Source: an optimization exercise on an open RTL-to-GDS flow (aim: small area, a short achievable clock period and few clock cycles). Production flows keep margins and buffers that such runs may drop. The RTL was checked by simulation tests, not by an equivalence proof against the original design. Some runs may be left out. An edit can pass the tests and still lose a function that they never use.

==> design.v <==
`timescale 1ns / 1ps
module pawd_crack(
    input clk,
    input reset_n,
    input [0:127]password_hash,
    input [4:0]blocknum,
    input btn_pressed,
    output reg find,
    output reg [7:0] out0,
    output reg [7:0] out1,
    output reg [7:0] out2,
    output reg [7:0] out3,
    output reg [7:0] out4,
    output reg [7:0] out5,
    output reg [7:0] out6,
    output reg [7:0] out7
    );
    localparam [3:0] INIT = 0,Pre = 1, For1 = 2, For2part1 = 3, Store = 4, Cmp = 5, Show = 6,Wait = 7,Sprintf = 8,For2part2 = 9, For2part3 = 10,For2part4 = 11,Sprintf2 = 12,Initialidx = 13;
    reg [3:0] P,P_next;
    reg pre_done,for1_done,store_done;
    wire for2_done;
    reg [6:0] for2_counter;
    reg sprintf_done;
    reg [7:0] msg[0:119];
    reg [7:0] hash[0:15];
    reg [3:0] idx[0:8];
    reg [3:0] idx2[0:8];
    reg [3:0] idx3[0:8];
    reg [3:0] idx4[0:8];
    reg [31:0] h0,h1,h2,h3;
    reg [31:0] w[0:15];
    reg [31:0] a,b,c,d,f,g,rotatepart1,rotatepart2,temp;
    function [31:0] r;
        input [6:0] i;
        begin
            case (i[5:0])
                6'd0: r = 32'd7;
                6'd1: r = 32'd12;
                6'd2: r = 32'd17;
                6'd3: r = 32'd22;
                6'd4: r = 32'd7;
                6'd5: r = 32'd12;
                6'd6: r = 32'd17;
                6'd7: r = 32'd22;
                6'd8: r = 32'd7;
                6'd9: r = 32'd12;
                6'd10: r = 32'd17;
                6'd11: r = 32'd22;
                6'd12: r = 32'd7;
                6'd13: r = 32'd12;
                6'd14: r = 32'd17;
                6'd15: r = 32'd22;
                6'd16: r = 32'd5;
                6'd17: r = 32'd9;
                6'd18: r = 32'd14;
                6'd19: r = 32'd20;
                6'd20: r = 32'd5;
                6'd21: r = 32'd9;
                6'd22: r = 32'd14;
                6'd23: r = 32'd20;
                6'd24: r = 32'd5;
                6'd25: r = 32'd9;
                6'd26: r = 32'd14;
                6'd27: r = 32'd20;
                6'd28: r = 32'd5;
                6'd29: r = 32'd9;
                6'd30: r = 32'd14;
                6'd31: r = 32'd20;
                6'd32: r = 32'd4;
                6'd33: r = 32'd11;
                6'd34: r = 32'd16;
                6'd35: r = 32'd23;
                6'd36: r = 32'd4;
                6'd37: r = 32'd11;
                6'd38: r = 32'd16;
                6'd39: r = 32'd23;
                6'd40: r = 32'd4;
                6'd41: r = 32'd11;
                6'd42: r = 32'd16;
                6'd43: r = 32'd23;
                6'd44: r = 32'd4;
                6'd45: r = 32'd11;
                6'd46: r = 32'd16;
                6'd47: r = 32'd23;
                6'd48: r = 32'd6;
                6'd49: r = 32'd10;
                6'd50: r = 32'd15;
                6'd51: r = 32'd21;
                6'd52: r = 32'd6;
                6'd53: r = 32'd10;
                6'd54: r = 32'd15;
                6'd55: r = 32'd21;
                6'd56: r = 32'd6;
                6'd57: r = 32'd10;
                6'd58: r = 32'd15;
                6'd59: r = 32'd21;
                6'd60: r = 32'd6;
                6'd61: r = 32'd10;
                6'd62: r = 32'd15;
                6'd63: r = 32'd21;
                default: r = 32'd0;
            endcase
        end
    endfunction
    function [31:0] k;
        input [6:0] i;
        begin
            case (i[5:0])
                6'd0: k = 32'hd76aa478;
                6'd1: k = 32'he8c7b756;
                6'd2: k = 32'h242070db;
                6'd3: k = 32'hc1bdceee;
                6'd4: k = 32'hf57c0faf;
                6'd5: k = 32'h4787c62a;
                6'd6: k = 32'ha8304613;
                6'd7: k = 32'hfd469501;
                6'd8: k = 32'h698098d8;
                6'd9: k = 32'h8b44f7af;
                6'd10: k = 32'hffff5bb1;
                6'd11: k = 32'h895cd7be;
                6'd12: k = 32'h6b901122;
                6'd13: k = 32'hfd987193;
                6'd14: k = 32'ha679438e;
                6'd15: k = 32'h49b40821;
                6'd16: k = 32'hf61e2562;
                6'd17: k = 32'hc040b340;
                6'd18: k = 32'h265e5a51;
                6'd19: k = 32'he9b6c7aa;
                6'd20: k = 32'hd62f105d;
                6'd21: k = 32'h02441453;
                6'd22: k = 32'hd8a1e681;
                6'd23: k = 32'he7d3fbc8;
                6'd24: k = 32'h21e1cde6;
                6'd25: k = 32'hc33707d6;
                6'd26: k = 32'hf4d50d87;
                6'd27: k = 32'h455a14ed;
                6'd28: k = 32'ha9e3e905;
                6'd29: k = 32'hfcefa3f8;
                6'd30: k = 32'h676f02d9;
                6'd31: k = 32'h8d2a4c8a;
                6'd32: k = 32'hfffa3942;
                6'd33: k = 32'h8771f681;
                6'd34: k = 32'h6d9d6122;
                6'd35: k = 32'hfde5380c;
                6'd36: k = 32'ha4beea44;
                6'd37: k = 32'h4bdecfa9;
                6'd38: k = 32'hf6bb4b60;
                6'd39: k = 32'hbebfbc70;
                6'd40: k = 32'h289b7ec6;
                6'd41: k = 32'heaa127fa;
                6'd42: k = 32'hd4ef3085;
                6'd43: k = 32'h04881d05;
                6'd44: k = 32'hd9d4d039;
                6'd45: k = 32'he6db99e5;
                6'd46: k = 32'h1fa27cf8;
                6'd47: k = 32'hc4ac5665;
                6'd48: k = 32'hf4292244;
                6'd49: k = 32'h432aff97;
                6'd50: k = 32'hab9423a7;
                6'd51: k = 32'hfc93a039;
                6'd52: k = 32'h655b59c3;
                6'd53: k = 32'h8f0ccc92;
                6'd54: k = 32'hffeff47d;
                6'd55: k = 32'h85845dd1;
                6'd56: k = 32'h6fa87e4f;
                6'd57: k = 32'hfe2ce6e0;
                6'd58: k = 32'ha3014314;
                6'd59: k = 32'h4e0811a1;
                6'd60: k = 32'hf7537e82;
                6'd61: k = 32'hbd3af235;
                6'd62: k = 32'h2ad7d2bb;
                6'd63: k = 32'heb86d391;
                default: k = 32'h0;
            endcase
        end
    endfunction
    always @(posedge clk) begin
      if (~reset_n) P <= Wait;
      else P <= P_next;
    end
    always @(*) begin
        case(P)
            INIT:
                P_next = Wait;
            Wait:
                if(btn_pressed)  P_next = Initialidx;
                else P_next = Wait;
            Initialidx:
                P_next = Sprintf;
            Sprintf:
                if(sprintf_done) P_next = Sprintf2;
                else P_next = Sprintf;
            Sprintf2:
                P_next = Pre;
            Pre:
                if(pre_done) P_next = For1;
                else P_next = Pre;
            For1:
                if(for1_done) P_next = For2part1;
                else P_next = For1;
            For2part1:
                P_next = For2part2;
            For2part2:
                P_next = For2part3;
            For2part3:
                P_next = For2part4;
            For2part4:
                if (for2_done) P_next = Store;
                else P_next = For2part1;
            Store:
                if(store_done) P_next = Cmp;
                else P_next = Store;
            Cmp:
                if(find) P_next = Show;
                else P_next = Sprintf;
            Show:
                P_next = Show;
            default:
                P_next = Wait;
        endcase
    end
    always @(posedge clk)begin
        if(P == Initialidx) begin
            if(blocknum == 0) begin
                {idx[0],idx[1],idx[2],idx[3],idx[4],idx[5],idx[6],idx[7],idx[8]} <=
                {4'd0,4'd0,4'd0,4'd0,4'd0,4'd0,4'd0,4'd0,4'd0};
            end
            else if(blocknum == 1) begin
                {idx[0],idx[1],idx[2],idx[3],idx[4],idx[5],idx[6],idx[7],idx[8]} <=
                {4'd0,4'd0,4'd5,4'd0,4'd0,4'd0,4'd0,4'd0,4'd0};
            end
            else if(blocknum == 2) begin
                {idx[0],idx[1],idx[2],idx[3],idx[4],idx[5],idx[6],idx[7],idx[8]} <=
                {4'd0,4'd1,4'd0,4'd0,4'd0,4'd0,4'd0,4'd0,4'd0};
            end
            else if(blocknum == 3) begin
                {idx[0],idx[1],idx[2],idx[3],idx[4],idx[5],idx[6],idx[7],idx[8]} <=
                {4'd0,4'd1,4'd5,4'd0,4'd0,4'd0,4'd0,4'd0,4'd0};
            end
            else if(blocknum == 4) begin
                {idx[0],idx[1],idx[2],idx[3],idx[4],idx[5],idx[6],idx[7],idx[8]} <=
                 {4'd0,4'd2,4'd0,4'd0,4'd0,4'd0,4'd0,4'd0,4'd0};
            end
            else if(blocknum == 5) begin
                {idx[0],idx[1],idx[2],idx[3],idx[4],idx[5],idx[6],idx[7],idx[8]} <=
                {4'd0,4'd2,4'd5,4'd0,4'd0,4'd0,4'd0,4'd0,4'd0};
            end
            else if(blocknum == 6) begin
                {idx[0],idx[1],idx[2],idx[3],idx[4],idx[5],idx[6],idx[7],idx[8]} <=
                {4'd0,4'd3,4'd0,4'd0,4'd0,4'd0,4'd0,4'd0,4'd0};
            end
            else if(blocknum == 7) begin
                {idx[0],idx[1],idx[2],idx[3],idx[4],idx[5],idx[6],idx[7],idx[8]} <=
                {4'd0,4'd3,4'd5,4'd0,4'd0,4'd0,4'd0,4'd0,4'd0};
            end
            else if(blocknum == 8) begin
                {idx[0],idx[1],idx[2],idx[3],idx[4],idx[5],idx[6],idx[7],idx[8]} <=
                {4'd0,4'd4,4'd0,4'd0,4'd0,4'd0,4'd0,4'd0,4'd0};
            end
            else if(blocknum == 9) begin
                {idx[0],idx[1],idx[2],idx[3],idx[4],idx[5],idx[6],idx[7],idx[8]} <=
                {4'd0,4'd4,4'd5,4'd0,4'd0,4'd0,4'd0,4'd0,4'd0};
            end
            else if(blocknum == 10) begin
                {idx[0],idx[1],idx[2],idx[3],idx[4],idx[5],idx[6],idx[7],idx[8]} <=
                {4'd0,4'd5,4'd0,4'd0,4'd0,4'd0,4'd0,4'd0,4'd0};
            end
            else if(blocknum == 11) begin
                {idx[0],idx[1],idx[2],idx[3],idx[4],idx[5],idx[6],idx[7],idx[8]} <=
                {4'd0,4'd5,4'd5,4'd0,4'd0,4'd0,4'd0,4'd0,4'd0};
            end
            else if(blocknum == 12) begin
                {idx[0],idx[1],idx[2],idx[3],idx[4],idx[5],idx[6],idx[7],idx[8]} <=
                {4'd0,4'd6,4'd0,4'd0,4'd0,4'd0,4'd0,4'd0,4'd0};
            end
            else if(blocknum == 13) begin
                {idx[0],idx[1],idx[2],idx[3],idx[4],idx[5],idx[6],idx[7],idx[8]} <=
                {4'd0,4'd6,4'd5,4'd0,4'd0,4'd0,4'd0,4'd0,4'd0};
            end
            else if(blocknum == 14) begin
                {idx[0],idx[1],idx[2],idx[3],idx[4],idx[5],idx[6],idx[7],idx[8]} <=
                {4'd0,4'd7,4'd0,4'd0,4'd0,4'd0,4'd0,4'd0,4'd0};
            end
            else if(blocknum == 15) begin
                {idx[0],idx[1],idx[2],idx[3],idx[4],idx[5],idx[6],idx[7],idx[8]} <=
                 {4'd0,4'd7,4'd5,4'd0,4'd0,4'd0,4'd0,4'd0,4'd0};
            end
            else if(blocknum == 16) begin
                {idx[0],idx[1],idx[2],idx[3],idx[4],idx[5],idx[6],idx[7],idx[8]} <=
                {4'd0,4'd8,4'd0,4'd0,4'd0,4'd0,4'd0,4'd0,4'd0};
            end
            else if(blocknum == 17) begin
                {idx[0],idx[1],idx[2],idx[3],idx[4],idx[5],idx[6],idx[7],idx[8]} <=
                {4'd0,4'd8,4'd5,4'd0,4'd0,4'd0,4'd0,4'd0,4'd0};
            end
            else if(blocknum == 18) begin
                {idx[0],idx[1],idx[2],idx[3],idx[4],idx[5],idx[6],idx[7],idx[8]} <=
                {4'd0,4'd9,4'd0,4'd0,4'd0,4'd0,4'd0,4'd0,4'd0};
            end
            else if(blocknum == 19) begin
                {idx[0],idx[1],idx[2],idx[3],idx[4],idx[5],idx[6],idx[7],idx[8]} <=
                {4'd0,4'd9,4'd5,4'd0,4'd0,4'd0,4'd0,4'd0,4'd0};
            end
            else  begin
                {idx[0],idx[1],idx[2],idx[3],idx[4],idx[5],idx[6],idx[7],idx[8]} <=
                {4'd0,4'd0,4'd0,4'd0,4'd0,4'd0,4'd0,4'd0,4'd0};
            end
        end
        else if(P == Sprintf2 && idx[8] < 9) 
        begin
            idx[8] <= idx[8] + 1;
        end
        else if(P == Sprintf2 && idx[8] == 9 && idx[7] < 9) begin
            idx[7] <= idx[7] + 1;
            idx[8] <= 0;
        end
        else if(P == Sprintf2 && idx[8] == 9 && idx[7] == 9 && idx[6] < 9)begin
            idx[6] <= idx[6] + 1;
            idx[7] <= 0;
            idx[8] <= 0;
        end
        else if(P == Sprintf2 && idx[8] == 9 && idx[7] == 9 && idx[6] == 9 && idx[5] < 9)begin
            idx[5] <= idx[5] + 1;
            idx[6] <= 0;
            idx[7] <= 0;
            idx[8] <= 0;
        end
        else if(P == Sprintf2 && idx[8] == 9 && idx[7] == 9 && idx[6] == 9 && idx[5] == 9 && idx[4] < 9)begin
            idx[4] <= idx[4] + 1;
            idx[5] <= 0;
            idx[6] <= 0;
            idx[7] <= 0;
            idx[8] <= 0;
        end
        else if(P == Sprintf2 && idx[8] == 9 && idx[7] == 9 && idx[6] == 9 && idx[5] == 9 && idx[4] == 9 && idx[3] < 9)begin
           idx[3] <= idx[3] + 1;
           idx[4] <= 0;
           idx[5] <= 0;
           idx[6] <= 0;
           idx[7] <= 0;
           idx[8] <= 0;
        end
        else if(P == Sprintf2 && idx[8] == 9 && idx[7] == 9 && idx[6] == 9 && idx[5] == 9 && idx[4] == 9 && idx[3] == 9 && idx[2] < 9)begin
          idx[2] <= idx[2] + 1;
          idx[3] <= 0;
          idx[4] <= 0;
          idx[5] <= 0;
          idx[6] <= 0;
          idx[7] <= 0;
          idx[8] <= 0;
        end
        else if(P == Sprintf2 && idx[8] == 9 && idx[7] == 9 && idx[6] == 9 && idx[5] == 9 && idx[4] == 9 && idx[3] == 9 && idx[2] == 9 && idx[1] < 9)begin
            idx[1] <= idx[1] + 1;
            idx[2] <= 0;
            idx[3] <= 0;
            idx[4] <= 0;
            idx[5] <= 0;
            idx[6] <= 0;
            idx[7] <= 0;
            idx[8] <= 0;
        end
        else if(P == Sprintf2 && idx[8] == 9 && idx[7] == 9 && idx[6] == 9 && idx[5] == 9 && idx[4] == 9 && idx[3] == 9 && idx[2] == 9 && idx[1] == 9)begin
            idx[0] <= 0;
            idx[1] <= 0;
            idx[2] <= 0;
            idx[3] <= 0;
            idx[4] <= 0;
            idx[5] <= 0;
            idx[6] <= 0;
            idx[7] <= 0;
            idx[8] <= 0;
        end
        else idx[0] <= idx[0];
    end
    always @(posedge clk)begin
        if(~reset_n) sprintf_done <= 0;
        else if(P == Store) sprintf_done <= 0;
        else if(P == Sprintf) begin
            out0 <= "0" +idx[1];
            out1 <= "0" +idx[2];
            out2 <= "0" +idx[3];
            out3 <= "0" +idx[4];
            out4 <= "0" +idx[5];
            out5 <= "0" +idx[6];
            out6 <= "0" +idx[7];
            out7 <= "0" +idx[8];
            sprintf_done <= 1;
        end
        else out0 <= out0;
    end
    always @(posedge clk)begin
        if(P == Pre)begin
            h0 <= 32'h67452301;
            h1 <= 32'hefcdab89;
            h2 <= 32'h98badcfe;
            h3 <= 32'h10325476;
        end
        else if(P == For2part4 && for2_counter > 63)begin
            h0 <= h0 + a;
            h1 <= h1 + b;
            h2 <= h2 + c;
            h3 <= h3 + d;
        end
        else begin
            h0 <= h0;
            h1 <= h1;
            h2 <= h2;
            h3 <= h3;
        end
    end
    always @(posedge clk)begin
        if(~reset_n) pre_done <= 0;
        else if(P == Sprintf) pre_done <= 0;
        else if(P == Pre) begin
            { msg[9  ],
            msg[10 ],msg[11 ],msg[12 ],msg[13 ],msg[14 ],msg[15 ],msg[16 ],msg[17 ],msg[18 ],msg[19 ],
            msg[20 ],msg[21 ],msg[22 ],msg[23 ],msg[24 ],msg[25 ],msg[26 ],msg[27 ],msg[28 ],msg[29 ],
            msg[30 ],msg[31 ],msg[32 ],msg[33 ],msg[34 ],msg[35 ],msg[36 ],msg[37 ],msg[38 ],msg[39 ],
            msg[40 ],msg[41 ],msg[42 ],msg[43 ],msg[44 ],msg[45 ],msg[46 ],msg[47 ],msg[48 ],msg[49 ],
            msg[50 ],msg[51 ],msg[52 ],msg[53 ],msg[54 ],msg[55 ] ,msg[57 ],msg[58 ],msg[59 ],
            msg[60 ],msg[61 ],msg[62 ],msg[63 ],msg[64 ],msg[65 ],msg[66 ],msg[67 ],msg[68 ],msg[69 ],
            msg[70 ],msg[71 ],msg[72 ],msg[73 ],msg[74 ],msg[75 ],msg[76 ],msg[77 ],msg[78 ],msg[79 ],
            msg[80 ],msg[81 ],msg[82 ],msg[83 ],msg[84 ],msg[85 ],msg[86 ],msg[87 ],msg[88 ],msg[89 ],
            msg[90 ],msg[91 ],msg[92 ],msg[93 ],msg[94 ],msg[95 ],msg[96 ],msg[97 ],msg[98 ],msg[99 ],
            msg[100],msg[101],msg[102],msg[103],msg[104],msg[105],msg[106],msg[107],msg[108],msg[109],
            msg[110],msg[111],msg[112],msg[113],msg[114],msg[115],msg[116],msg[117],msg[118],msg[119]} <=
            { 8'd0,
            8'd0,8'd0,8'd0,8'd0,8'd0,8'd0,8'd0,8'd0,8'd0,8'd0,
            8'd0,8'd0,8'd0,8'd0,8'd0,8'd0,8'd0,8'd0,8'd0,8'd0,
            8'd0,8'd0,8'd0,8'd0,8'd0,8'd0,8'd0,8'd0,8'd0,8'd0,
            8'd0,8'd0,8'd0,8'd0,8'd0,8'd0,8'd0,8'd0,8'd0,8'd0,
            8'd0,8'd0,8'd0,8'd0,8'd0,8'd0,8'd0,8'd0,8'd0,8'd0,
            8'd0,8'd0,8'd0,8'd0,8'd0,8'd0,8'd0,8'd0,8'd0,8'd0,
            8'd0,8'd0,8'd0,8'd0,8'd0,8'd0,8'd0,8'd0,8'd0,8'd0,
            8'd0,8'd0,8'd0,8'd0,8'd0,8'd0,8'd0,8'd0,8'd0,8'd0,
            8'd0,8'd0,8'd0,8'd0,8'd0,8'd0,8'd0,8'd0,8'd0,8'd0,
            8'd0,8'd0,8'd0,8'd0,8'd0,8'd0,8'd0,8'd0,8'd0,8'd0,
            8'd0,8'd0,8'd0,8'd0,8'd0,8'd0,8'd0,8'd0,8'd0 };
            msg[0] <= out0;
            msg[1] <= out1;
            msg[2] <= out2;
            msg[3] <= out3;
            msg[4] <= out4;
            msg[5] <= out5;
            msg[6] <= out6;
            msg[7] <= out7; 
            msg[8] <= 8'd128;
            msg[56] <= 8'd64;
            pre_done <= 1;
        end
        else msg[0] <= msg[0];
    end
    always @(posedge clk) begin
        if(~reset_n) for1_done <= 0;
        else if(P == Cmp) for1_done <= 0;
        else if(P == For1) begin
            w[0 ] <= {msg[3 ],msg[2 ],msg[1 ],msg[0 ]};
            w[1 ] <= {msg[7 ],msg[6 ],msg[5 ],msg[4 ]};
            w[2 ] <= {msg[11],msg[10],msg[9 ],msg[8 ]};
            w[3 ] <= {msg[15],msg[14],msg[13],msg[12]};
            w[4 ] <= {msg[19],msg[18],msg[17],msg[16]};
            w[5 ] <= {msg[23],msg[22],msg[21],msg[20]};
            w[6 ] <= {msg[27],msg[26],msg[25],msg[24]};
            w[7 ] <= {msg[31],msg[30],msg[29],msg[28]};
            w[8 ] <= {msg[35],msg[34],msg[33],msg[32]};
            w[9 ] <= {msg[39],msg[38],msg[37],msg[36]};
            w[10] <= {msg[43],msg[42],msg[41],msg[40]};
            w[11] <= {msg[47],msg[46],msg[45],msg[44]};
            w[12] <= {msg[51],msg[50],msg[49],msg[48]};
            w[13] <= {msg[55],msg[54],msg[53],msg[52]};
            w[14] <= {msg[59],msg[58],msg[57],msg[56]};
            w[15] <= {msg[63],msg[62],msg[61],msg[60]};
            for1_done <= 1;
        end
    end
    always @(posedge clk)begin
        if(~reset_n) for2_counter <= 0;
        else if(P == For2part4 && for2_counter < 127 && P_next == For2part1) for2_counter <= for2_counter + 1;
        else if(P == Cmp) for2_counter <= 0;
        else for2_counter <= for2_counter; 
    end
    always @(posedge clk)begin
        if(P == For2part1 && for2_counter < 16) begin
            f <= (b & c) | ( (~b) & d);
            g <= for2_counter;
        end
        else if(P == For2part1 && for2_counter < 32) begin
            f <= (d & b) | ((~d) & c);
            g <= (5*for2_counter+1)%16;
        end
        else if(P == For2part1 && for2_counter < 48) begin
            f <= b ^ c ^ d;
            g <= (3*for2_counter+5)%16;
        end
        else if(P == For2part1 && for2_counter < 64) begin
            f <= c ^ (b | (~d));
            g <= (7*for2_counter)%16;
        end
        else if(P == Store)begin
            f <= 0;g <= 0;
        end
        else begin
            f <= f;
        end
    end
    always @(posedge clk)begin
        if(P == For1) begin
            c <= h2;
            d <= h3;
        end
        else if(P == For2part2 && for2_counter < 16) begin
            d <= c;
            c <= b;
            rotatepart1 <= a + f + k(for2_counter) + w[g];
            temp <= d;
        end
        else if(P == For2part2 && for2_counter < 32) begin
            d <= c;
            c <= b;
            rotatepart1 <= a + f + k(for2_counter) + w[g];
            temp <= d;
        end
        else if(P == For2part2 && for2_counter < 48) begin
            d <= c;
            c <= b;
            rotatepart1 <= a + f + k(for2_counter) + w[g];
            temp <= d;
        end
        else if(P == For2part2 && for2_counter < 64) begin
            d <= c;
            c <= b;
            rotatepart1 <= a + f + k(for2_counter) + w[g];
            temp <= d;
        end
        else if(P == Store)begin
           rotatepart1 <= 0;
        end
        else rotatepart1 <= rotatepart1;
    end
    always @ (posedge clk) begin
        if(P == For2part3 && for2_counter < 16) begin
            rotatepart2 <= (((rotatepart1) << (r(for2_counter))) | ((rotatepart1) >> (32 - (r(for2_counter)))));
        end
        else if(P == For2part3 && for2_counter < 32) begin  
            rotatepart2 <= (((rotatepart1) << (r(for2_counter))) | ((rotatepart1) >> (32 - (r(for2_counter)))));
        end
        else if(P == For2part3 && for2_counter < 48) begin
            rotatepart2 <= (((rotatepart1) << (r(for2_counter))) | ((rotatepart1) >> (32 - (r(for2_counter)))));
        end
        else if(P == For2part3 && for2_counter < 64) begin
            rotatepart2 <= (((rotatepart1) << (r(for2_counter))) | ((rotatepart1) >> (32 - (r(for2_counter)))));
        end
        else if(P == Store)begin
           rotatepart2 <= 0;
        end
        else rotatepart2 <= rotatepart2;
    end
    always @(posedge clk) begin
        if(P == For1) begin
            a <= h0;
            b <= h1;
        end
        else if(P == For2part4 && for2_counter < 16) begin
            b <= b + rotatepart2;
            a <= temp;
        end
        else if(P == For2part4 && for2_counter < 32) begin
            b <= b + rotatepart2;
            a <= temp;
        end
        else if(P == For2part4 && for2_counter < 48) begin
            b <= b + rotatepart2;
            a <= temp;
        end
        else if(P == For2part4 && for2_counter < 65) begin
            b <= b + rotatepart2;
            a <= temp;
        end
        else a <= a;
    end
    assign for2_done = (for2_counter > 63);
    always @(posedge clk) begin
        if(~reset_n) store_done <= 0;
        else if(P == Sprintf) store_done <= 0;
        else if(P == Store) begin
            hash[0 ] <= h0[7:0];
            hash[1 ] <= h0[15:8];
            hash[2 ] <= h0[23:16];
            hash[3 ] <= h0[31:24];
            hash[4 ] <= h1[7:0];
            hash[5 ] <= h1[15:8];
            hash[6 ] <= h1[23:16];
            hash[7 ] <= h1[31:24];
            hash[8 ] <= h2[7:0];
            hash[9 ] <= h2[15:8];
            hash[10] <= h2[23:16];
            hash[11] <= h2[31:24];
            hash[12] <= h3[7:0];
            hash[13] <= h3[15:8];
            hash[14] <= h3[23:16];
            hash[15] <= h3[31:24];
            store_done <= 1;
        end
        else hash[0 ] <= hash[0 ];
    end
    always @(posedge clk)begin
        if(~reset_n) find <= 0;
        else if(P == Store && store_done &&
        hash[0 ] == password_hash[0:7] && hash[1] == password_hash[8:15] && hash[2] == password_hash[16:23] && hash[3] == password_hash[24:31]&& 
        hash[4 ] == password_hash[32:39] && hash[5] == password_hash[40:47] && hash[6] == password_hash[48:55] && hash[7] == password_hash[56:63]&&
        hash[8 ] == password_hash[64:71] && hash[9] == password_hash[72:79] && hash[10] == password_hash[80:87] && hash[11] == password_hash[88:95]&&
        hash[12] == password_hash[96:103] && hash[13] == password_hash[104:111] && hash[14] == password_hash[112:119] && hash[15] == password_hash[120:127])
        find <= 1;
        else find <= find;
    end
endmodule               
==> run.sh <==
#!/bin/bash
# synth_recipe.tcl (not shown) runs the flow's synth.tcl, then flattens the netlist and writes it again
# the make line also repeats each setting of config.mk as NAME=value (left out here)
make -C /OpenROAD-flow-scripts/flow DESIGN_CONFIG=/design/flow/config.mk WORK_HOME=/design/flow/orfs CLKGATE_MAP_FILE= SYNTH_SCRIPT=/design/flow/synth_recipe.tcl finish
==> config.mk <==
export PLATFORM = sky130hd
export DESIGN_NAME = pawd_crack
export DESIGN_NICKNAME = pawd_crack
export VERILOG_FILES = /design/flow/design.v
export SDC_FILE = /design/flow/constraint.sdc
export NUM_CORES = 4
export LEC_CHECK = 0
export CAP_MARGIN = 20
export CORE_MARGIN = 2
export CORE_UTILIZATION = 40
export PLACE_DENSITY = 0.6
export SLEW_MARGIN = 20
==> constraint.sdc <==
create_clock -name core_clock -period 10.0 [get_ports {clk}]
set_input_delay 2.0000 -clock core_clock [delete_from_list [all_inputs] [get_ports {clk}]]
set_output_delay 2.0000 -clock core_clock [all_outputs]
set_load 0.01 [all_outputs]
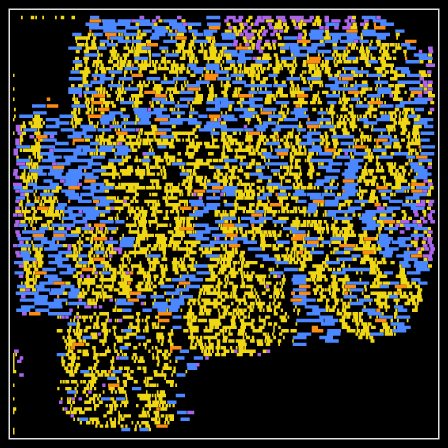
Run 1: placement by cell class
| color | class | cells | share of their area |
|---|---|---|---|
| purple | other buffers and delay cells | 233 | 4.4% |
| orange | clock drivers and dummy loads | 151 | 5.5% |
| blue | flip-flops | 697 | 38% |
| yellow | all other logic | 4,064 | 52% |

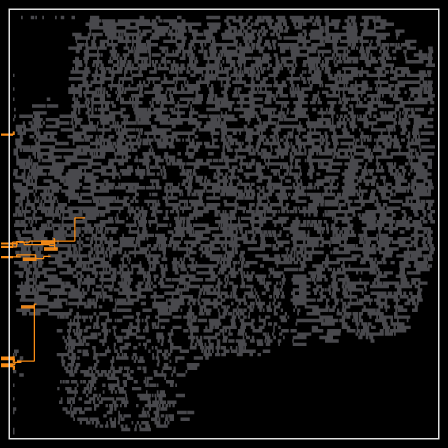
Run 1: wires at chosen ports, followed through buffers
| color | port | bits | direction | end cells | buffers | wire |
|---|---|---|---|---|---|---|
| orange | out6 | 8 | output | 8 | 4 | 269 um |

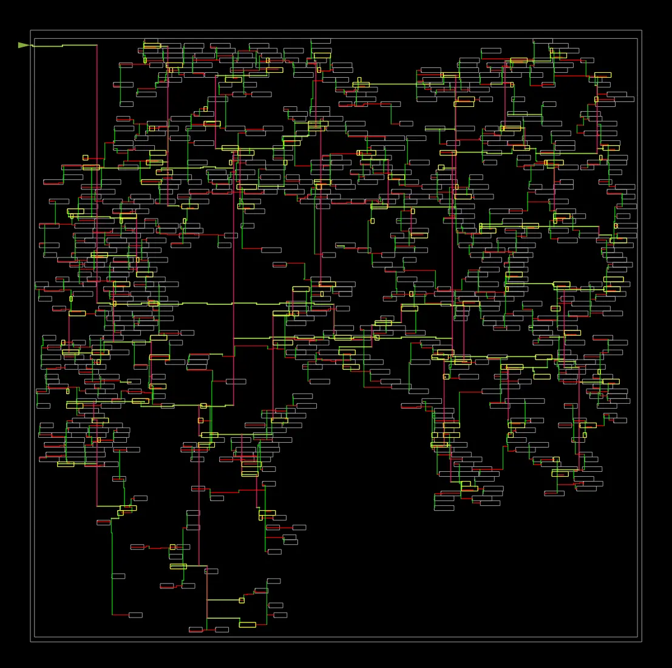
Run 1: the clock network
clock buffers: 102
later-pin clock latency in the skew report: 660 ps
CTS Buf Count: 82

==> out/results.tsv, run 1 <==
metric	value	unit
status	timing/DRC/antenna clean	
Tcrit/Tclk final	61.21	%
ranking of synthesized cells by area	edfxtp_1 (32%), dfxtp_1 (9.0%), ha_1 (7.4%)	
setup TNS	0	ps
core box area	0.1128	sq mm
Critical Path, Cell by Cell	nor3_1, clkinv_1, nor2_1, fa_1, ha_1, fa_1, a211oi_1, nor2_1, o41a_1, a211oi_2, a2111oi_0, or3_1, a31o_1, a21oi_1, xnor3_1, nor2_1	
Ports	201	
initial antenna violation count	1	
GRT Max-Usage Layer	met2	
first-pass GRT wire length	232.6	mm
mean post-synth cell area	9.141	sq um
most common cell after layout, fill and taps aside	nand2_1	
endpoint of the worst hold path	w[1][26]	
count leader, synth	nand2_1	
#FFs+latches synth	697	
crit path to	rotatepart1[31]	
CP dominant cell by count	nor2_1	
CTS sink cnt	697	
setup slack after layout	3879	ps
Total Routing Usage GR	26.24	%
routability-driven placement congestion ratio	0.9594	
non-clock buffer count	233	
Chip Height	341.9	um
r2r worst-path depth	16	
largest family of logic cells by synthesized area	compound AO/OA/AOI/OAI gates	
post-synth top area share	32.35	%
Synth area leader	edfxtp_1	
post-placement cell count	6494	
async set or reset register ratio after synthesis	0	%
Diodes inserted	1	
DR DRC count	0	
number of cells on the critical path	16	
hpwl dp	116.6	mm
synthesized area	0.04568	sq mm
final setup vio count	0	
Fill cells	10790	
grt met1 use	36.80	%
multi-input combinational area share	48.86	%
hold depth	0	
placed inst area	0.04875	sq mm
Tapcell Cnt	1500	
delay-heaviest family, CP	simple AND/OR/NAND/NOR gates	
CP peak stage delay	880	ps
via count	38910	
Period minus WS final	6121	ps
Total Wirelength	157.6	mm
largest net degree at the start of global routing	129	
Met1 Wirelength	69.43	mm
Port Buf Inserts	168	
area of the die	0.1169	sq mm
unrepaired setup endpoints after global routing	no	
CP required	10500	ps
Hold-fix buffers, CTS	0	
cells after synthesis	4997	
compound-gate portion of the synthesized area	20.25	%
Reg with most FFs	hash	
met3 Track Usage GR	4.083	%
reg-to-reg setup timing slack	3880	ps
Post-synth EDFFs	492	
post-synthesis sequential area ratio	41.33	%
post-CTS setup buffer count	0	
layout cells sized above 1	6.336	%
Avg WL per Cell	23.71	um
Rows	123	
Pre-antenna DRT Iters	6	
Clock Skew	30.01	ps
cell area after layout	0.05148	sq mm
Logic inverters	175	
vias in the first global route	36230	
reported max-cap violation count	0	
Worst EP arrival	6620	ps
crit path buf inv count	1	
Hold Crit Class	reg -> reg	
top cells by count, synth	nand2_1 (721), edfxtp_1 (492), a21oi_1 (435)	
critical path type	reg -> reg	
Bufs on Longest Clock Path	3	
Worst-path clk slew	70	ps
1st-iter DRT viols	4255	
R2R Path End	rotatepart1[31]	
fin. max-slew vios	0	
Netlist cell types	110	
Register Area	0.01889	sq mm
Synth Flop Type	edfxtp_1	
final hold violation count	0	
CP Capture Type	register	
initial cell density of the core	40.49	%
CP Launch Type	register	
Synth Area in XOR/XNOR	6.818	%
fraction of the mapped netlist area in simple logic gates	15.59	%
Place WS	3923	ps
synth warn	5	
Signal buf overhead	4.239	%
Syn-to-layout area delta	12.70	%
CTS tree	built	
H-Tree Depth	3	
Hold Startpoint	msg[7][2]	
top cell category	multi-input combinational cells	
comb_multi_in	3889	
clock root cell	clkbuf_16	
multi-input gate area in the final layout	0.02515	sq mm
Final Net Count	5520	
most frequent cells in the layout	nand2_1 (719), edfxtp_1 (492), a21oi_1 (435)	
CP max-delay cell	clkinv_1	
fraction of area in registers	36.69	%
Die Span X	341.9	um
Core Util, Final	45.63	%
Post-Layout Cell Count	6646	
f_max	0.1634	GHz
met3 WL	12.02	mm
post-synthesis mux area share	2.978	%
vias per inst	5.854	
PostCTS Resize Cnt	0	
post-synthesis adder-cell area fraction	8.957	%
Clock-cell share	5.291	%
worst-path fanout max	15	
hold_ws	418.0	ps
CP startpoint	g[3]	
DR WL met2	70.00	mm
Seq Cell Count	697	
Least-Margin Pin Slew	1144	ps
met2 Resource Use GR	40.78	%
worst reg2reg startpoint	g[3]	
max reg flops	128	
Routed Antenna Nets	0	
highest routed metal layer	met5	
global route overflow	0	
Worst slew margin	23.44	%
Testbench counts for the RTL of run 1, summed over its fixed seeds: cycles 900,848.
==> run 2: a larger rewrite; changed files in full <==
==> design.v <==
`timescale 1ns / 1ps
module pawd_crack(
    input clk,
    input reset_n,
    input [0:127] password_hash,
    input [4:0] blocknum,
    input btn_pressed,
    output reg find,
    output [7:0] out0,
    output [7:0] out1,
    output [7:0] out2,
    output [7:0] out3,
    output [7:0] out4,
    output [7:0] out5,
    output [7:0] out6,
    output [7:0] out7
    );
    localparam [31:0] IVA = 32'h67452301, IVB = 32'hefcdab89,
                      IVC = 32'h98badcfe, IVD = 32'h10325476;
    localparam [31:0] S0C = 32'h6edff7a9;  
    localparam [1:0] IDLE = 2'd0, LOAD = 2'd1, RUN = 2'd2, DONE = 2'd3;
    function [31:0] kpn; input [5:0] r; begin
        kpn =
            ({32{r == 6'd0}} & 32'h18f7e786) |
            ({32{r == 6'd1}} & 32'h2420715b) |
            ({32{r == 6'd2}} & 32'hc1bdceee) |
            ({32{r == 6'd3}} & 32'hf57c0faf) |
            ({32{r == 6'd4}} & 32'h4787c62a) |
            ({32{r == 6'd5}} & 32'ha8304613) |
            ({32{r == 6'd6}} & 32'hfd469501) |
            ({32{r == 6'd7}} & 32'h698098d8) |
            ({32{r == 6'd8}} & 32'h8b44f7af) |
            ({32{r == 6'd9}} & 32'hffff5bb1) |
            ({32{r == 6'd10}} & 32'h895cd7be) |
            ({32{r == 6'd11}} & 32'h6b901122) |
            ({32{r == 6'd12}} & 32'hfd987193) |
            ({32{r == 6'd13}} & 32'ha67943ce) |
            ({32{r == 6'd14}} & 32'h49b40821) |
            ({32{r == 6'd15}} & 32'h264e5592) |
            ({32{r == 6'd16}} & 32'hc040b340) |
            ({32{r == 6'd17}} & 32'h265e5a51) |
            ({32{r == 6'd18}} & 32'h19e6f7da) |
            ({32{r == 6'd19}} & 32'hd62f105d) |
            ({32{r == 6'd20}} & 32'h02441453) |
            ({32{r == 6'd21}} & 32'hd8a1e681) |
            ({32{r == 6'd22}} & 32'he7d3fbc8) |
            ({32{r == 6'd23}} & 32'h21e1cde6) |
            ({32{r == 6'd24}} & 32'hc3370816) |
            ({32{r == 6'd25}} & 32'hf4d50d87) |
            ({32{r == 6'd26}} & 32'h455a14ed) |
            ({32{r == 6'd27}} & 32'ha9e3e905) |
            ({32{r == 6'd28}} & 32'hfcefa478) |
            ({32{r == 6'd29}} & 32'h676f02d9) |
            ({32{r == 6'd30}} & 32'h8d2a4c8a) |
            ({32{r == 6'd31}} & 32'hfffa3942) |
            ({32{r == 6'd32}} & 32'h8771f681) |
            ({32{r == 6'd33}} & 32'h6d9d6122) |
            ({32{r == 6'd34}} & 32'hfde5384c) |
            ({32{r == 6'd35}} & 32'hd4ef1a74) |
            ({32{r == 6'd36}} & 32'h4bdecfa9) |
            ({32{r == 6'd37}} & 32'hf6bb4b60) |
            ({32{r == 6'd38}} & 32'hbebfbc70) |
            ({32{r == 6'd39}} & 32'h289b7ec6) |
            ({32{r == 6'd40}} & 32'h1ad1582a) |
            ({32{r == 6'd41}} & 32'hd4ef3085) |
            ({32{r == 6'd42}} & 32'h04881d05) |
            ({32{r == 6'd43}} & 32'hd9d4d039) |
            ({32{r == 6'd44}} & 32'he6db99e5) |
            ({32{r == 6'd45}} & 32'h1fa27cf8) |
            ({32{r == 6'd46}} & 32'hc4ac56e5) |
            ({32{r == 6'd47}} & 32'h24595274) |
            ({32{r == 6'd48}} & 32'h432aff97) |
            ({32{r == 6'd49}} & 32'hab9423e7) |
            ({32{r == 6'd50}} & 32'hfc93a039) |
            ({32{r == 6'd51}} & 32'h655b59c3) |
            ({32{r == 6'd52}} & 32'h8f0ccc92) |
            ({32{r == 6'd53}} & 32'hffeff47d) |
            ({32{r == 6'd54}} & 32'hb5b48e01) |
            ({32{r == 6'd55}} & 32'h6fa87e4f) |
            ({32{r == 6'd56}} & 32'hfe2ce6e0) |
            ({32{r == 6'd57}} & 32'ha3014314) |
            ({32{r == 6'd58}} & 32'h4e0811a1) |
            ({32{r == 6'd59}} & 32'hf7537e82) |
            ({32{r == 6'd60}} & 32'hbd3af235) |
            ({32{r == 6'd61}} & 32'h2ad7d33b) |
            ({32{r == 6'd62}} & 32'heb86d391) |
            ({32{r == 6'd63}} & 32'h079ad4a8);
    end endfunction
    function [1:0] xseln; input [5:0] r; begin case (r)
        6'd0: xseln = 2'd2;
        6'd15: xseln = 2'd2;
        6'd18: xseln = 2'd1;
        6'd35: xseln = 2'd2;
        6'd40: xseln = 2'd1;
        6'd47: xseln = 2'd1;
        6'd54: xseln = 2'd2;
        6'd63: xseln = 2'd1;
        default: xseln = 2'd0;
    endcase end endfunction
    function [4:0] rotamt; input [5:0] r; begin
        case ({r[5:4], r[1:0]})
            4'd0: rotamt = 5'd7;   4'd1: rotamt = 5'd12; 4'd2: rotamt = 5'd17; 4'd3: rotamt = 5'd22;
            4'd4: rotamt = 5'd5;   4'd5: rotamt = 5'd9;  4'd6: rotamt = 5'd14; 4'd7: rotamt = 5'd20;
            4'd8: rotamt = 5'd4;   4'd9: rotamt = 5'd11; 4'd10: rotamt = 5'd16; 4'd11: rotamt = 5'd23;
            4'd12: rotamt = 5'd6;  4'd13: rotamt = 5'd10; 4'd14: rotamt = 5'd15; default: rotamt = 5'd21;
        endcase
    end endfunction
    function [31:0] xw0; input [31:0] d; begin
        xw0 = {4'h0, d[19:16], 4'h0, d[23:20], 4'h0, d[27:24], 4'h0, d[31:28]};
    end endfunction
    function [31:0] xw1; input [31:0] d; begin
        xw1 = {4'h0, d[3:0], 4'h0, d[7:4], 4'h0, d[11:8], 4'h0, d[15:12]};
    end endfunction
    reg [1:0] st;
    reg ph;               
    reg [6:0] rnd;        
    reg [31:0] G;         
    reg a0, a1, h0;       
    reg ld1;              
    reg [31:0] S, B, C, D;         
    reg [31:0] T1, Sn, B1, C1;     
    reg [4:0] sh1;
    reg [31:0] Hc;        
    assign out0 = {4'h3, G[31:28]};
    assign out1 = {4'h3, G[27:24]};
    assign out2 = {4'h3, G[23:20]};
    assign out3 = {4'h3, G[19:16]};
    assign out4 = {4'h3, G[15:12]};
    assign out5 = {4'h3, G[11:8]};
    assign out6 = {4'h3, G[7:4]};
    assign out7 = {4'h3, G[3:0]};
    reg [31:0] G2;
    reg cy;
    integer j;
    always @(*) begin
        if (G[3:0] == 4'd8) begin G2[3:0] = 4'd0; cy = 1'b1; end
        else begin G2[3:0] = G[3:0] + 4'd2; cy = 1'b0; end
        for (j = 1; j < 8; j = j + 1) begin
            if (cy) begin
                if (G[4*j +: 4] == 4'd9) G2[4*j +: 4] = 4'd0;
                else begin G2[4*j +: 4] = G[4*j +: 4] + 4'd1; cy = 1'b0; end
            end else G2[4*j +: 4] = G[4*j +: 4];
        end
    end
    reg [31:0] F;
    always @(*) begin
        case (rnd[5:4])
            2'd0: F = (B & C) | (~B & D);
            2'd1: F = (D & B) | (~D & C);
            2'd2: F = B ^ C ^ D;
            default: F = C ^ (B | ~D);
        endcase
    end
    wire [1:0] xs = xseln(rnd[5:0]);
    wire [31:0] Gt = {G[31:1], ph};    
    wire [31:0] Xn = (xs == 2'd1) ? xw0(Gt) : (xs == 2'd2) ? xw1(Gt) : 32'd0;
    always @(posedge clk) begin
        T1 <= S + F;
        Sn <= D + kpn(rnd[5:0]) + Xn;
        B1 <= B;
        C1 <= C;
        sh1 <= rotamt(rnd[5:0]);
    end
    wire [63:0] T1d = {T1, T1} << sh1;
    wire [31:0] Bn = B1 + T1d[63:32];
    reg [31:0] Kc;
    always @(*) begin
        case (rnd[1:0])
            2'd1: Kc = IVA;      
            2'd2: Kc = IVD;      
            2'd3: Kc = IVC;      
            default: Kc = IVB;   
        endcase
    end
    wire [31:0] cin = B ^ Kc ^ Hc;
    wire [31:0] cout = (B & Kc) | (B & cin) | (Kc & cin);
    wire hit = ~cin[0] & (cin[31:1] == cout[30:0]);
    always @(posedge clk) begin
        if (ph) case (rnd[1:0])
            2'd0: Hc <= {password_hash[24:31], password_hash[16:23], password_hash[8:15], password_hash[0:7]};
            2'd1: Hc <= {password_hash[120:127], password_hash[112:119], password_hash[104:111], password_hash[96:103]};
            2'd2: Hc <= {password_hash[88:95], password_hash[80:87], password_hash[72:79], password_hash[64:71]};
            default: Hc <= {password_hash[56:63], password_hash[48:55], password_hash[40:47], password_hash[32:39]};
        endcase
    end
    wire chk = (st == RUN) && (rnd >= 7'd61);
    wire n0 = a0 & h0;
    wire n1 = a1 & hit;
    wire endpair = chk && ph;                        
    wire found = endpair && rnd[6] && (n0 | n1);
    wire drop = endpair && !(n0 | n1);
    wire load0 = (st == LOAD) || drop;               
    wire [31:0] S0 = S0C + xw0(drop ? G2 : G);
    always @(posedge clk) begin
        if (!reset_n) begin
            st <= IDLE;
            find <= 1'b0;
        end else begin
            case (st)
                IDLE: if (btn_pressed) st <= LOAD;
                LOAD: st <= RUN;
                RUN: if (found) begin st <= DONE; find <= 1'b1; end
                default: ;
            endcase
        end
    end
    always @(posedge clk) begin
        if (st == IDLE)
            G <= (blocknum < 5'd20) ? {blocknum[4:1], blocknum[0] ? 4'd5 : 4'd0, 24'd0} : 32'd0;
        else if (drop)
            G <= G2;
        else if (found && !n0)
            G <= {G[31:1], 1'b1};
    end
    always @(posedge clk) begin
        if (load0 || ld1) begin
            S <= S0;
            B <= IVB;
            C <= IVC;
            D <= IVD;
        end else begin
            S <= Sn;
            B <= Bn;
            C <= B1;
            D <= C1;
        end
    end
    always @(posedge clk) begin
        ld1 <= load0;
        if (load0) begin
            ph <= 1'b0;
            rnd <= 7'd0;
            a0 <= 1'b1;
            a1 <= 1'b1;
        end else begin
            ph <= ~ph;
            if (ph) rnd <= rnd + 7'd1;
            if (chk && !ph) h0 <= hit;
            if (endpair) begin a0 <= n0; a1 <= n1; end
        end
    end
endmodule
==> config.mk <==
export PLATFORM = sky130hd
export DESIGN_NAME = pawd_crack
export DESIGN_NICKNAME = pawd_crack
export VERILOG_FILES = /design/flow/design.v
export SDC_FILE = /design/flow/constraint.sdc
export NUM_CORES = 4
export LEC_CHECK = 0
export ABC_AREA = 1
export CAP_MARGIN = 20
export CORE_MARGIN = 2
export CORE_UTILIZATION = 40
export PLACE_DENSITY = 0.6
export SETUP_SLACK_MARGIN = 4.5
export SLEW_MARGIN = 20
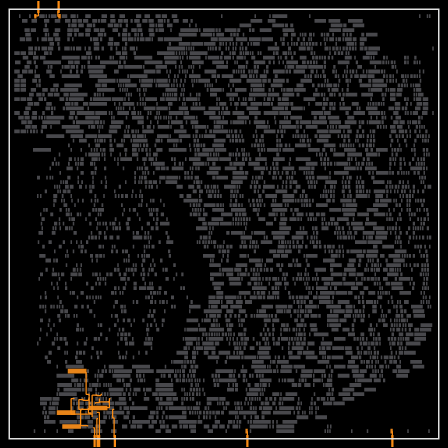
Run 2: wires at chosen ports, followed through buffers
Port Buf Inserts: 168
Ports: 201

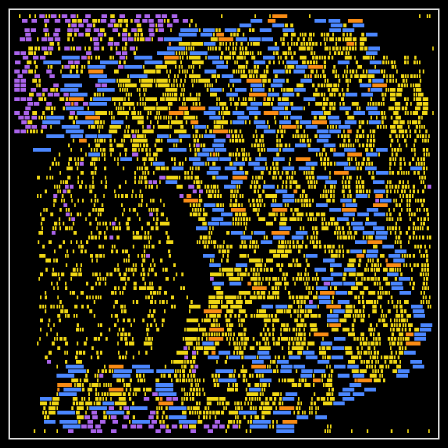
Run 2: placement by cell class
Rows: 91
Core Util, Final: 46.75%
fraction of area in registers: 26.02%
cell area after layout: 0.02869 sq mm

==> run 2 against run 1 <==
Compared with the run above:
- register-to-register slack improved by 730 ps
- flip-flop and latch count shrank 357
- count of clock-buffer cells in the layout down 45
- hold slack got worse by 39 ps
- critical path type unchanged
- largest cell class unchanged
- global-route usage is 4.8 points higher
- synthesized cell count is 29% lower
- synthesized area decreased by 46%
- highest routed layer unchanged
- die area shrank 45%
- first-iteration DRC count decreased by 38%
==> out/results.tsv, run 2 <==
metric	value	unit	change
Signal buf overhead	6.908	%	+2.7 points
Total Wirelength	102.2	mm	-35%
Hold-fix buffers, CTS	0		unchanged
number of cells on the critical path	17		+1
setup slack after layout	4605	ps	+725.9 ps
Post-Layout Cell Count	4518		-32%
post-CTS setup buffer count	4		+4
Synth Flop Type	dfxtp_1		
post-synthesis adder-cell area fraction	10.79	%	+1.8 points
highest routed metal layer	met5		
endpoint of the worst hold path	C1[21]		
crit path buf inv count	3		+2
most frequent cells in the layout	nand2_1 (666), nor2_1 (462), inv_1 (432)		
reported max-cap violation count	0		unchanged
GRT Max-Usage Layer	met2		
Logic inverters	448		+160%
Diodes inserted	2		+1
Bufs on Longest Clock Path	3		unchanged
worst reg2reg startpoint	rnd[4]		
CTS Buf Count	40		-51%
routability-driven placement congestion ratio	1.078		+12%
r2r worst-path depth	17		+1
non-clock buffer count	206		-12%
CP max-delay cell	nor4_1		
CP Capture Type	register		
Fill cells	6308		-42%
Critical Path, Cell by Cell	nor2_1, inv_2, nor2_1, inv_1, nand2_1, nor4_1, or3b_1, nor3_2, fa_1, inv_1, ha_1, a21oi_1, o21ai_0, a221oi_1, o21ai_0, a21oi_1, xnor2_1		
initial antenna violation count	3		+2
Routed Antenna Nets	0		unchanged
count leader, synth	nand2_1		
placed inst area	0.02702	sq mm	-45%
Pre-antenna DRT Iters	9		+3
PostCTS Resize Cnt	23		+23
Hold Crit Class	reg -> reg		
f_max	0.1854	GHz	+13%
critical path type	reg -> reg		
cells after synthesis	3546		-29%
Total Routing Usage GR	31.05	%	+4.8 points
reg-to-reg setup timing slack	4610	ps	+730 ps
met2 Resource Use GR	50.43	%	+9.7 points
largest family of logic cells by synthesized area	simple AND/OR/NAND/NOR gates		
hold_ws	378.7	ps	-39.38 ps
status	timing/DRC/antenna clean		
R2R Path End	Sn[31]		
hold depth	0		unchanged
vias per inst	5.490		-6.2%
mean post-synth cell area	6.968	sq um	-24%
clock root cell	clkbuf_16		
#FFs+latches synth	340		-51%
Syn-to-layout area delta	16.11	%	
initial cell density of the core	40.26	%	-0.23 points
Worst-path clk slew	60	ps	about the same
Chip Height	252.5	um	-26%
Tcrit/Tclk final	53.95	%	-7.3 points
area of the die	0.06378	sq mm	-45%
first-pass GRT wire length	146.6	mm	-37%
delay-heaviest family, CP	simple AND/OR/NAND/NOR gates		
DR DRC count	0		unchanged
setup TNS	0	ps	unchanged
later-pin clock latency in the skew report	590	ps	-70 ps
Synth Area in XOR/XNOR	3.398	%	-3.4 points
Die Span X	252.5	um	-26%
comb_multi_in	2658		-32%
Clock-cell share	4.880	%	-0.41 points
final hold violation count	0		unchanged
Tapcell Cnt	790		-47%
CTS sink cnt	340		-51%
hpwl dp	82.43	mm	-29%
DR WL met2	46.53	mm	-34%
multi-input combinational area share	52.81	%	+4.0 points
top cells by count, synth	nand2_1 (670), nor2_1 (477), inv_1 (435)		
grt met1 use	41.45	%	+4.6 points
unrepaired setup endpoints after global routing	no		
clock buffers	57		-44%
Testbench counts for the RTL of run 2, summed over its fixed seeds: cycles 212,072.
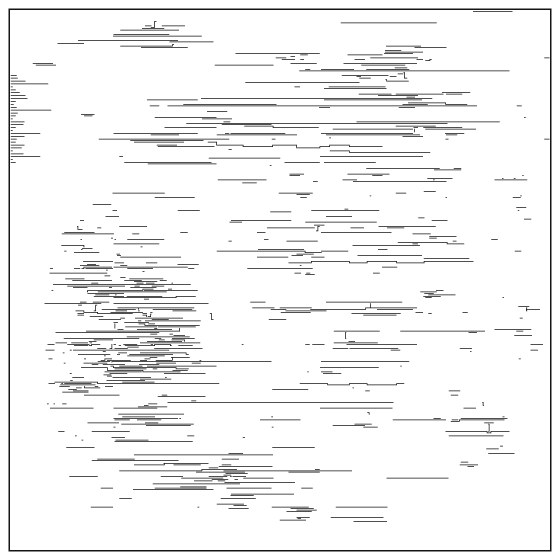
Run 2: M3 wires
share of all routed wire: 8.0%
longest straight run: 144 um
nets with wire on the layer: 397
main direction: horizontal
wire length on this layer: 8,180 um

## Run 3: what changed since run 2
--- a/config.mk
+++ b/config.mk
@@ -11,4 +11,3 @@
 export CORE_UTILIZATION = 40
 export PLACE_DENSITY = 0.6
-export SETUP_SLACK_MARGIN = 4.5
 export SLEW_MARGIN = 20
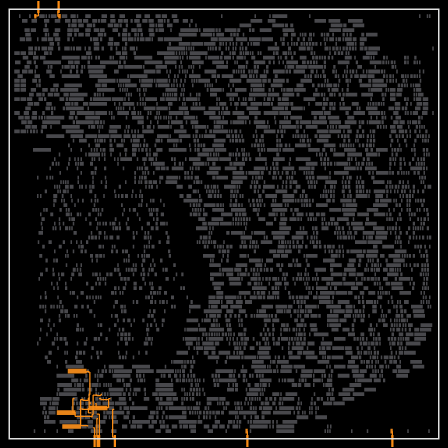
Run 3: wires at chosen ports, followed through buffers

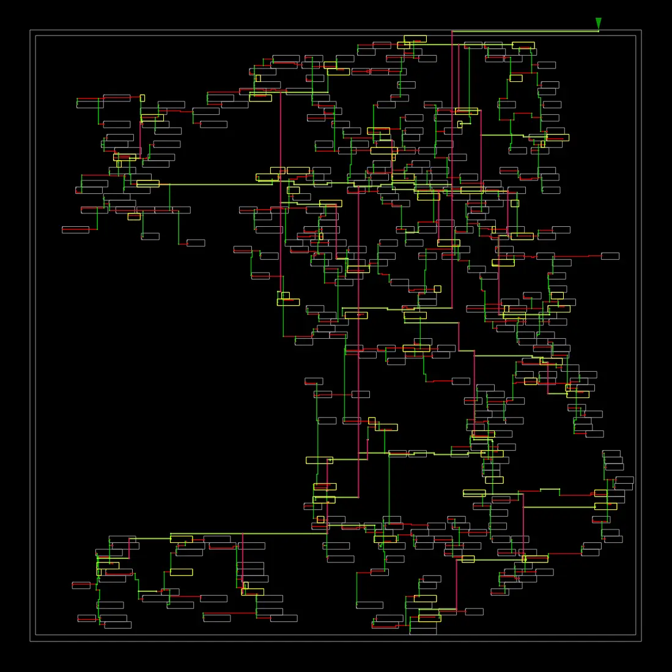
Run 3: the clock network
later-pin clock latency in the skew report: 590 ps

==> run 3 against run 2 <==
Compared with the run above:
- via count is 0.54% lower
- global-route usage is 0.086 points lower
- critical path depth is 9 higher
- core utilization is 0.44 points lower
- largest cell class unchanged
- critical endpoint is now Sn[25]
- hold slack worse by 2.5 ps
- count of clock-buffer cells in the layout stayed put
- still clean on timing, DRC and antenna
==> out/results.tsv, run 3 <==
metric	value	unit	change
Clock Skew	36.05	ps	
Diodes inserted	1		-1
mean post-synth cell area	6.968	sq um	unchanged
non-clock buffer count	197		-4.4%
most frequent cells in the layout	nand2_1 (670), nor2_1 (477), inv_1 (435)		
top cells by count, synth	nand2_1 (670), nor2_1 (477), inv_1 (435)		
via count	24670		
Post-Layout Cell Count	4507		-0.24%
Post-synth EDFFs	65		
largest family of logic cells by synthesized area	simple AND/OR/NAND/NOR gates		
Core Util, Final	46.31	%	-0.44 points
post-synthesis adder-cell area fraction	10.79	%	unchanged
reg-to-reg setup timing slack	3610	ps	-1000 ps
Total Routing Usage GR	30.97	%	-0.086 points
fraction of the mapped netlist area in simple logic gates	29.64	%	
vias per inst	5.474		-0.29%
Worst slew margin	24.37	%	
post-CTS setup buffer count	0		-4
top cell category	multi-input combinational cells		
Pre-antenna DRT Iters	6		-3
Logic inverters	448		unchanged
multi-input gate area in the final layout	0.01499	sq mm	
clock buffers	57		unchanged
compound-gate portion of the synthesized area	15.19	%	
CTS sink cnt	340		unchanged
met2 Resource Use GR	50.26	%	-0.17 points
Signal buf overhead	6.683	%	-0.22 points
Routed Antenna Nets	0		unchanged
comb_multi_in	2657		-0.038%
fin. max-slew vios	0		
Least-Margin Pin Slew	1128	ps	
CP startpoint	rnd[4]		
count leader, synth	nand2_1		
global route overflow	0		
unrepaired setup endpoints after global routing	no		
hold depth	0		unchanged
CP Capture Type	register		
layout cells sized above 1	6.243	%	
f_max	0.1564	GHz	-16%
Synth Flop Type	dfxtp_1		
met3 Track Usage GR	5.273	%	
Final Net Count	4003		
setup TNS	0	ps	unchanged
1st-iter DRT viols	2627		
Port Buf Inserts	168		unchanged
Tapcell Cnt	790		unchanged
async set or reset register ratio after synthesis	0	%	
worst-path fanout max	21		
Bufs on Longest Clock Path	3		unchanged
H-Tree Depth	2		
initial cell density of the core	40.26	%	unchanged
post-synth top area share	22.28	%	
ranking of synthesized cells by area	dfxtp_1 (22%), nand2_1 (10%), edfxtp_1 (7.9%)		
Synth area leader	dfxtp_1		
R2R Path End	Sn[25]		
final setup vio count	0		
Hold-fix buffers, CTS	0		unchanged
Chip Height	252.5	um	unchanged
area of the die	0.06378	sq mm	unchanged
met3 WL	7.668	mm	
vias in the first global route	22470		
Avg WL per Cell	22.58	um	
grt met1 use	41.46	%	about the same
crit path buf inv count	7		+4
most common cell after layout, fill and taps aside	nand2_1		
Seq Cell Count	340		
initial antenna violation count	3		unchanged
status	timing/DRC/antenna clean		
#FFs+latches synth	340		unchanged
DR DRC count	0		unchanged
Met1 Wirelength	43.76	mm	
multi-input combinational area share	52.73	%	-0.083 points
clock root cell	clkbuf_16		
GRT Max-Usage Layer	met2		
Period minus WS final	6394	ps	
Rows	91		unchanged
Tcrit/Tclk final	63.94	%	+10 points
Worst EP arrival	6920	ps	
CTS tree	built		
post-synthesis mux area share	1.134	%	
Clock-cell share	4.926	%	+0.046 points
Synth Area in XOR/XNOR	3.398	%	unchanged
endpoint of the worst hold path	C1[26]		
cells after synthesis	3546		unchanged
placed inst area	0.02702	sq mm	unchanged
Register Area	0.007460	sq mm	
cell area after layout	0.02842	sq mm	-0.94%
Place WS	3709	ps	
r2r worst-path depth	26		+9
reported max-cap violation count	0		unchanged
DR WL met2	46.41	mm	-0.25%
Netlist cell types	71		
CP required	10530	ps	
Fill cells	6323		+0.24%
core box area	0.06137	sq mm	
PostCTS Resize Cnt	0		-100%
post-synthesis sequential area ratio	30.18	%	
routability-driven placement congestion ratio	1.078		unchanged
CP Launch Type	register		
CP max-delay cell	nor3_1		
critical path type	reg -> reg		
Syn-to-layout area delta	15.02	%	
post-placement cell count	4432		
final hold violation count	0		unchanged
Ports	201		unchanged
hold_ws	376.2	ps	-2.481 ps
Hold Crit Class	reg -> reg		
first-pass GRT wire length	146.1	mm	-0.31%
worst reg2reg startpoint	rnd[4]		
largest net degree at the start of global routing	94		
crit path to	Sn[25]		
setup slack after layout	3606	ps	-998.8 ps
highest routed metal layer	met5		
fraction of area in registers	26.25	%	+0.23 points
hpwl dp	82.43	mm	unchanged
number of cells on the critical path	26		+9
CP peak stage delay	740	ps	
Total Wirelength	101.8	mm	-0.37%
Hold Startpoint	C[26]		
delay-heaviest family, CP	buffers and inverters		
Worst-path clk slew	60	ps	about the same
CTS Buf Count	40		unchanged
Die Span X	252.5	um	unchanged
synth warn	1		
synthesized area	0.02471	sq mm	
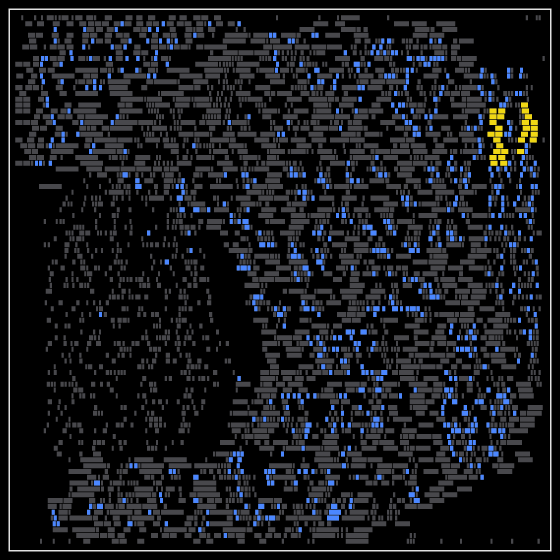
Run 3: logic cells by family
| color | family | cells | most used | where |
|---|---|---|---|---|
| yellow | multiplexers | 28 | mux2i_1 | north-east |
| blue | inverting AOI/OAI gates | 612 | a21oi_1 | widely spread |

## Run 4: what changed since run 3
--- a/design.v
+++ b/design.v
@@ -18,5 +18,4 @@
     localparam [31:0] IVA = 32'h67452301, IVB = 32'hefcdab89,
                       IVC = 32'h98badcfe, IVD = 32'h10325476;
-    localparam [31:0] S0C = 32'h6edff7a9;  
     localparam [1:0] IDLE = 2'd0, LOAD = 2'd1, RUN = 2'd2, DONE = 2'd3;
     function [31:0] kpn; input [5:0] r; begin
@@ -87,15 +86,9 @@
             ({32{r == 6'd63}} & 32'h079ad4a8);
     end endfunction
-    function [1:0] xseln; input [5:0] r; begin case (r)
-        6'd0: xseln = 2'd2;
-        6'd15: xseln = 2'd2;
-        6'd18: xseln = 2'd1;
-        6'd35: xseln = 2'd2;
-        6'd40: xseln = 2'd1;
-        6'd47: xseln = 2'd1;
-        6'd54: xseln = 2'd2;
-        6'd63: xseln = 2'd1;
-        default: xseln = 2'd0;
-    endcase end endfunction
+    function [1:0] xseln; input [5:0] r; begin
+        xseln = {r == 6'd0 | r == 6'd15 | r == 6'd35 | r == 6'd54,
+                 r == 6'd18 | r == 6'd40 | r == 6'd47 | r == 6'd63};
+    end endfunction
+    localparam [31:0] S0C = 32'h6edff7a9;  
     function [4:0] rotamt; input [5:0] r; begin
         case ({r[5:4], r[1:0]})
@@ -116,9 +109,16 @@
     reg [6:0] rnd;        
     reg [31:0] G;         
-    reg a0, a1, h0;       
+    reg a0, a1;           
+    reg hl, hf;           
+    reg dk;               
     reg ld1;              
     reg [31:0] S, B, C, D;         
-    reg [31:0] T1, Sn, B1, C1;     
+    reg [31:0] T1, D1, B1, C1;     
     reg [4:0] sh1;
+    reg [5:0] rb;         
+    reg [1:0] xs;         
+    reg [3:0] fg;         
+    reg ck;               
+    reg [3:0] kc;         
     reg [31:0] Hc;        
     assign out0 = {4'h3, G[31:28]};
@@ -143,53 +143,33 @@
         end
     end
-    reg [31:0] F;
-    always @(*) begin
-        case (rnd[5:4])
-            2'd0: F = (B & C) | (~B & D);
-            2'd1: F = (D & B) | (~D & C);
-            2'd2: F = B ^ C ^ D;
-            default: F = C ^ (B | ~D);
-        endcase
-    end
-    wire [1:0] xs = xseln(rnd[5:0]);
+    wire [31:0] F = ({32{fg[0]}} & ((B & C) | (~B & D)))
+                  | ({32{fg[1]}} & ((D & B) | (~D & C)))
+                  | ({32{fg[2]}} & (B ^ C ^ D))
+                  | ({32{fg[3]}} & (C ^ (B | ~D)));
     wire [31:0] Gt = {G[31:1], ph};    
-    wire [31:0] Xn = (xs == 2'd1) ? xw0(Gt) : (xs == 2'd2) ? xw1(Gt) : 32'd0;
-    always @(posedge clk) begin
-        T1 <= S + F;
-        Sn <= D + kpn(rnd[5:0]) + Xn;
+    wire [31:0] Xn = ({32{xs[0]}} & xw0(Gt)) | ({32{xs[1]}} & xw1(Gt));
+    always @(posedge clk) begin
+        T1 <= S + F + Xn;
+        D1 <= D;
         B1 <= B;
         C1 <= C;
         sh1 <= rotamt(rnd[5:0]);
+        rb <= rnd[5:0];
     end
     wire [63:0] T1d = {T1, T1} << sh1;
     wire [31:0] Bn = B1 + T1d[63:32];
-    reg [31:0] Kc;
-    always @(*) begin
-        case (rnd[1:0])
-            2'd1: Kc = IVA;      
-            2'd2: Kc = IVD;      
-            2'd3: Kc = IVC;      
-            default: Kc = IVB;   
-        endcase
-    end
+    wire [31:0] Sn = D1 + kpn(rb);       
+    wire [31:0] Kc = ({32{kc[0]}} & IVA) | ({32{kc[1]}} & IVD)
+                   | ({32{kc[2]}} & IVC) | ({32{kc[3]}} & IVB);
     wire [31:0] cin = B ^ Kc ^ Hc;
     wire [31:0] cout = (B & Kc) | (B & cin) | (Kc & cin);
     wire hit = ~cin[0] & (cin[31:1] == cout[30:0]);
-    always @(posedge clk) begin
-        if (ph) case (rnd[1:0])
-            2'd0: Hc <= {password_hash[24:31], password_hash[16:23], password_hash[8:15], password_hash[0:7]};
-            2'd1: Hc <= {password_hash[120:127], password_hash[112:119], password_hash[104:111], password_hash[96:103]};
-            2'd2: Hc <= {password_hash[88:95], password_hash[80:87], password_hash[72:79], password_hash[64:71]};
-            default: Hc <= {password_hash[56:63], password_hash[48:55], password_hash[40:47], password_hash[32:39]};
-        endcase
-    end
-    wire chk = (st == RUN) && (rnd >= 7'd61);
-    wire n0 = a0 & h0;
-    wire n1 = a1 & hit;
-    wire endpair = chk && ph;                        
-    wire found = endpair && rnd[6] && (n0 | n1);
-    wire drop = endpair && !(n0 | n1);
+    wire run = (st == RUN);
+    wire n0 = a0 & hl;
+    wire n1 = a1 & hf;
+    wire last = rnd[6] & rnd[0];                     
+    wire found = run && dk && last && (n0 | n1);
+    wire drop = run && dk && !(n0 | n1);
     wire load0 = (st == LOAD) || drop;               
-    wire [31:0] S0 = S0C + xw0(drop ? G2 : G);
     always @(posedge clk) begin
         if (!reset_n) begin
@@ -215,5 +195,5 @@
     always @(posedge clk) begin
         if (load0 || ld1) begin
-            S <= S0;
+            S <= S0C;
             B <= IVB;
             C <= IVC;
@@ -226,6 +206,11 @@
         end
     end
+    wire [6:0] rn = rnd + 7'd1;
     always @(posedge clk) begin
         ld1 <= load0;
+        if (ck) begin
+            if (ph) hf <= hit;
+            else hl <= hit;
+        end
         if (load0) begin
             ph <= 1'b0;
@@ -233,9 +218,25 @@
             a0 <= 1'b1;
             a1 <= 1'b1;
+            dk <= 1'b0;
+            xs <= 2'b01;
+            fg <= 4'b0001;
+            ck <= 1'b0;
         end else begin
             ph <= ~ph;
-            if (ph) rnd <= rnd + 7'd1;
-            if (chk && !ph) h0 <= hit;
-            if (endpair) begin a0 <= n0; a1 <= n1; end
+            dk <= ph & ck;
+            if (dk) begin a0 <= n0; a1 <= n1; end
+            if (ph) begin
+                rnd <= rn;
+                xs <= xseln(rnd[5:0]);
+                fg <= 4'b0001 << rn[5:4];
+                ck <= (rn >= 7'd61) && (rn <= 7'd64);
+                kc <= 4'b0001 << (rn[1:0] - 2'd1);
+                case (rn[1:0])
+                    2'd1: Hc <= {password_hash[24:31], password_hash[16:23], password_hash[8:15], password_hash[0:7]};
+                    2'd2: Hc <= {password_hash[120:127], password_hash[112:119], password_hash[104:111], password_hash[96:103]};
+                    2'd3: Hc <= {password_hash[88:95], password_hash[80:87], password_hash[72:79], password_hash[64:71]};
+                    default: Hc <= {password_hash[56:63], password_hash[48:55], password_hash[40:47], password_hash[32:39]};
+                endcase
+            end
         end
     end
--- a/config.mk
+++ b/config.mk
@@ -10,4 +10,6 @@
 export CORE_MARGIN = 2
 export CORE_UTILIZATION = 40
+export CTS_BUF_LIST = sky130_fd_sc_hd__clkbuf_4
 export PLACE_DENSITY = 0.6
+export SETUP_SLACK_MARGIN = 5
 export SLEW_MARGIN = 20
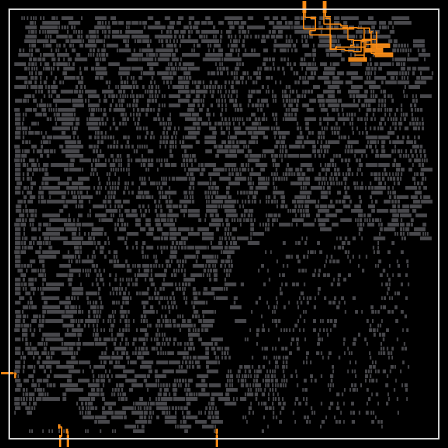
Run 4: wires at chosen ports, followed through buffers

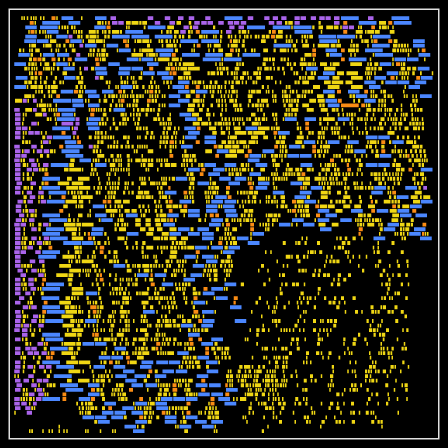
Run 4: placement by cell class
| color | class | cells | share of their area |
|---|---|---|---|
| orange | clock drivers and dummy loads | 180 | 4.7% |
| purple | other buffers and delay cells | 185 | 6.6% |
| yellow | all other logic | 3,094 | 60% |
| blue | flip-flops | 359 | 29% |
fraction of area in registers: 27.52%
Core Util, Final: 46.46%
core box area: 0.06171 sq mm
cell area after layout: 0.02867 sq mm

==> run 4 against run 3 <==
Compared with the run above:
- synthesized cell count decreased by 0.20%
- still clean on timing, DRC and antenna
- critical path type unchanged
- die area increased by 0.94%
- synthesized area increased by 0.96%
- critical path depth decreased by 10
- highest routed layer is now met4
- first-iteration DRC count decreased by 4.4%
- cell area increased by 0.88%
- cell count increased by 3.5%
- via count increased by 5.7%
==> out/results.tsv, run 4 <==
metric	value	unit	change
Least-Margin Pin Slew	1108	ps	-20.25 ps
Synth Flop Type	dfxtp_1		
Die Span X	253.7	um	+0.47%
Ports	201		unchanged
largest net degree at the start of global routing	67		-29%
H-Tree Depth	3		+1
CP required	10740	ps	+210 ps
Worst EP arrival	5340	ps	-1580 ps
most frequent cells in the layout	nand2_1 (746), inv_1 (414), nor2_1 (374)		
Met1 Wirelength	46.72	mm	+6.8%
setup TNS	0	ps	unchanged
area of the die	0.06438	sq mm	+0.94%
post-synth top area share	23.19	%	+0.91 points
Total Routing Usage GR	33.60	%	+2.6 points
status	timing/DRC/antenna clean		
Critical Path, Cell by Cell	buf_4, clkinvlp_4, nand2_1, nand2_1, o21ai_0, mux2i_1, o21ai_0, mux2i_1, ha_1, nand2_1, a21oi_1, a21oi_1, o21ai_0, nand3b_1, a21oi_1, nor2_1		
mean post-synth cell area	7.049	sq um	+1.2%
non-clock buffer count	185		-6.1%
endpoint of the worst hold path	D[8]		
routability-driven placement congestion ratio	1.051		-2.5%
CP Capture Type	register		
CTS Buf Count	101		+150%
top cells by count, synth	nand2_1 (746), inv_1 (416), nor2_1 (375)		
Tcrit/Tclk final	45.99	%	-18 points
ranking of synthesized cells by area	dfxtp_1 (23%), nand2_1 (11%), edfxtp_1 (8.4%)		
GRT Max-Usage Layer	met2		
Period minus WS final	4599	ps	-1794 ps
Hold Startpoint	C1[8]		
highest routed metal layer	met4		
CTS sink cnt	359		+5.6%
post-synthesis sequential area ratio	31.62	%	+1.4 points
Place WS	4970	ps	+1260 ps
Seq Cell Count	359		+5.6%
Rows	91		unchanged
DR DRC count	0		unchanged
Hold-fix buffers, CTS	0		unchanged
cells after synthesis	3539		-0.20%
Routed Antenna Nets	0		unchanged
Final Net Count	4061		+1.4%
critical path type	reg -> reg		
Worst slew margin	25.35	%	+0.98 points
multi-input gate area in the final layout	0.01496	sq mm	-0.16%
Bufs on Longest Clock Path	3		unchanged
grt met1 use	44.17	%	+2.7 points
setup slack after layout	5401	ps	+1794 ps
Post-Layout Cell Count	4663		+3.5%
later-pin clock latency in the skew report	930	ps	+340 ps
CP peak stage delay	480	ps	-260 ps
Netlist cell types	54		-24%
largest family of logic cells by synthesized area	simple AND/OR/NAND/NOR gates		
vias in the first global route	24640		+9.7%
Hold Crit Class	reg -> reg		
number of cells on the critical path	16		-38%
global route overflow	0		unchanged
hpwl dp	86.84	mm	+5.4%
Signal buf overhead	6.354	%	-0.33 points
crit path buf inv count	2		-5
worst reg2reg startpoint	sh1[0]		
synth warn	1		unchanged
Logic inverters	432		-3.6%
Syn-to-layout area delta	14.93	%	about the same
final setup vio count	0		unchanged
CTS tree	built		
f_max	0.2174	GHz	+39%
initial antenna violation count	9		+6
hold_ws	321.1	ps	-55.03 ps
CP Launch Type	register		
clock buffers	151		+160%
met2 Resource Use GR	52.09	%	+1.8 points
initial cell density of the core	40.42	%	+0.16 points
r2r worst-path depth	16		-38%
synthesized area	0.02495	sq mm	+0.96%
Worst-path clk slew	70	ps	about the same
multi-input combinational area share	52.19	%	-0.54 points
reg-to-reg setup timing slack	5400	ps	+1790 ps
1st-iter DRT viols	2512		-4.4%
Clock-cell share	4.534	%	-0.39 points
CP max-delay cell	clkinvlp_4		
#FFs+latches synth	359		+5.6%
Avg WL per Cell	23.42	um	+3.7%
post-placement cell count	4474		+0.95%
met3 WL	9.015	mm	+18%
crit path to	B[28]		
top cell category	multi-input combinational cells		
Pre-antenna DRT Iters	6		unchanged
fraction of the mapped netlist area in simple logic gates	28.29	%	-1.3 points
Synth area leader	dfxtp_1		
hold depth	2		+2
fin. max-slew vios	0		unchanged
CP startpoint	sh1[0]		
Tapcell Cnt	837		+5.9%
first-pass GRT wire length	158.9	mm	+8.7%
post-CTS setup buffer count	0		unchanged
count leader, synth	nand2_1		
async set or reset register ratio after synthesis	0	%	unchanged
Synth Area in XOR/XNOR	2.317	%	-1.1 points
unrepaired setup endpoints after global routing	no		
DR WL met2	47.63	mm	+2.6%
reported max-cap violation count	0		unchanged
final hold violation count	0		unchanged
most common cell after layout, fill and taps aside	nand2_1		
comb_multi_in	2662		+0.19%
R2R Path End	B[28]		
delay-heaviest family, CP	compound AO/OA/AOI/OAI gates		
Testbench counts for the RTL of run 4, summed over its fixed seeds: cycles 213,774.
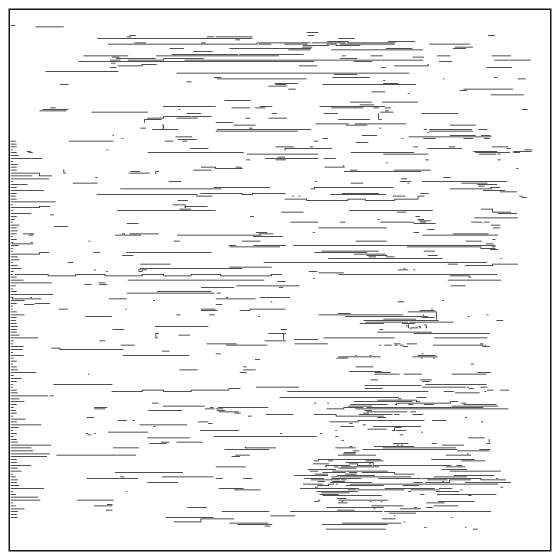
Run 4: M3 wires
share of all routed wire: 8.3%
wire length on this layer: 9,020 um
longest straight run: 112 um
nets with wire on the layer: 550
main direction: horizontal
via count: 26,090
met3 Track Usage GR: 7.067%
Total Wirelength: 109.2 mm

## Run 5: what changed since run 4
--- a/config.mk
+++ b/config.mk
@@ -10,5 +10,4 @@
 export CORE_MARGIN = 2
 export CORE_UTILIZATION = 40
-export CTS_BUF_LIST = sky130_fd_sc_hd__clkbuf_4
 export PLACE_DENSITY = 0.6
 export SETUP_SLACK_MARGIN = 5
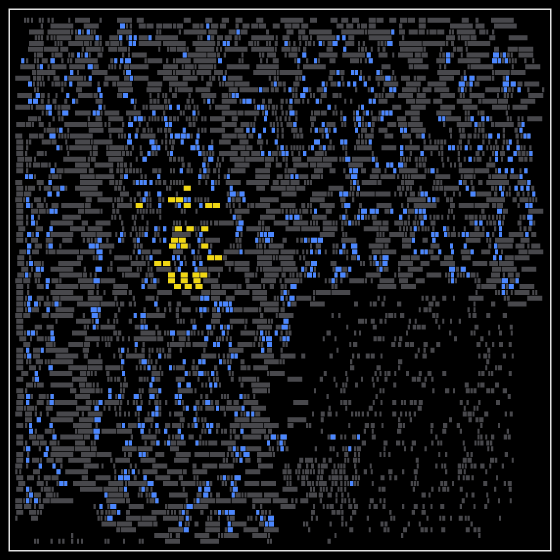
Run 5: logic cells by family
most common cell after layout, fill and taps aside: nand2_1
multi-input combinational area share: 51.64%
Post-Layout Cell Count: 4,562

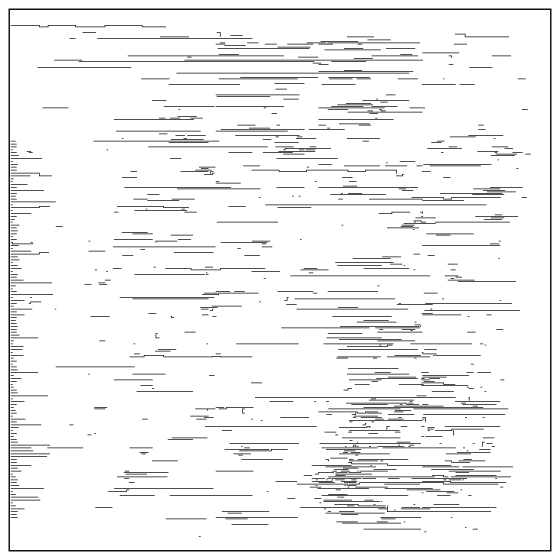
Run 5: M3 wires
main direction: horizontal
share of all routed wire: 8.3%
nets with wire on the layer: 560
wire length on this layer: 9,010 um

==> run 5 against run 4 <==
Compared with the run above:
- synthesized area did not move
- via count is 1.4% lower
- critical endpoint is now S[30]
- critical path type unchanged
- synthesized cell count unchanged
- routed wire length fell by 0.69%
- die area unchanged
==> out/results.tsv, run 5 <==
metric	value	unit	change
Final Net Count	4004		-1.4%
cell area after layout	0.02897	sq mm	+1.1%
routability-driven placement congestion ratio	1.051		unchanged
async set or reset register ratio after synthesis	0	%	unchanged
DR DRC count	0		unchanged
synthesized area	0.02495	sq mm	unchanged
unrepaired setup endpoints after global routing	no		
DR WL met2	47.29	mm	-0.72%
critical path type	reg -> reg		
Least-Margin Pin Slew	1208	ps	+99.68 ps
top cell category	multi-input combinational cells		
endpoint of the worst hold path	D1[2]		
final hold violation count	0		unchanged
initial antenna violation count	7		-2
Die Span X	253.7	um	unchanged
Hold Startpoint	D[2]		
multi-input gate area in the final layout	0.01496	sq mm	unchanged
reported max-cap violation count	0		unchanged
grt met1 use	44.46	%	+0.30 points
Hold Crit Class	reg -> reg		
hold_ws	344.0	ps	+22.89 ps
largest family of logic cells by synthesized area	simple AND/OR/NAND/NOR gates		
Pre-antenna DRT Iters	6		unchanged
Critical Path, Cell by Cell	inv_2, nand2_1, nor2_1, nand2_1, nand2_1, nor2_1, nand3_1, nor3_1, nand4_1, ha_1, nand2_1, nor2_1, inv_1, nor4_1, nand3_1, nand2_1, a21oi_1, o21ai_0		
clock buffers	61		-60%
Tapcell Cnt	837		unchanged
Synth area leader	dfxtp_1		
Hold-fix buffers, CTS	0		unchanged
setup TNS	0	ps	unchanged
1st-iter DRT viols	2501		-0.44%
Clock-cell share	5.554	%	+1.0 points
Met1 Wirelength	46.00	mm	-1.6%
non-clock buffer count	185		unchanged
CP Launch Type	register		
Avg WL per Cell	23.78	um	+1.5%
post-CTS setup buffer count	0		unchanged
Syn-to-layout area delta	16.13	%	
post-synth top area share	23.19	%	unchanged
global route overflow	0		unchanged
CP max-delay cell	ha_1		
f_max	0.2219	GHz	+2.1%
final setup vio count	0		unchanged
mean post-synth cell area	7.049	sq um	unchanged
most frequent cells in the layout	nand2_1 (746), inv_1 (414), nor2_1 (374)		
fraction of the mapped netlist area in simple logic gates	28.29	%	unchanged
post-placement cell count	4474		unchanged
r2r worst-path depth	18		+2
GRT Max-Usage Layer	met2		
hpwl dp	86.84	mm	unchanged
met3 Track Usage GR	6.166	%	-0.90 points
Bufs on Longest Clock Path	3		unchanged
hold depth	0		-2
core box area	0.06171	sq mm	unchanged
cells after synthesis	3539		unchanged
count leader, synth	nand2_1		
delay-heaviest family, CP	simple AND/OR/NAND/NOR gates		
met3 WL	9.013	mm	about the same
CP Capture Type	register		
highest routed metal layer	met5		
fin. max-slew vios	0		unchanged
vias in the first global route	24100		-2.2%
Netlist cell types	54		unchanged
fraction of area in registers	27.24	%	-0.29 points
Tcrit/Tclk final	45.06	%	-0.93 points
Period minus WS final	4506	ps	-92.84 ps
largest net degree at the start of global routing	67		unchanged
CP peak stage delay	570	ps	+90 ps
Worst EP arrival	5060	ps	-280 ps
Synth Area in XOR/XNOR	2.317	%	unchanged
Seq Cell Count	359		unchanged
status	timing/DRC/antenna clean		
crit path to	S[30]		
synth warn	1		unchanged
initial cell density of the core	40.42	%	unchanged
Ports	201		unchanged
CTS tree	built		
later-pin clock latency in the skew report	620	ps	-310 ps
R2R Path End	S[30]		
post-synthesis sequential area ratio	31.62	%	unchanged
H-Tree Depth	2		-1
Total Wirelength	108.5	mm	-0.69%
Worst-path clk slew	70	ps	about the same
setup slack after layout	5494	ps	+92.84 ps
ranking of synthesized cells by area	dfxtp_1 (23%), nand2_1 (11%), edfxtp_1 (8.4%)		
Place WS	4970	ps	unchanged
Rows	91		unchanged
comb_multi_in	2662		unchanged
top cells by count, synth	nand2_1 (746), inv_1 (416), nor2_1 (375)		
Routed Antenna Nets	0		unchanged
reg-to-reg setup timing slack	5490	ps	+90 ps
#FFs+latches synth	359		unchanged
CTS sink cnt	359		unchanged
first-pass GRT wire length	158.2	mm	-0.43%
CP required	10550	ps	-190 ps
Signal buf overhead	6.288	%	-0.066 points
worst reg2reg startpoint	rb[2]		
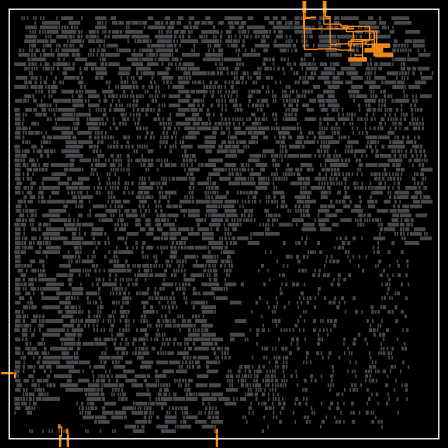
Run 5: wires at chosen ports, followed through buffers

## Run 6: what changed since run 5
==> flow/run.sh (new file) <==
#!/bin/bash
set -o pipefail
export BUFFER_PORTS_ARGS="-buffer_cell sky130_fd_sc_hd__buf_1"
bash standard.sh > standard.log 2>&1
==> standard.sh (new file) <==
#!/bin/bash
# synth_recipe.tcl (not shown) runs the flow's synth.tcl, then flattens the netlist and writes it again
# the make line also repeats each setting of config.mk as NAME=value (left out here)
make -C /OpenROAD-flow-scripts/flow DESIGN_CONFIG=/design/flow/config.mk WORK_HOME=/design/flow/orfs CLKGATE_MAP_FILE= SYNTH_SCRIPT=/design/flow/synth_recipe.tcl "${@:-finish}"
removed: run.sh
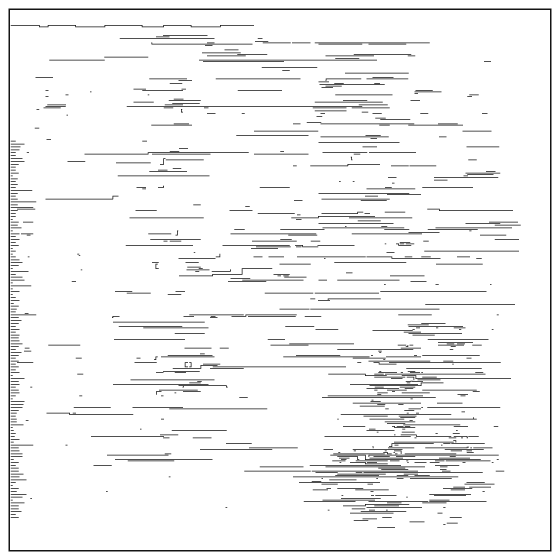
Run 6: M3 wires
via count: 25,550
met3 Track Usage GR: 5.080%
Total Wirelength: 101.6 mm

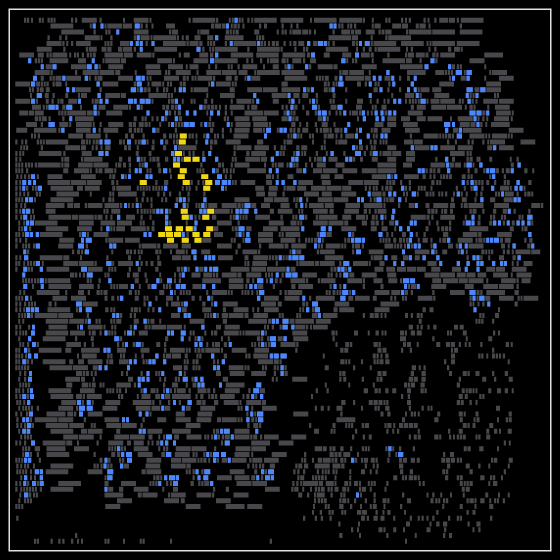
Run 6: logic cells by family
| color | family | cells | most used |
|---|---|---|---|
| yellow | multiplexers | 29 | mux2i_1 |
| blue | inverting AOI/OAI gates | 646 | o21ai_0 |
multi-input combinational area share: 54.08%
Post-Layout Cell Count: 4,551

==> run 6 against run 5 <==
Compared with the run above:
- still clean
- synthesized cell count unchanged
- global-route usage decreased by 2.1 points
- synthesized area unchanged
- flip-flop and latch count unchanged
- setup slack got worse by 18 ps
- core utilization decreased by 2.1 points
==> out/results.tsv, run 6 <==
metric	value	unit	change
Critical Path, Cell by Cell	nor2_2, nand3_1, nand2_1, nor4_1, nand4_1, ha_1, nand2_1, nor2_1, inv_1, nor3_1, nand2_1, nand3_1, nand3_1, a21oi_1, nor2_1		
R2R Path End	S[28]		
Least-Margin Pin Slew	1145	ps	-62.38 ps
highest routed metal layer	met5		
vias in the first global route	23340		-3.1%
non-clock buffer count	183		-1.1%
synthesized area	0.02495	sq mm	unchanged
most common cell after layout, fill and taps aside	nand2_1		
GRT Max-Usage Layer	met2		
Place WS	4983	ps	+13.09 ps
Die Span X	253.7	um	unchanged
Hold-fix buffers, CTS	0		unchanged
largest family of logic cells by synthesized area	simple AND/OR/NAND/NOR gates		
reported max-cap violation count	0		unchanged
Worst EP arrival	4990	ps	-70 ps
Clock-cell share	4.986	%	-0.57 points
met2 Resource Use GR	49.29	%	
first-pass GRT wire length	149.6	mm	-5.4%
CP peak stage delay	1020	ps	+450 ps
Worst-path clk slew	80	ps	about the same
count leader, synth	nand2_1		
hold_ws	363.1	ps	+19.03 ps
later-pin clock latency in the skew report	590	ps	-30 ps
unrepaired setup endpoints after global routing	no		
CP Launch Type	register		
endpoint of the worst hold path	D1[11]		
routability-driven placement congestion ratio	1.091		+3.8%
Final Net Count	4000		-0.10%
Register Area	0.007893	sq mm	
met3 WL	8.315	mm	-7.7%
post-synth top area share	23.19	%	unchanged
Syn-to-layout area delta	10.95	%	
global route overflow	0		unchanged
delay-heaviest family, CP	simple AND/OR/NAND/NOR gates		
final hold violation count	0		unchanged
top cells by count, synth	nand2_1 (746), inv_1 (416), nor2_1 (375)		
f_max	0.2210	GHz	-0.40%
Signal buf overhead	2.730	%	-3.6 points
fraction of area in registers	28.52	%	+1.3 points
Rows	91		unchanged
synth warn	1		unchanged
Routed Antenna Nets	0		unchanged
H-Tree Depth	2		unchanged
top cell category	multi-input combinational cells		
fraction of the mapped netlist area in simple logic gates	28.29	%	unchanged
post-CTS setup buffer count	0		unchanged
critical path type	reg -> reg		
cells after synthesis	3539		unchanged
crit path to	S[28]		
cell area after layout	0.02768	sq mm	-4.5%
Met1 Wirelength	43.84	mm	-4.7%
post-placement cell count	4472		-0.045%
Hold Startpoint	D[11]		
multi-input gate area in the final layout	0.01497	sq mm	about the same
Netlist cell types	54		unchanged
ranking of synthesized cells by area	dfxtp_1 (23%), nand2_1 (11%), edfxtp_1 (8.4%)		
Bufs on Longest Clock Path	3		unchanged
Logic inverters	432		
worst reg2reg startpoint	rb[4]		
fin. max-slew vios	0		unchanged
hold depth	0		unchanged
initial cell density of the core	40.42	%	unchanged
grt met1 use	42.59	%	-1.9 points
setup TNS	0	ps	unchanged
placed inst area	0.02626	sq mm	
core box area	0.06171	sq mm	unchanged
mean post-synth cell area	7.049	sq um	unchanged
final setup vio count	0		unchanged
CTS tree	built		
DR WL met2	44.50	mm	-5.9%
hpwl dp	81.39	mm	-6.3%
reg-to-reg setup timing slack	5480	ps	-20 ps
status	timing/DRC/antenna clean		
largest net degree at the start of global routing	69		+3.0%
most frequent cells in the layout	nand2_1 (746), inv_1 (414), nor2_1 (374)		
Period minus WS final	4525	ps	+18.21 ps
CP max-delay cell	nor4_1		
CP startpoint	rb[4]		
CTS sink cnt	359		unchanged
CP Capture Type	register		
r2r worst-path depth	15		-3
Tcrit/Tclk final	45.25	%	+0.18 points
Pre-antenna DRT Iters	6		unchanged
setup slack after layout	5475	ps	-18.21 ps
Hold Crit Class	reg -> reg		
clock root cell	clkbuf_16		
Ports	201		unchanged
Tapcell Cnt	837		unchanged
worst-path fanout max	17		
comb_multi_in	2662		unchanged
number of cells on the critical path	15		
DR DRC count	0		unchanged
post-synthesis sequential area ratio	31.62	%	unchanged
CP required	10470	ps	-80 ps
Synth Area in XOR/XNOR	2.317	%	unchanged
initial antenna violation count	4		-3
Chip Height	253.7	um	
Avg WL per Cell	22.33	um	-6.1%
async set or reset register ratio after synthesis	0	%	unchanged
PostCTS Resize Cnt	1		
1st-iter DRT viols	2329		-6.9%
Synth area leader	dfxtp_1		
post-synthesis adder-cell area fraction	10.73	%	
#FFs+latches synth	359		unchanged
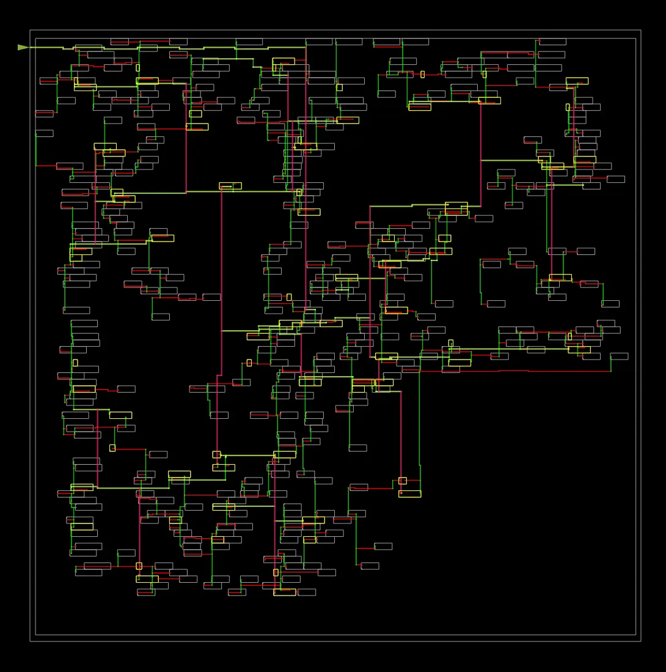
Run 6: the clock network
CTS Buf Count: 42
Seq Cell Count: 359
Clock Skew: 22.34 ps
clock buffers: 63

## Run 7: what changed since run 6
==> flow/run.sh (replaced) <==
#!/bin/bash
set -o pipefail
export BUFFER_PORTS_ARGS="-buffer_cell sky130_fd_sc_hd__buf_1"
export SETUP_SLACK_MARGIN=6.7
bash standard.sh > standard.log 2>&1
--- a/config.mk
+++ b/config.mk
@@ -11,4 +11,3 @@
 export CORE_UTILIZATION = 40
 export PLACE_DENSITY = 0.6
-export SETUP_SLACK_MARGIN = 5
 export SLEW_MARGIN = 20
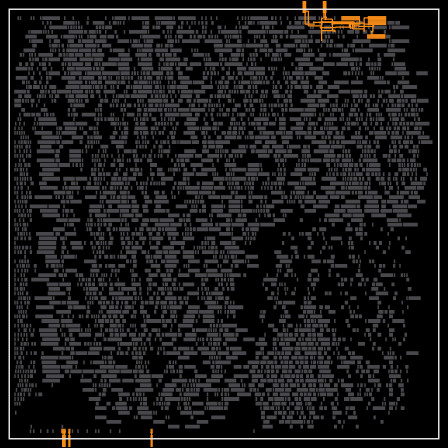
Run 7: wires at chosen ports, followed through buffers

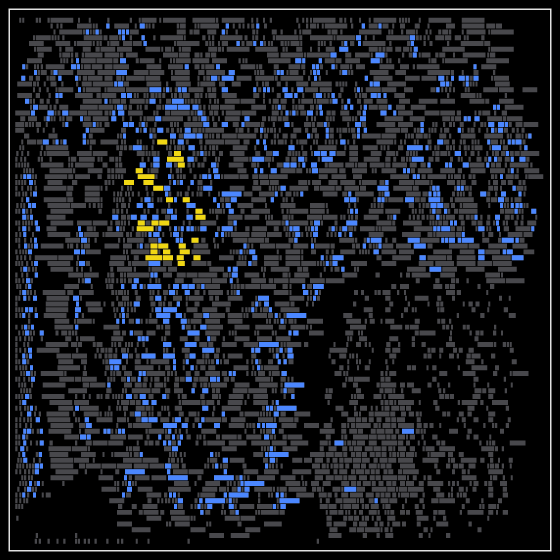
Run 7: logic cells by family
multi-input combinational area share: 55.88%
Post-Layout Cell Count: 4,767

==> run 7 against run 6 <==
Compared with the run above:
- critical endpoint is now S[31]
- critical path depth is 3 higher
- setup slack better by 1100 ps
- routed wire length is 11% higher
- core utilization is 9.5 points higher
- hold slack worse by 6.1 ps
- first-iteration DRC count is 15% higher
- non-clock buffer count is 210 higher
- still clean on timing, DRC and antenna
==> out/results.tsv, run 7 <==
metric	value	unit	change
status	timing/DRC/antenna clean		
CP Capture Type	register		
ranking of synthesized cells by area	dfxtp_1 (23%), nand2_1 (11%), edfxtp_1 (8.4%)		
worst reg2reg startpoint	rb[3]		
Tapcell Cnt	837		unchanged
synthesized area	0.02495	sq mm	unchanged
f_max	0.2906	GHz	+31%
worst-path fanout max	5		-12
cell area after layout	0.03356	sq mm	+21%
Ports	201		unchanged
r2r worst-path depth	18		+3
Rows	91		unchanged
Netlist cell types	54		unchanged
count leader, synth	nand2_1		
Signal buf overhead	7.922	%	+5.2 points
Synth Area in XOR/XNOR	2.317	%	unchanged
PostCTS Resize Cnt	546		+545
synth warn	1		unchanged
non-clock buffer count	393		+110%
vias in the first global route	24740		+6.0%
most common cell after layout, fill and taps aside	nand2_1		
post-placement cell count	4473		+0.022%
initial cell density of the core	40.42	%	unchanged
Place WS	4949	ps	-34.30 ps
Routed Antenna Nets	0		unchanged
async set or reset register ratio after synthesis	0	%	unchanged
post-CTS setup buffer count	89		+89
Period minus WS final	3441	ps	-1083 ps
delay-heaviest family, CP	simple AND/OR/NAND/NOR gates		
Synth area leader	dfxtp_1		
routability-driven placement congestion ratio	1.095		+0.39%
post-synth top area share	23.19	%	unchanged
post-synthesis sequential area ratio	31.62	%	unchanged
first-pass GRT wire length	160.1	mm	+7.1%
setup slack after layout	6559	ps	+1083 ps
largest family of logic cells by synthesized area	simple AND/OR/NAND/NOR gates		
Logic inverters	436		+0.93%
via count	27210		+6.5%
clock root cell	clkbuf_16		
CTS tree	built		
met2 Resource Use GR	54.71	%	+5.4 points
most frequent cells in the layout	nand2_1 (604), inv_1 (381), nor2_1 (292)		
DR DRC count	0		unchanged
Total Wirelength	112.9	mm	+11%
hpwl dp	84.85	mm	+4.2%
mean post-synth cell area	7.049	sq um	unchanged
later-pin clock latency in the skew report	610	ps	+20 ps
clock buffers	62		-1.6%
cells after synthesis	3539		unchanged
CP peak stage delay	420	ps	-600 ps
reg-to-reg setup timing slack	6560	ps	+1080 ps
Clock-cell share	4.146	%	-0.84 points
hold depth	0		unchanged
met3 Track Usage GR	5.183	%	+0.10 points
multi-input gate area in the final layout	0.01876	sq mm	+25%
R2R Path End	S[31]		
Worst-path clk slew	60	ps	-20 ps
Syn-to-layout area delta	34.53	%	
CP startpoint	rb[3]		
Chip Height	253.7	um	unchanged
Hold Startpoint	D[10]		
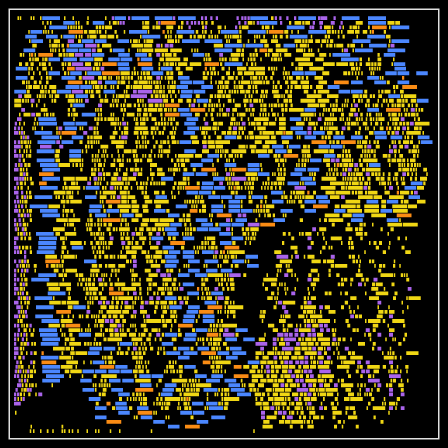
Run 7: placement by cell class
| color | class | cells | share of their area |
|---|---|---|---|
| yellow | all other logic | 3,100 | 63% |
| orange | clock drivers and dummy loads | 76 | 4.3% |
| purple | other buffers and delay cells | 393 | 8.2% |
| blue | flip-flops | 359 | 25% |

## Run 8: what changed since run 7
==> flow/run.sh (replaced) <==
#!/bin/bash
set -o pipefail
export BUFFER_PORTS_ARGS="-buffer_cell sky130_fd_sc_hd__buf_1"
export SETUP_SLACK_MARGIN=6.45
bash standard.sh > standard.log 2>&1
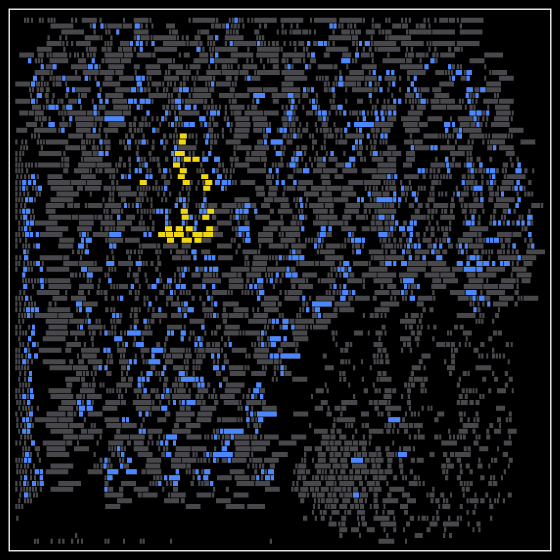
Run 8: logic cells by family
multi-input combinational area share: 55.72%
Post-Layout Cell Count: 4,624

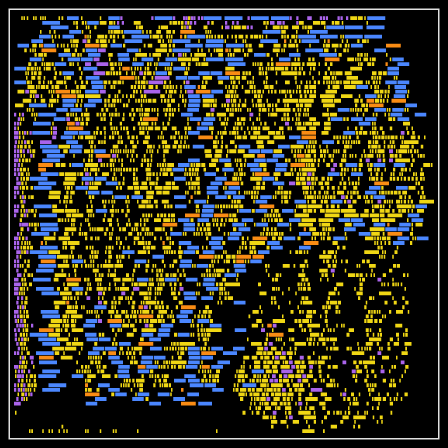
Run 8: placement by cell class
| color | class | cells | share of their area |
|---|---|---|---|
| yellow | all other logic | 3,099 | 63% |
| purple | other buffers and delay cells | 252 | 4.8% |
| blue | flip-flops | 359 | 27% |
| orange | clock drivers and dummy loads | 75 | 4.7% |

==> run 8 against run 7 <==
Compared with the run above:
- still clean on timing, DRC and antenna
- sequential share of layout area is 2.3 points higher
- non-clock buffer count down 141
- cell count fell by 3.0%
- core utilization is 5.1 points lower
- synthesized cell count unchanged
- count of clock-buffer cells in the layout rose by 1
- setup slack worse by 110 ps
- hold slack improved by 7.1 ps
- clock skew shrank 23 ps
- critical path type unchanged
- largest cell class unchanged
==> out/results.tsv, run 8 <==
metric	value	unit	change
status	timing/DRC/antenna clean		
Rows	91		unchanged
post-CTS setup buffer count	28		-69%
Period minus WS final	3551	ps	+109.2 ps
multi-input gate area in the final layout	0.01694	sq mm	-9.7%
r2r worst-path depth	16		-2
Die Span X	253.7	um	
Hold Startpoint	D[10]		
first-pass GRT wire length	151.9	mm	-5.2%
cells after synthesis	3539		unchanged
top cell category	multi-input combinational cells		
hold depth	0		unchanged
async set or reset register ratio after synthesis	0	%	unchanged
met2 Resource Use GR	49.64	%	-5.1 points
later-pin clock latency in the skew report	590	ps	-20 ps
synth warn	1		unchanged
final hold violation count	0		
core box area	0.06171	sq mm	
Signal buf overhead	4.631	%	-3.3 points
CP startpoint	rb[4]		
CP max-delay cell	dfxtp_2		
Synth Flop Type	dfxtp_1		
f_max	0.2817	GHz	-3.1%
most common cell after layout, fill and taps aside	nand2_1		
Ports	201		unchanged
Chip Height	253.7	um	unchanged
Tapcell Cnt	837		unchanged
endpoint of the worst hold path	D1[10]		
post-synth top area share	23.19	%	unchanged
clock root cell	clkbuf_16		
Worst-path clk slew	80	ps	+20 ps
top cells by count, synth	nand2_1 (746), inv_1 (416), nor2_1 (375)		
Logic inverters	436		unchanged
fraction of the mapped netlist area in simple logic gates	28.29	%	
ranking of synthesized cells by area	dfxtp_1 (23%), nand2_1 (11%), edfxtp_1 (8.4%)		
CTS tree	built		
cell area after layout	0.03040	sq mm	-9.4%
Pre-antenna DRT Iters	6		
CP required	10440	ps	
largest net degree at the start of global routing	69		
highest routed metal layer	met5		
GRT Max-Usage Layer	met2		
Syn-to-layout area delta	21.85	%	
Routed Antenna Nets	0		unchanged
delay-heaviest family, CP	simple AND/OR/NAND/NOR gates		
hold_ws	364.1	ps	
crit path buf inv count	2		
initial antenna violation count	7		
routability-driven placement congestion ratio	1.091		-0.39%
Port Buf Inserts	168		
non-clock buffer count	252		-36%
met3 Track Usage GR	5.357	%	+0.17 points
setup slack after layout	6449	ps	-109.2 ps
CP peak stage delay	430	ps	about the same
Fill cells	6248		
reg-to-reg setup timing slack	6450	ps	-110 ps
DR DRC count	0		unchanged
vias per inst	5.632		
CTS Buf Count	42		
most frequent cells in the layout	nand2_1 (663), inv_1 (404), nor2_1 (335)		
met3 WL	8.810	mm	
synthesized area	0.02495	sq mm	unchanged
CP Capture Type	register		
Place WS	4983	ps	+34.30 ps
post-synthesis mux area share	1.164	%	
post-synthesis adder-cell area fraction	10.73	%	
Netlist cell types	54		unchanged
Hold Crit Class	reg -> reg		
Core Util, Final	49.26	%	
Diodes inserted	2		
count leader, synth	nand2_1		
post-synthesis sequential area ratio	31.62	%	unchanged
initial cell density of the core	40.42	%	unchanged
largest family of logic cells by synthesized area	simple AND/OR/NAND/NOR gates		
worst reg2reg startpoint	rb[4]		
worst-path fanout max	10		+5
Synth area leader	dfxtp_1		
hpwl dp	81.39	mm	-4.1%
vias in the first global route	23830		-3.7%
1st-iter DRT viols	2340		
PostCTS Resize Cnt	211		-61%
Synth Area in XOR/XNOR	2.317	%	unchanged
critical path type	reg -> reg		
Clock-cell share	4.540	%	+0.39 points
post-placement cell count	4472		-0.022%
clock buffers	63		+1.6%
R2R Path End	S[19]		
Seq Cell Count	359		
Hold-fix buffers, CTS	0		
mean post-synth cell area	7.049	sq um	unchanged
Post-synth EDFFs	70		
Tcrit/Tclk final	35.51	%	
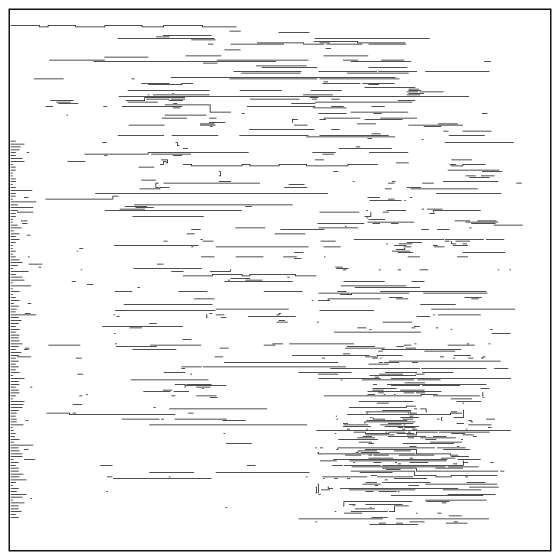
Run 8: M3 wires
main direction: horizontal
nets with wire on the layer: 543
via count: 26,040
Total Wirelength: 105.3 mm

## Run 9: what changed since run 8
==> flow/run.sh (replaced) <==
#!/bin/bash
set -o pipefail
export BUFFER_PORTS_ARGS="-buffer_cell sky130_fd_sc_hd__buf_1"
export SETUP_SLACK_MARGIN=6.2
bash standard.sh > standard.log 2>&1
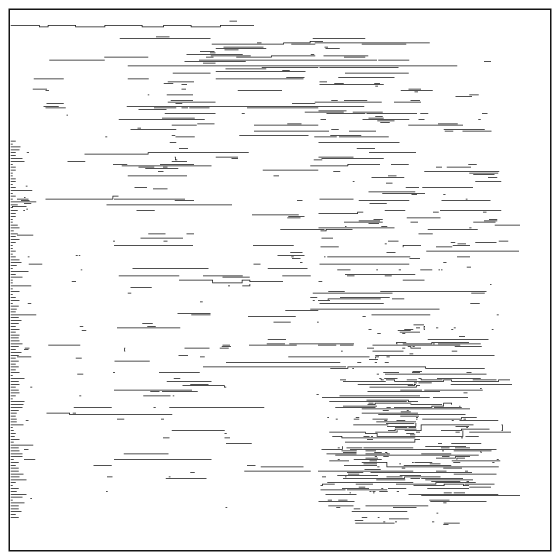
Run 9: M3 wires
Total Wirelength: 103.0 mm
via count: 25,720

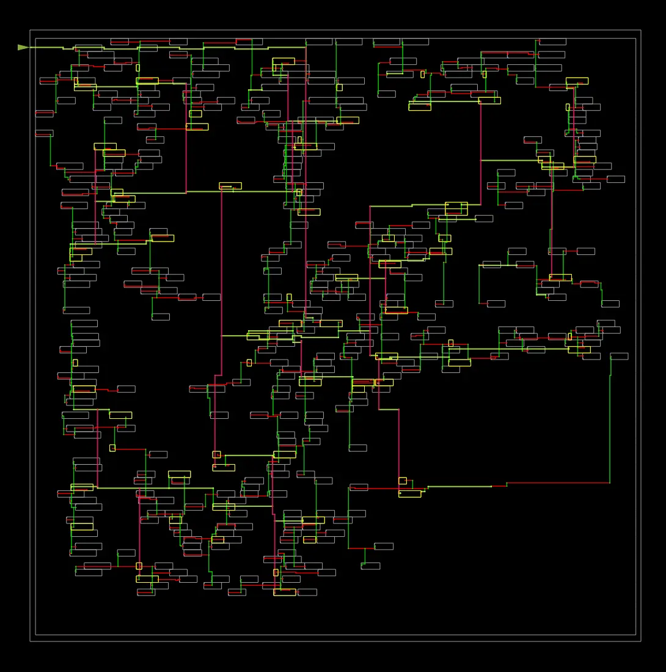
Run 9: the clock network
later-pin clock latency in the skew report: 580 ps
CTS sink cnt: 359

==> run 9 against run 8 <==
Compared with the run above:
- cell count fell by 0.80%
- hold slack improved by 3.8 ps
- via count fell by 1.3%
- first-iteration DRC count rose by 2.5%
- cell area fell by 5.1%
- synthesized cell count did not move
- core utilization fell by 2.5 points
- fmax fell by 6.3%
==> out/results.tsv, run 9 <==
metric	value	unit	change
first-pass GRT wire length	150.4	mm	-0.94%
cells after synthesis	3539		unchanged
Port Buf Inserts	168		unchanged
async set or reset register ratio after synthesis	0	%	unchanged
ranking of synthesized cells by area	dfxtp_1 (23%), nand2_1 (11%), edfxtp_1 (8.4%)		
PostCTS Resize Cnt	81		-62%
R2R Path End	S[30]		
status	timing/DRC/antenna clean		
multi-input gate area in the final layout	0.01577	sq mm	-6.9%
core box area	0.06171	sq mm	unchanged
Post-synth EDFFs	70		unchanged
multi-input combinational area share	54.68	%	-1.0 points
worst reg2reg startpoint	rb[0]		
Diodes inserted	1		-1
top cell category	multi-input combinational cells		
DR DRC count	0		unchanged
Synth area leader	dfxtp_1		
CP required	10500	ps	+60 ps
CTS tree	built		
met2 Resource Use GR	49.64	%	about the same
f_max	0.2639	GHz	-6.3%
Die Span X	253.7	um	unchanged
setup slack after layout	6211	ps	-238.6 ps
final hold violation count	0		unchanged
Synth Flop Type	dfxtp_1		
Tcrit/Tclk final	37.89	%	+2.4 points
CP startpoint	rb[0]		
vias in the first global route	23520		-1.3%
Tapcell Cnt	837		unchanged
met3 WL	8.292	mm	-5.9%
Signal buf overhead	3.631	%	-1.0 points
met3 Track Usage GR	4.691	%	-0.67 points
Synth Area in XOR/XNOR	2.317	%	unchanged
Pre-antenna DRT Iters	6		unchanged
endpoint of the worst hold path	D1[11]		
non-clock buffer count	216		-14%
count leader, synth	nand2_1		
1st-iter DRT viols	2399		+2.5%
crit path buf inv count	1		-1
Hold Crit Class	reg -> reg		
synthesized area	0.02495	sq mm	unchanged
CTS Buf Count	42		unchanged
reg-to-reg setup timing slack	6210	ps	-240 ps
post-placement cell count	4472		unchanged
mean post-synth cell area	7.049	sq um	unchanged
CP Capture Type	register		
initial antenna violation count	2		-5
most common cell after layout, fill and taps aside	nand2_1		
top cells by count, synth	nand2_1 (746), inv_1 (416), nor2_1 (375)		
highest routed metal layer	met4		
Chip Height	253.7	um	unchanged
hold_ws	367.9	ps	+3.786 ps
clock root cell	clkbuf_16		
critical path type	reg -> reg		
hold depth	0		unchanged
Fill cells	6436		+3.0%
post-CTS setup buffer count	12		-57%
Syn-to-layout area delta	15.61	%	
post-synthesis mux area share	1.164	%	unchanged
post-synthesis adder-cell area fraction	10.73	%	unchanged
vias per inst	5.606		-0.46%
post-synth top area share	23.19	%	unchanged
post-synthesis sequential area ratio	31.62	%	unchanged
Routed Antenna Nets	0		unchanged
largest family of logic cells by synthesized area	simple AND/OR/NAND/NOR gates		
Hold Startpoint	D[11]		
Ports	201		unchanged
Post-Layout Cell Count	4587		-0.80%
synth warn	1		unchanged
worst-path fanout max	6		-4
Worst-path clk slew	80	ps	about the same
Period minus WS final	3789	ps	+238.6 ps
Seq Cell Count	359		unchanged
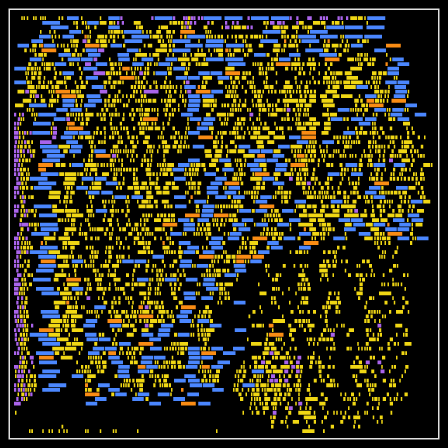
Run 9: placement by cell class
| color | class | cells | share of their area |
|---|---|---|---|
| orange | clock drivers and dummy loads | 75 | 5.0% |
| blue | flip-flops | 359 | 28% |
| purple | other buffers and delay cells | 216 | 3.8% |
| yellow | all other logic | 3,099 | 63% |
Core Util, Final: 46.73%
cell area after layout: 0.02884 sq mm
fraction of area in registers: 27.46%

## Run 10: what changed since run 9
--- a/design.v
+++ b/design.v
@@ -143,4 +143,19 @@
         end
     end
+    function [31:0] padd; input [31:0] x, y;
+        reg [31:0] g, p, gn, pn;
+        integer l, i, jj;
+        begin
+            g = x & y; p = x ^ y;
+            for (l = 0; l < 5; l = l + 1) begin
+                gn = g; pn = p;
+                for (i = 0; i < 32; i = i + 1) begin
+                    if ((i >> l) & 1) begin jj = ((i >> l) << l) - 1; gn[i] = g[i] | (p[i] & g[jj]); pn[i] = p[i] & p[jj]; end
+                end
+                g = gn; p = pn;
+            end
+            padd = (x ^ y) ^ {g[30:0], 1'b0};
+        end
+    endfunction
     wire [31:0] F = ({32{fg[0]}} & ((B & C) | (~B & D)))
                   | ({32{fg[1]}} & ((D & B) | (~D & C)))
@@ -158,6 +173,6 @@
     end
     wire [63:0] T1d = {T1, T1} << sh1;
-    wire [31:0] Bn = B1 + T1d[63:32];
-    wire [31:0] Sn = D1 + kpn(rb);       
+    wire [31:0] Bn = padd(B1, T1d[63:32]);
+    wire [31:0] Sn = padd(D1, kpn(rb));       
     wire [31:0] Kc = ({32{kc[0]}} & IVA) | ({32{kc[1]}} & IVD)
                    | ({32{kc[2]}} & IVC) | ({32{kc[3]}} & IVB);
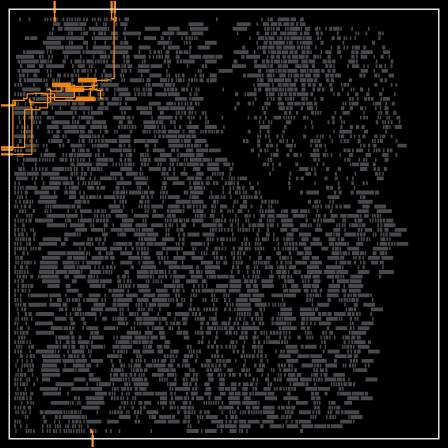
Run 10: wires at chosen ports, followed through buffers
| color | port | bits | direction | end cells | buffers | wire |
|---|---|---|---|---|---|---|
| orange | out6 | 8 | output | 8 | 4 | 372 um |

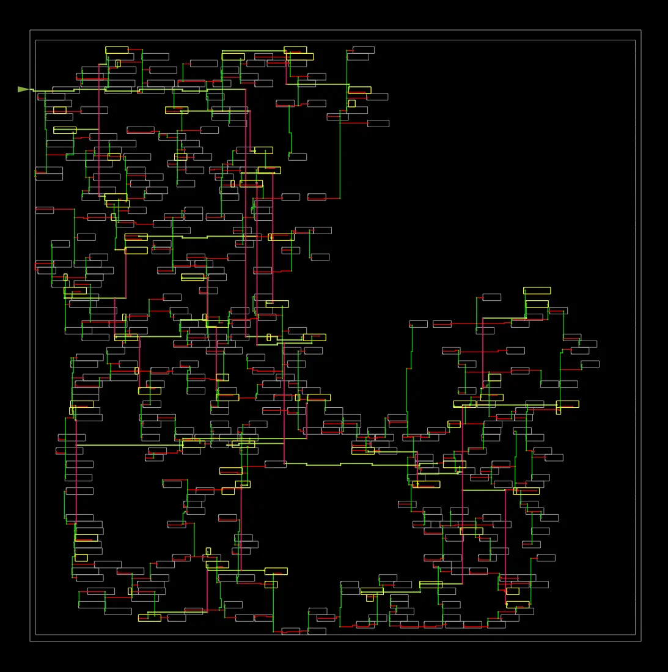
Run 10: the clock network
later-pin clock latency in the skew report: 590 ps
Clock Skew: 32.80 ps

==> run 10 against run 9 <==
Compared with the run above:
- still clean
- synthesized area shrank 3.8%
- clock skew grew 14 ps
- hold slack gained 4.9 ps
- register-to-register slack is essentially flat
- routed wire length shrank 10%
- count of clock-buffer cells in the layout shrank 2
- critical path type unchanged
- critical endpoint is now S[27]
- largest cell class unchanged
==> out/results.tsv, run 10 <==
metric	value	unit	change
status	timing/DRC/antenna clean		
worst reg2reg startpoint	rb[4]		
Worst EP arrival	4210	ps	
critical path type	reg -> reg		
DR DRC count	0		unchanged
number of cells on the critical path	18		
Seq Cell Count	359		unchanged
Post-synth EDFFs	70		unchanged
CP required	10420	ps	-80 ps
Ports	201		unchanged
highest routed metal layer	met5		
CP Capture Type	register		
CP peak stage delay	440	ps	
synthesized area	0.02399	sq mm	-3.8%
1st-iter DRT viols	2164		-9.8%
multi-input combinational area share	53.14	%	-1.5 points
Port Buf Inserts	168		unchanged
Rows	89		
clock root cell	clkbuf_16		
hold depth	0		unchanged
delay-heaviest family, CP	simple AND/OR/NAND/NOR gates		
Period minus WS final	3791	ps	+1.900 ps
f_max	0.2638	GHz	about the same
compound-gate portion of the synthesized area	13.85	%	
first-pass GRT wire length	135.4	mm	-10%
Register Area	0.007924	sq mm	
GRT Max-Usage Layer	met2		
initial antenna violation count	7		+5
PostCTS Resize Cnt	141		+74%
area of the die	0.06195	sq mm	
CP max-delay cell	ha_1		
crit path buf inv count	3		+2
largest family of logic cells by synthesized area	simple AND/OR/NAND/NOR gates		
Syn-to-layout area delta	18.30	%	
final hold violation count	0		unchanged
reported max-cap violation count	0		
fraction of area in registers	27.92	%	+0.46 points
Bufs on Longest Clock Path	3		
Clock-cell share	4.819	%	
met2 Resource Use GR	46.95	%	-2.7 points
synth warn	1		unchanged
ranking of synthesized cells by area	dfxtp_1 (24%), nand2_1 (12%), edfxtp_1 (8.8%)		
Worst-path clk slew	60	ps	-20 ps
DR WL met2	42.18	mm	
#FFs+latches synth	359		
crit path to	S[27]		
clock buffers	61		
Chip Height	248.9	um	-1.9%
comb_multi_in	2469		
hpwl dp	72.24	mm	
Logic inverters	432		
endpoint of the worst hold path	D1[28]		
Final Net Count	3876		
vias per inst	5.520		-1.5%
post-synthesis adder-cell area fraction	11.62	%	+0.89 points
CTS sink cnt	359		unchanged
top cells by count, synth	nand2_1 (739), inv_1 (422), nor2_1 (364)		
CP startpoint	rb[4]		
post-placement cell count	4217		-5.7%
setup TNS	0	ps	
Tapcell Cnt	773		-7.6%
most frequent cells in the layout	nand2_1 (659), inv_1 (402), nor2_1 (339)		
Synth Area in XOR/XNOR	2.556	%	+0.24 points
CP Launch Type	register		
Synth Flop Type	dfxtp_1		
Hold Crit Class	reg -> reg		
most common cell after layout, fill and taps aside	nand2_1		
r2r worst-path depth	18		
post-synth top area share	24.12	%	+0.92 points
R2R Path End	S[27]		
Synth area leader	dfxtp_1		
setup slack after layout	6209	ps	-1.900 ps
count leader, synth	nand2_1		
Post-Layout Cell Count	4356		-5.0%
grt met1 use	37.31	%	
async set or reset register ratio after synthesis	0	%	unchanged
fraction of the mapped netlist area in simple logic gates	27.86	%	
CTS Buf Count	41		-2.4%
post-CTS setup buffer count	14		+2
routability-driven placement congestion ratio	1.079		
fin. max-slew vios	0		
Total Routing Usage GR	28.52	%	
Critical Path, Cell by Cell	buf_4, nor2_4, buf_6, buf_4, nand2_2, nand2_1, nor2_1, and3_1, nand4_1, ha_1, a21oi_1, o21ai_2, nand2_1, nand2_2, a211oi_1, nand2_1, nand2_1, nand3_1		
cell area after layout	0.02838	sq mm	-1.6%
Total Wirelength	92.59	mm	-10%
unrepaired setup endpoints after global routing	yes		
multi-input gate area in the final layout	0.01508	sq mm	-4.4%
post-synthesis sequential area ratio	32.88	%	+1.3 points
Fill cells	5963		-7.3%
hold_ws	372.7	ps	+4.873 ps
Worst slew margin	30.00	%	
Hold Startpoint	D[28]		
Place WS	5095	ps	
Routed Antenna Nets	0		unchanged
reg-to-reg setup timing slack	6210	ps	about the same
non-clock buffer count	249		+15%
Avg WL per Cell	21.25	um	
met3 WL	7.140	mm	-14%
top cell category	multi-input combinational cells		
largest net degree at the start of global routing	66		
Netlist cell types	55		
Diodes inserted	0		-1
Met1 Wirelength	38.99	mm	
mean post-synth cell area	7.176	sq um	+1.8%
Hold-fix buffers, CTS	0		
cells after synthesis	3343		-5.5%
Die Span X	248.9	um	-1.9%
initial cell density of the core	40.57	%	
worst-path fanout max	8		+2
Least-Margin Pin Slew	1046	ps	
H-Tree Depth	2		
post-synthesis mux area share	2.003	%	+0.84 points
CTS tree	built		
Signal buf overhead	4.753	%	+1.1 points
Pre-antenna DRT Iters	7		+1
placed inst area	0.02528	sq mm	
Tcrit/Tclk final	37.91	%	about the same
Core Util, Final	48.00	%	+1.3 points
vias in the first global route	22020		-6.3%
core box area	0.05913	sq mm	-4.2%
global route overflow	0		
layout cells sized above 1	11.89	%	
CP dominant cell by count	nand2_1		
final setup vio count	0		
Testbench counts for the RTL of run 10, summed over its fixed seeds: cycles 213,774.
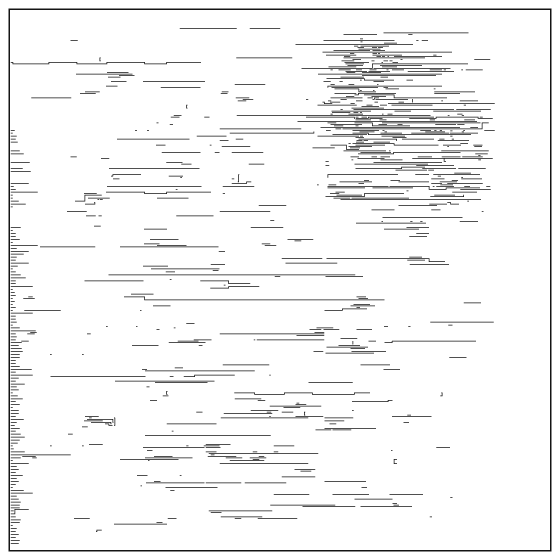
Run 10: M3 wires
met3 Track Usage GR: 5.005%
via count: 24,050

## Run 11: what changed since run 10
--- a/design.v
+++ b/design.v
@@ -164,6 +164,8 @@
     wire [31:0] Gt = {G[31:1], ph};    
     wire [31:0] Xn = ({32{xs[0]}} & xw0(Gt)) | ({32{xs[1]}} & xw1(Gt));
-    always @(posedge clk) begin
-        T1 <= S + F + Xn;
+    wire [31:0] cs = S ^ F ^ Xn;
+    wire [31:0] cc = (S & F) | (S & Xn) | (F & Xn);
+    always @(posedge clk) begin
+        T1 <= padd(cs, {cc[30:0], 1'b0});
         D1 <= D;
         B1 <= B;
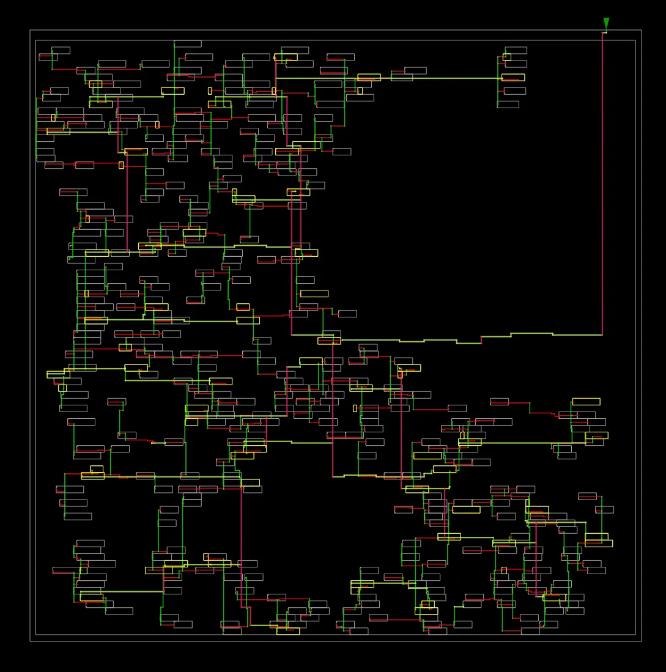
Run 11: the clock network
CTS Buf Count: 44

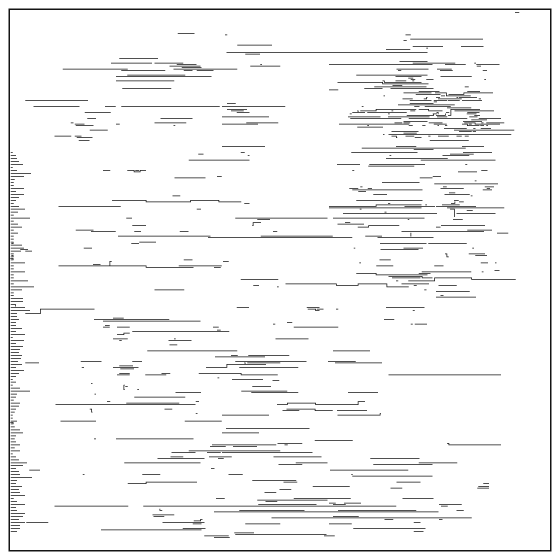
Run 11: M3 wires
longest straight run: 115 um
main direction: horizontal
nets with wire on the layer: 431
wire length on this layer: 6,550 um
via count: 23,370
met3 Track Usage GR: 4.368%

==> run 11 against run 10 <==
Compared with the run above:
- clock skew down 8.7 ps
- register-to-register slack improved by 60 ps
- global-route usage increased by 1.4 points
- critical endpoint is now S[16]
- cell area fell by 0.45%
- flip-flop and latch count unchanged
- highest routed layer is now met4
- still clean on timing, DRC and antenna
- largest cell class unchanged
==> out/results.tsv, run 11 <==
metric	value	unit	change
routability-driven placement congestion ratio	1.104		+2.3%
Hold Crit Class	reg -> reg		
CP Launch Type	register		
core box area	0.05781	sq mm	-2.2%
GRT Max-Usage Layer	met2		
Diodes inserted	1		+1
Critical Path, Cell by Cell	nand2_1, clkinvlp_4, buf_12, nand3_2, nand4_1, nor3_2, nand3_1, ha_4, a21oi_2, o21ai_0, a21oi_2, nand2_4, fa_1, or2_2		
compound-gate portion of the synthesized area	14.40	%	+0.55 points
1st-iter DRT viols	2066		-4.5%
Syn-to-layout area delta	20.36	%	
fraction of area in registers	28.03	%	+0.11 points
R2R Path End	S[16]		
Worst EP arrival	4190	ps	-20 ps
reported max-cap violation count	0		unchanged
cells after synthesis	3229		-3.4%
met3 WL	6.553	mm	-8.2%
Core Util, Final	48.87	%	+0.88 points
clock root cell	clkbuf_16		
Rows	88		-1.1%
final hold violation count	0		unchanged
Clock Skew	24.08	ps	-8.720 ps
initial antenna violation count	4		-3
Synth Area in XOR/XNOR	2.239	%	-0.32 points
Chip Height	246.2	um	-1.1%
Clock-cell share	5.350	%	+0.53 points
Hold Startpoint	D[5]		
number of cells on the critical path	14		-4
Port Buf Inserts	168		unchanged
crit path buf inv count	2		-1
Total Wirelength	93.14	mm	+0.60%
Die Span X	246.2	um	-1.1%
top cell category	multi-input combinational cells		
endpoint of the worst hold path	D1[5]		
CP max-delay cell	fa_1		
Final Net Count	3766		-2.8%
most common cell after layout, fill and taps aside	nand2_1		
setup TNS	0	ps	unchanged
Pre-antenna DRT Iters	6		-1
Ports	201		unchanged
later-pin clock latency in the skew report	590	ps	about the same
Seq Cell Count	359		unchanged
Netlist cell types	52		-5.5%
fin. max-slew vios	0		unchanged
ranking of synthesized cells by area	dfxtp_1 (25%), nand2_1 (12%), edfxtp_1 (9.0%)		
H-Tree Depth	2		unchanged
PostCTS Resize Cnt	157		+11%
most frequent cells in the layout	nand2_1 (640), inv_1 (381), nor2_1 (300)		
first-pass GRT wire length	135.9	mm	+0.37%
synthesized area	0.02347	sq mm	-2.2%
async set or reset register ratio after synthesis	0	%	unchanged
CTS sink cnt	359		unchanged
Tapcell Cnt	765		-1.0%
crit path to	S[16]		
met2 Resource Use GR	49.09	%	+2.1 points
CP required	10460	ps	+40 ps
post-placement cell count	4095		-2.9%
Register Area	0.007919	sq mm	about the same
post-synth top area share	24.65	%	+0.53 points
largest net degree at the start of global routing	81		+23%
multi-input gate area in the final layout	0.01494	sq mm	-0.91%
grt met1 use	39.32	%	+2.0 points
Tcrit/Tclk final	37.35	%	-0.56 points
Routed Antenna Nets	0		unchanged
hpwl dp	72.19	mm	about the same
initial cell density of the core	40.60	%	about the same
post-synthesis sequential area ratio	33.61	%	+0.73 points
multi-input combinational area share	52.89	%	-0.24 points
post-synthesis adder-cell area fraction	12.24	%	+0.62 points
post-synthesis mux area share	1.194	%	-0.81 points
vias per inst	5.519		about the same
Synth Flop Type	dfxtp_1		
vias in the first global route	21720		-1.4%
setup slack after layout	6265	ps	+56.33 ps
post-CTS setup buffer count	22		+8
Met1 Wirelength	39.48	mm	+1.3%
status	timing/DRC/antenna clean		
highest routed metal layer	met4		
CP peak stage delay	480	ps	+40 ps
CP Capture Type	register		
placed inst area	0.02474	sq mm	-2.1%
Total Routing Usage GR	29.94	%	+1.4 points
synth warn	1		unchanged
non-clock buffer count	244		-2.0%
delay-heaviest family, CP	simple AND/OR/NAND/NOR gates		
CP dominant cell by count	a21oi_2		
Hold-fix buffers, CTS	0		unchanged
Fill cells	5740		-3.7%
fraction of the mapped netlist area in simple logic gates	27.30	%	-0.55 points
DR WL met2	42.98	mm	+1.9%
top cells by count, synth	nand2_1 (730), inv_1 (393), nor2_1 (326)		
r2r worst-path depth	14		-4
Post-synth EDFFs	70		unchanged
Place WS	5096	ps	+1.550 ps
Period minus WS final	3735	ps	-56.33 ps
global route overflow	0		unchanged
Testbench counts for the RTL of run 11, summed over its fixed seeds: cycles 213,774.
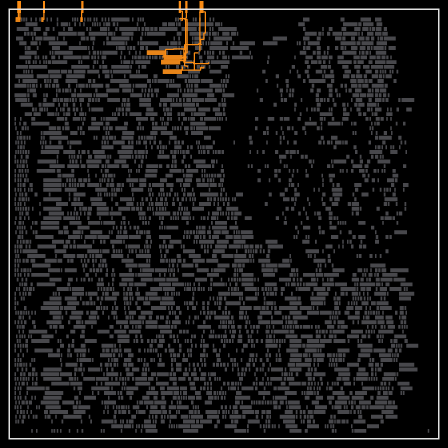
Run 11: wires at chosen ports, followed through buffers
| color | port | bits | direction | end cells | buffers | wire |
|---|---|---|---|---|---|---|
| orange | out6 | 8 | output | 8 | 4 | 234 um |

## re-timing with driven ports
The flow's constraints put no driver on any port. The routed layouts listed below were extracted and timed again, unchanged, in two steps. Step 1 assumes that a clkbuf_16 drives the clock port and a buf_2 every other input. Step 2, shift: input delay + t, output delay - t, t = (earliest + latest rising clock arrival at the registers) / 2. This alone moves slack from input paths to output paths. a / b / c = no drivers / after step 1 / after step 2; a / b = the first two.
run | shift t [ns] | setup WS [ns] | worst hold slack (ns) | worst setup path after step 2 | worst data-port slew with drivers (ns)
run 1 | 0.723 | 3.879 / 3.879 / 3.879 | 0.418 / 0.418 / 0.418 | register to register | 0.06
run 2 | 0.631 | 4.605 / 4.605 / 4.605 | 0.379 / 0.379 / 0.379 | register to register | 0.09
run 3 | 0.633 | 3.606 / 3.606 / 3.606 | 0.376 / 0.376 / 0.376 | register to register | 0.10
run 4 | 0.930 | 5.401 / 5.401 / 5.401 | 0.321 / 0.321 / 0.321 | register to register | 0.06
run 5 | 0.656 | 5.494 / 5.494 / 5.494 | 0.344 / 0.344 / 0.344 | register to register | 0.06
run 6 | 0.639 | 5.475 / 5.475 / 5.475 | 0.363 / 0.363 / 0.363 | register to register | 0.04
run 7 | 0.646 | 6.559 / 6.559 / 6.559 | 0.357 / 0.357 / 0.357 | register to register | 0.04
run 8 | 0.643 | 6.449 / 6.449 / 6.449 | 0.364 / 0.364 / 0.364 | register to register | 0.04
run 9 | 0.637 | 6.211 / 6.211 / 6.211 | 0.368 / 0.368 / 0.368 | register to register | 0.04
run 10 | 0.635 | 6.209 / 6.209 / 6.209 | 0.373 / 0.373 / 0.373 | register to register | 0.05
run 11 | 0.641 | 6.265 / 6.265 / 6.265 | 0.367 / 0.367 / 0.367 | register to register | 0.05
After both steps setup and hold are still met in every run listed.
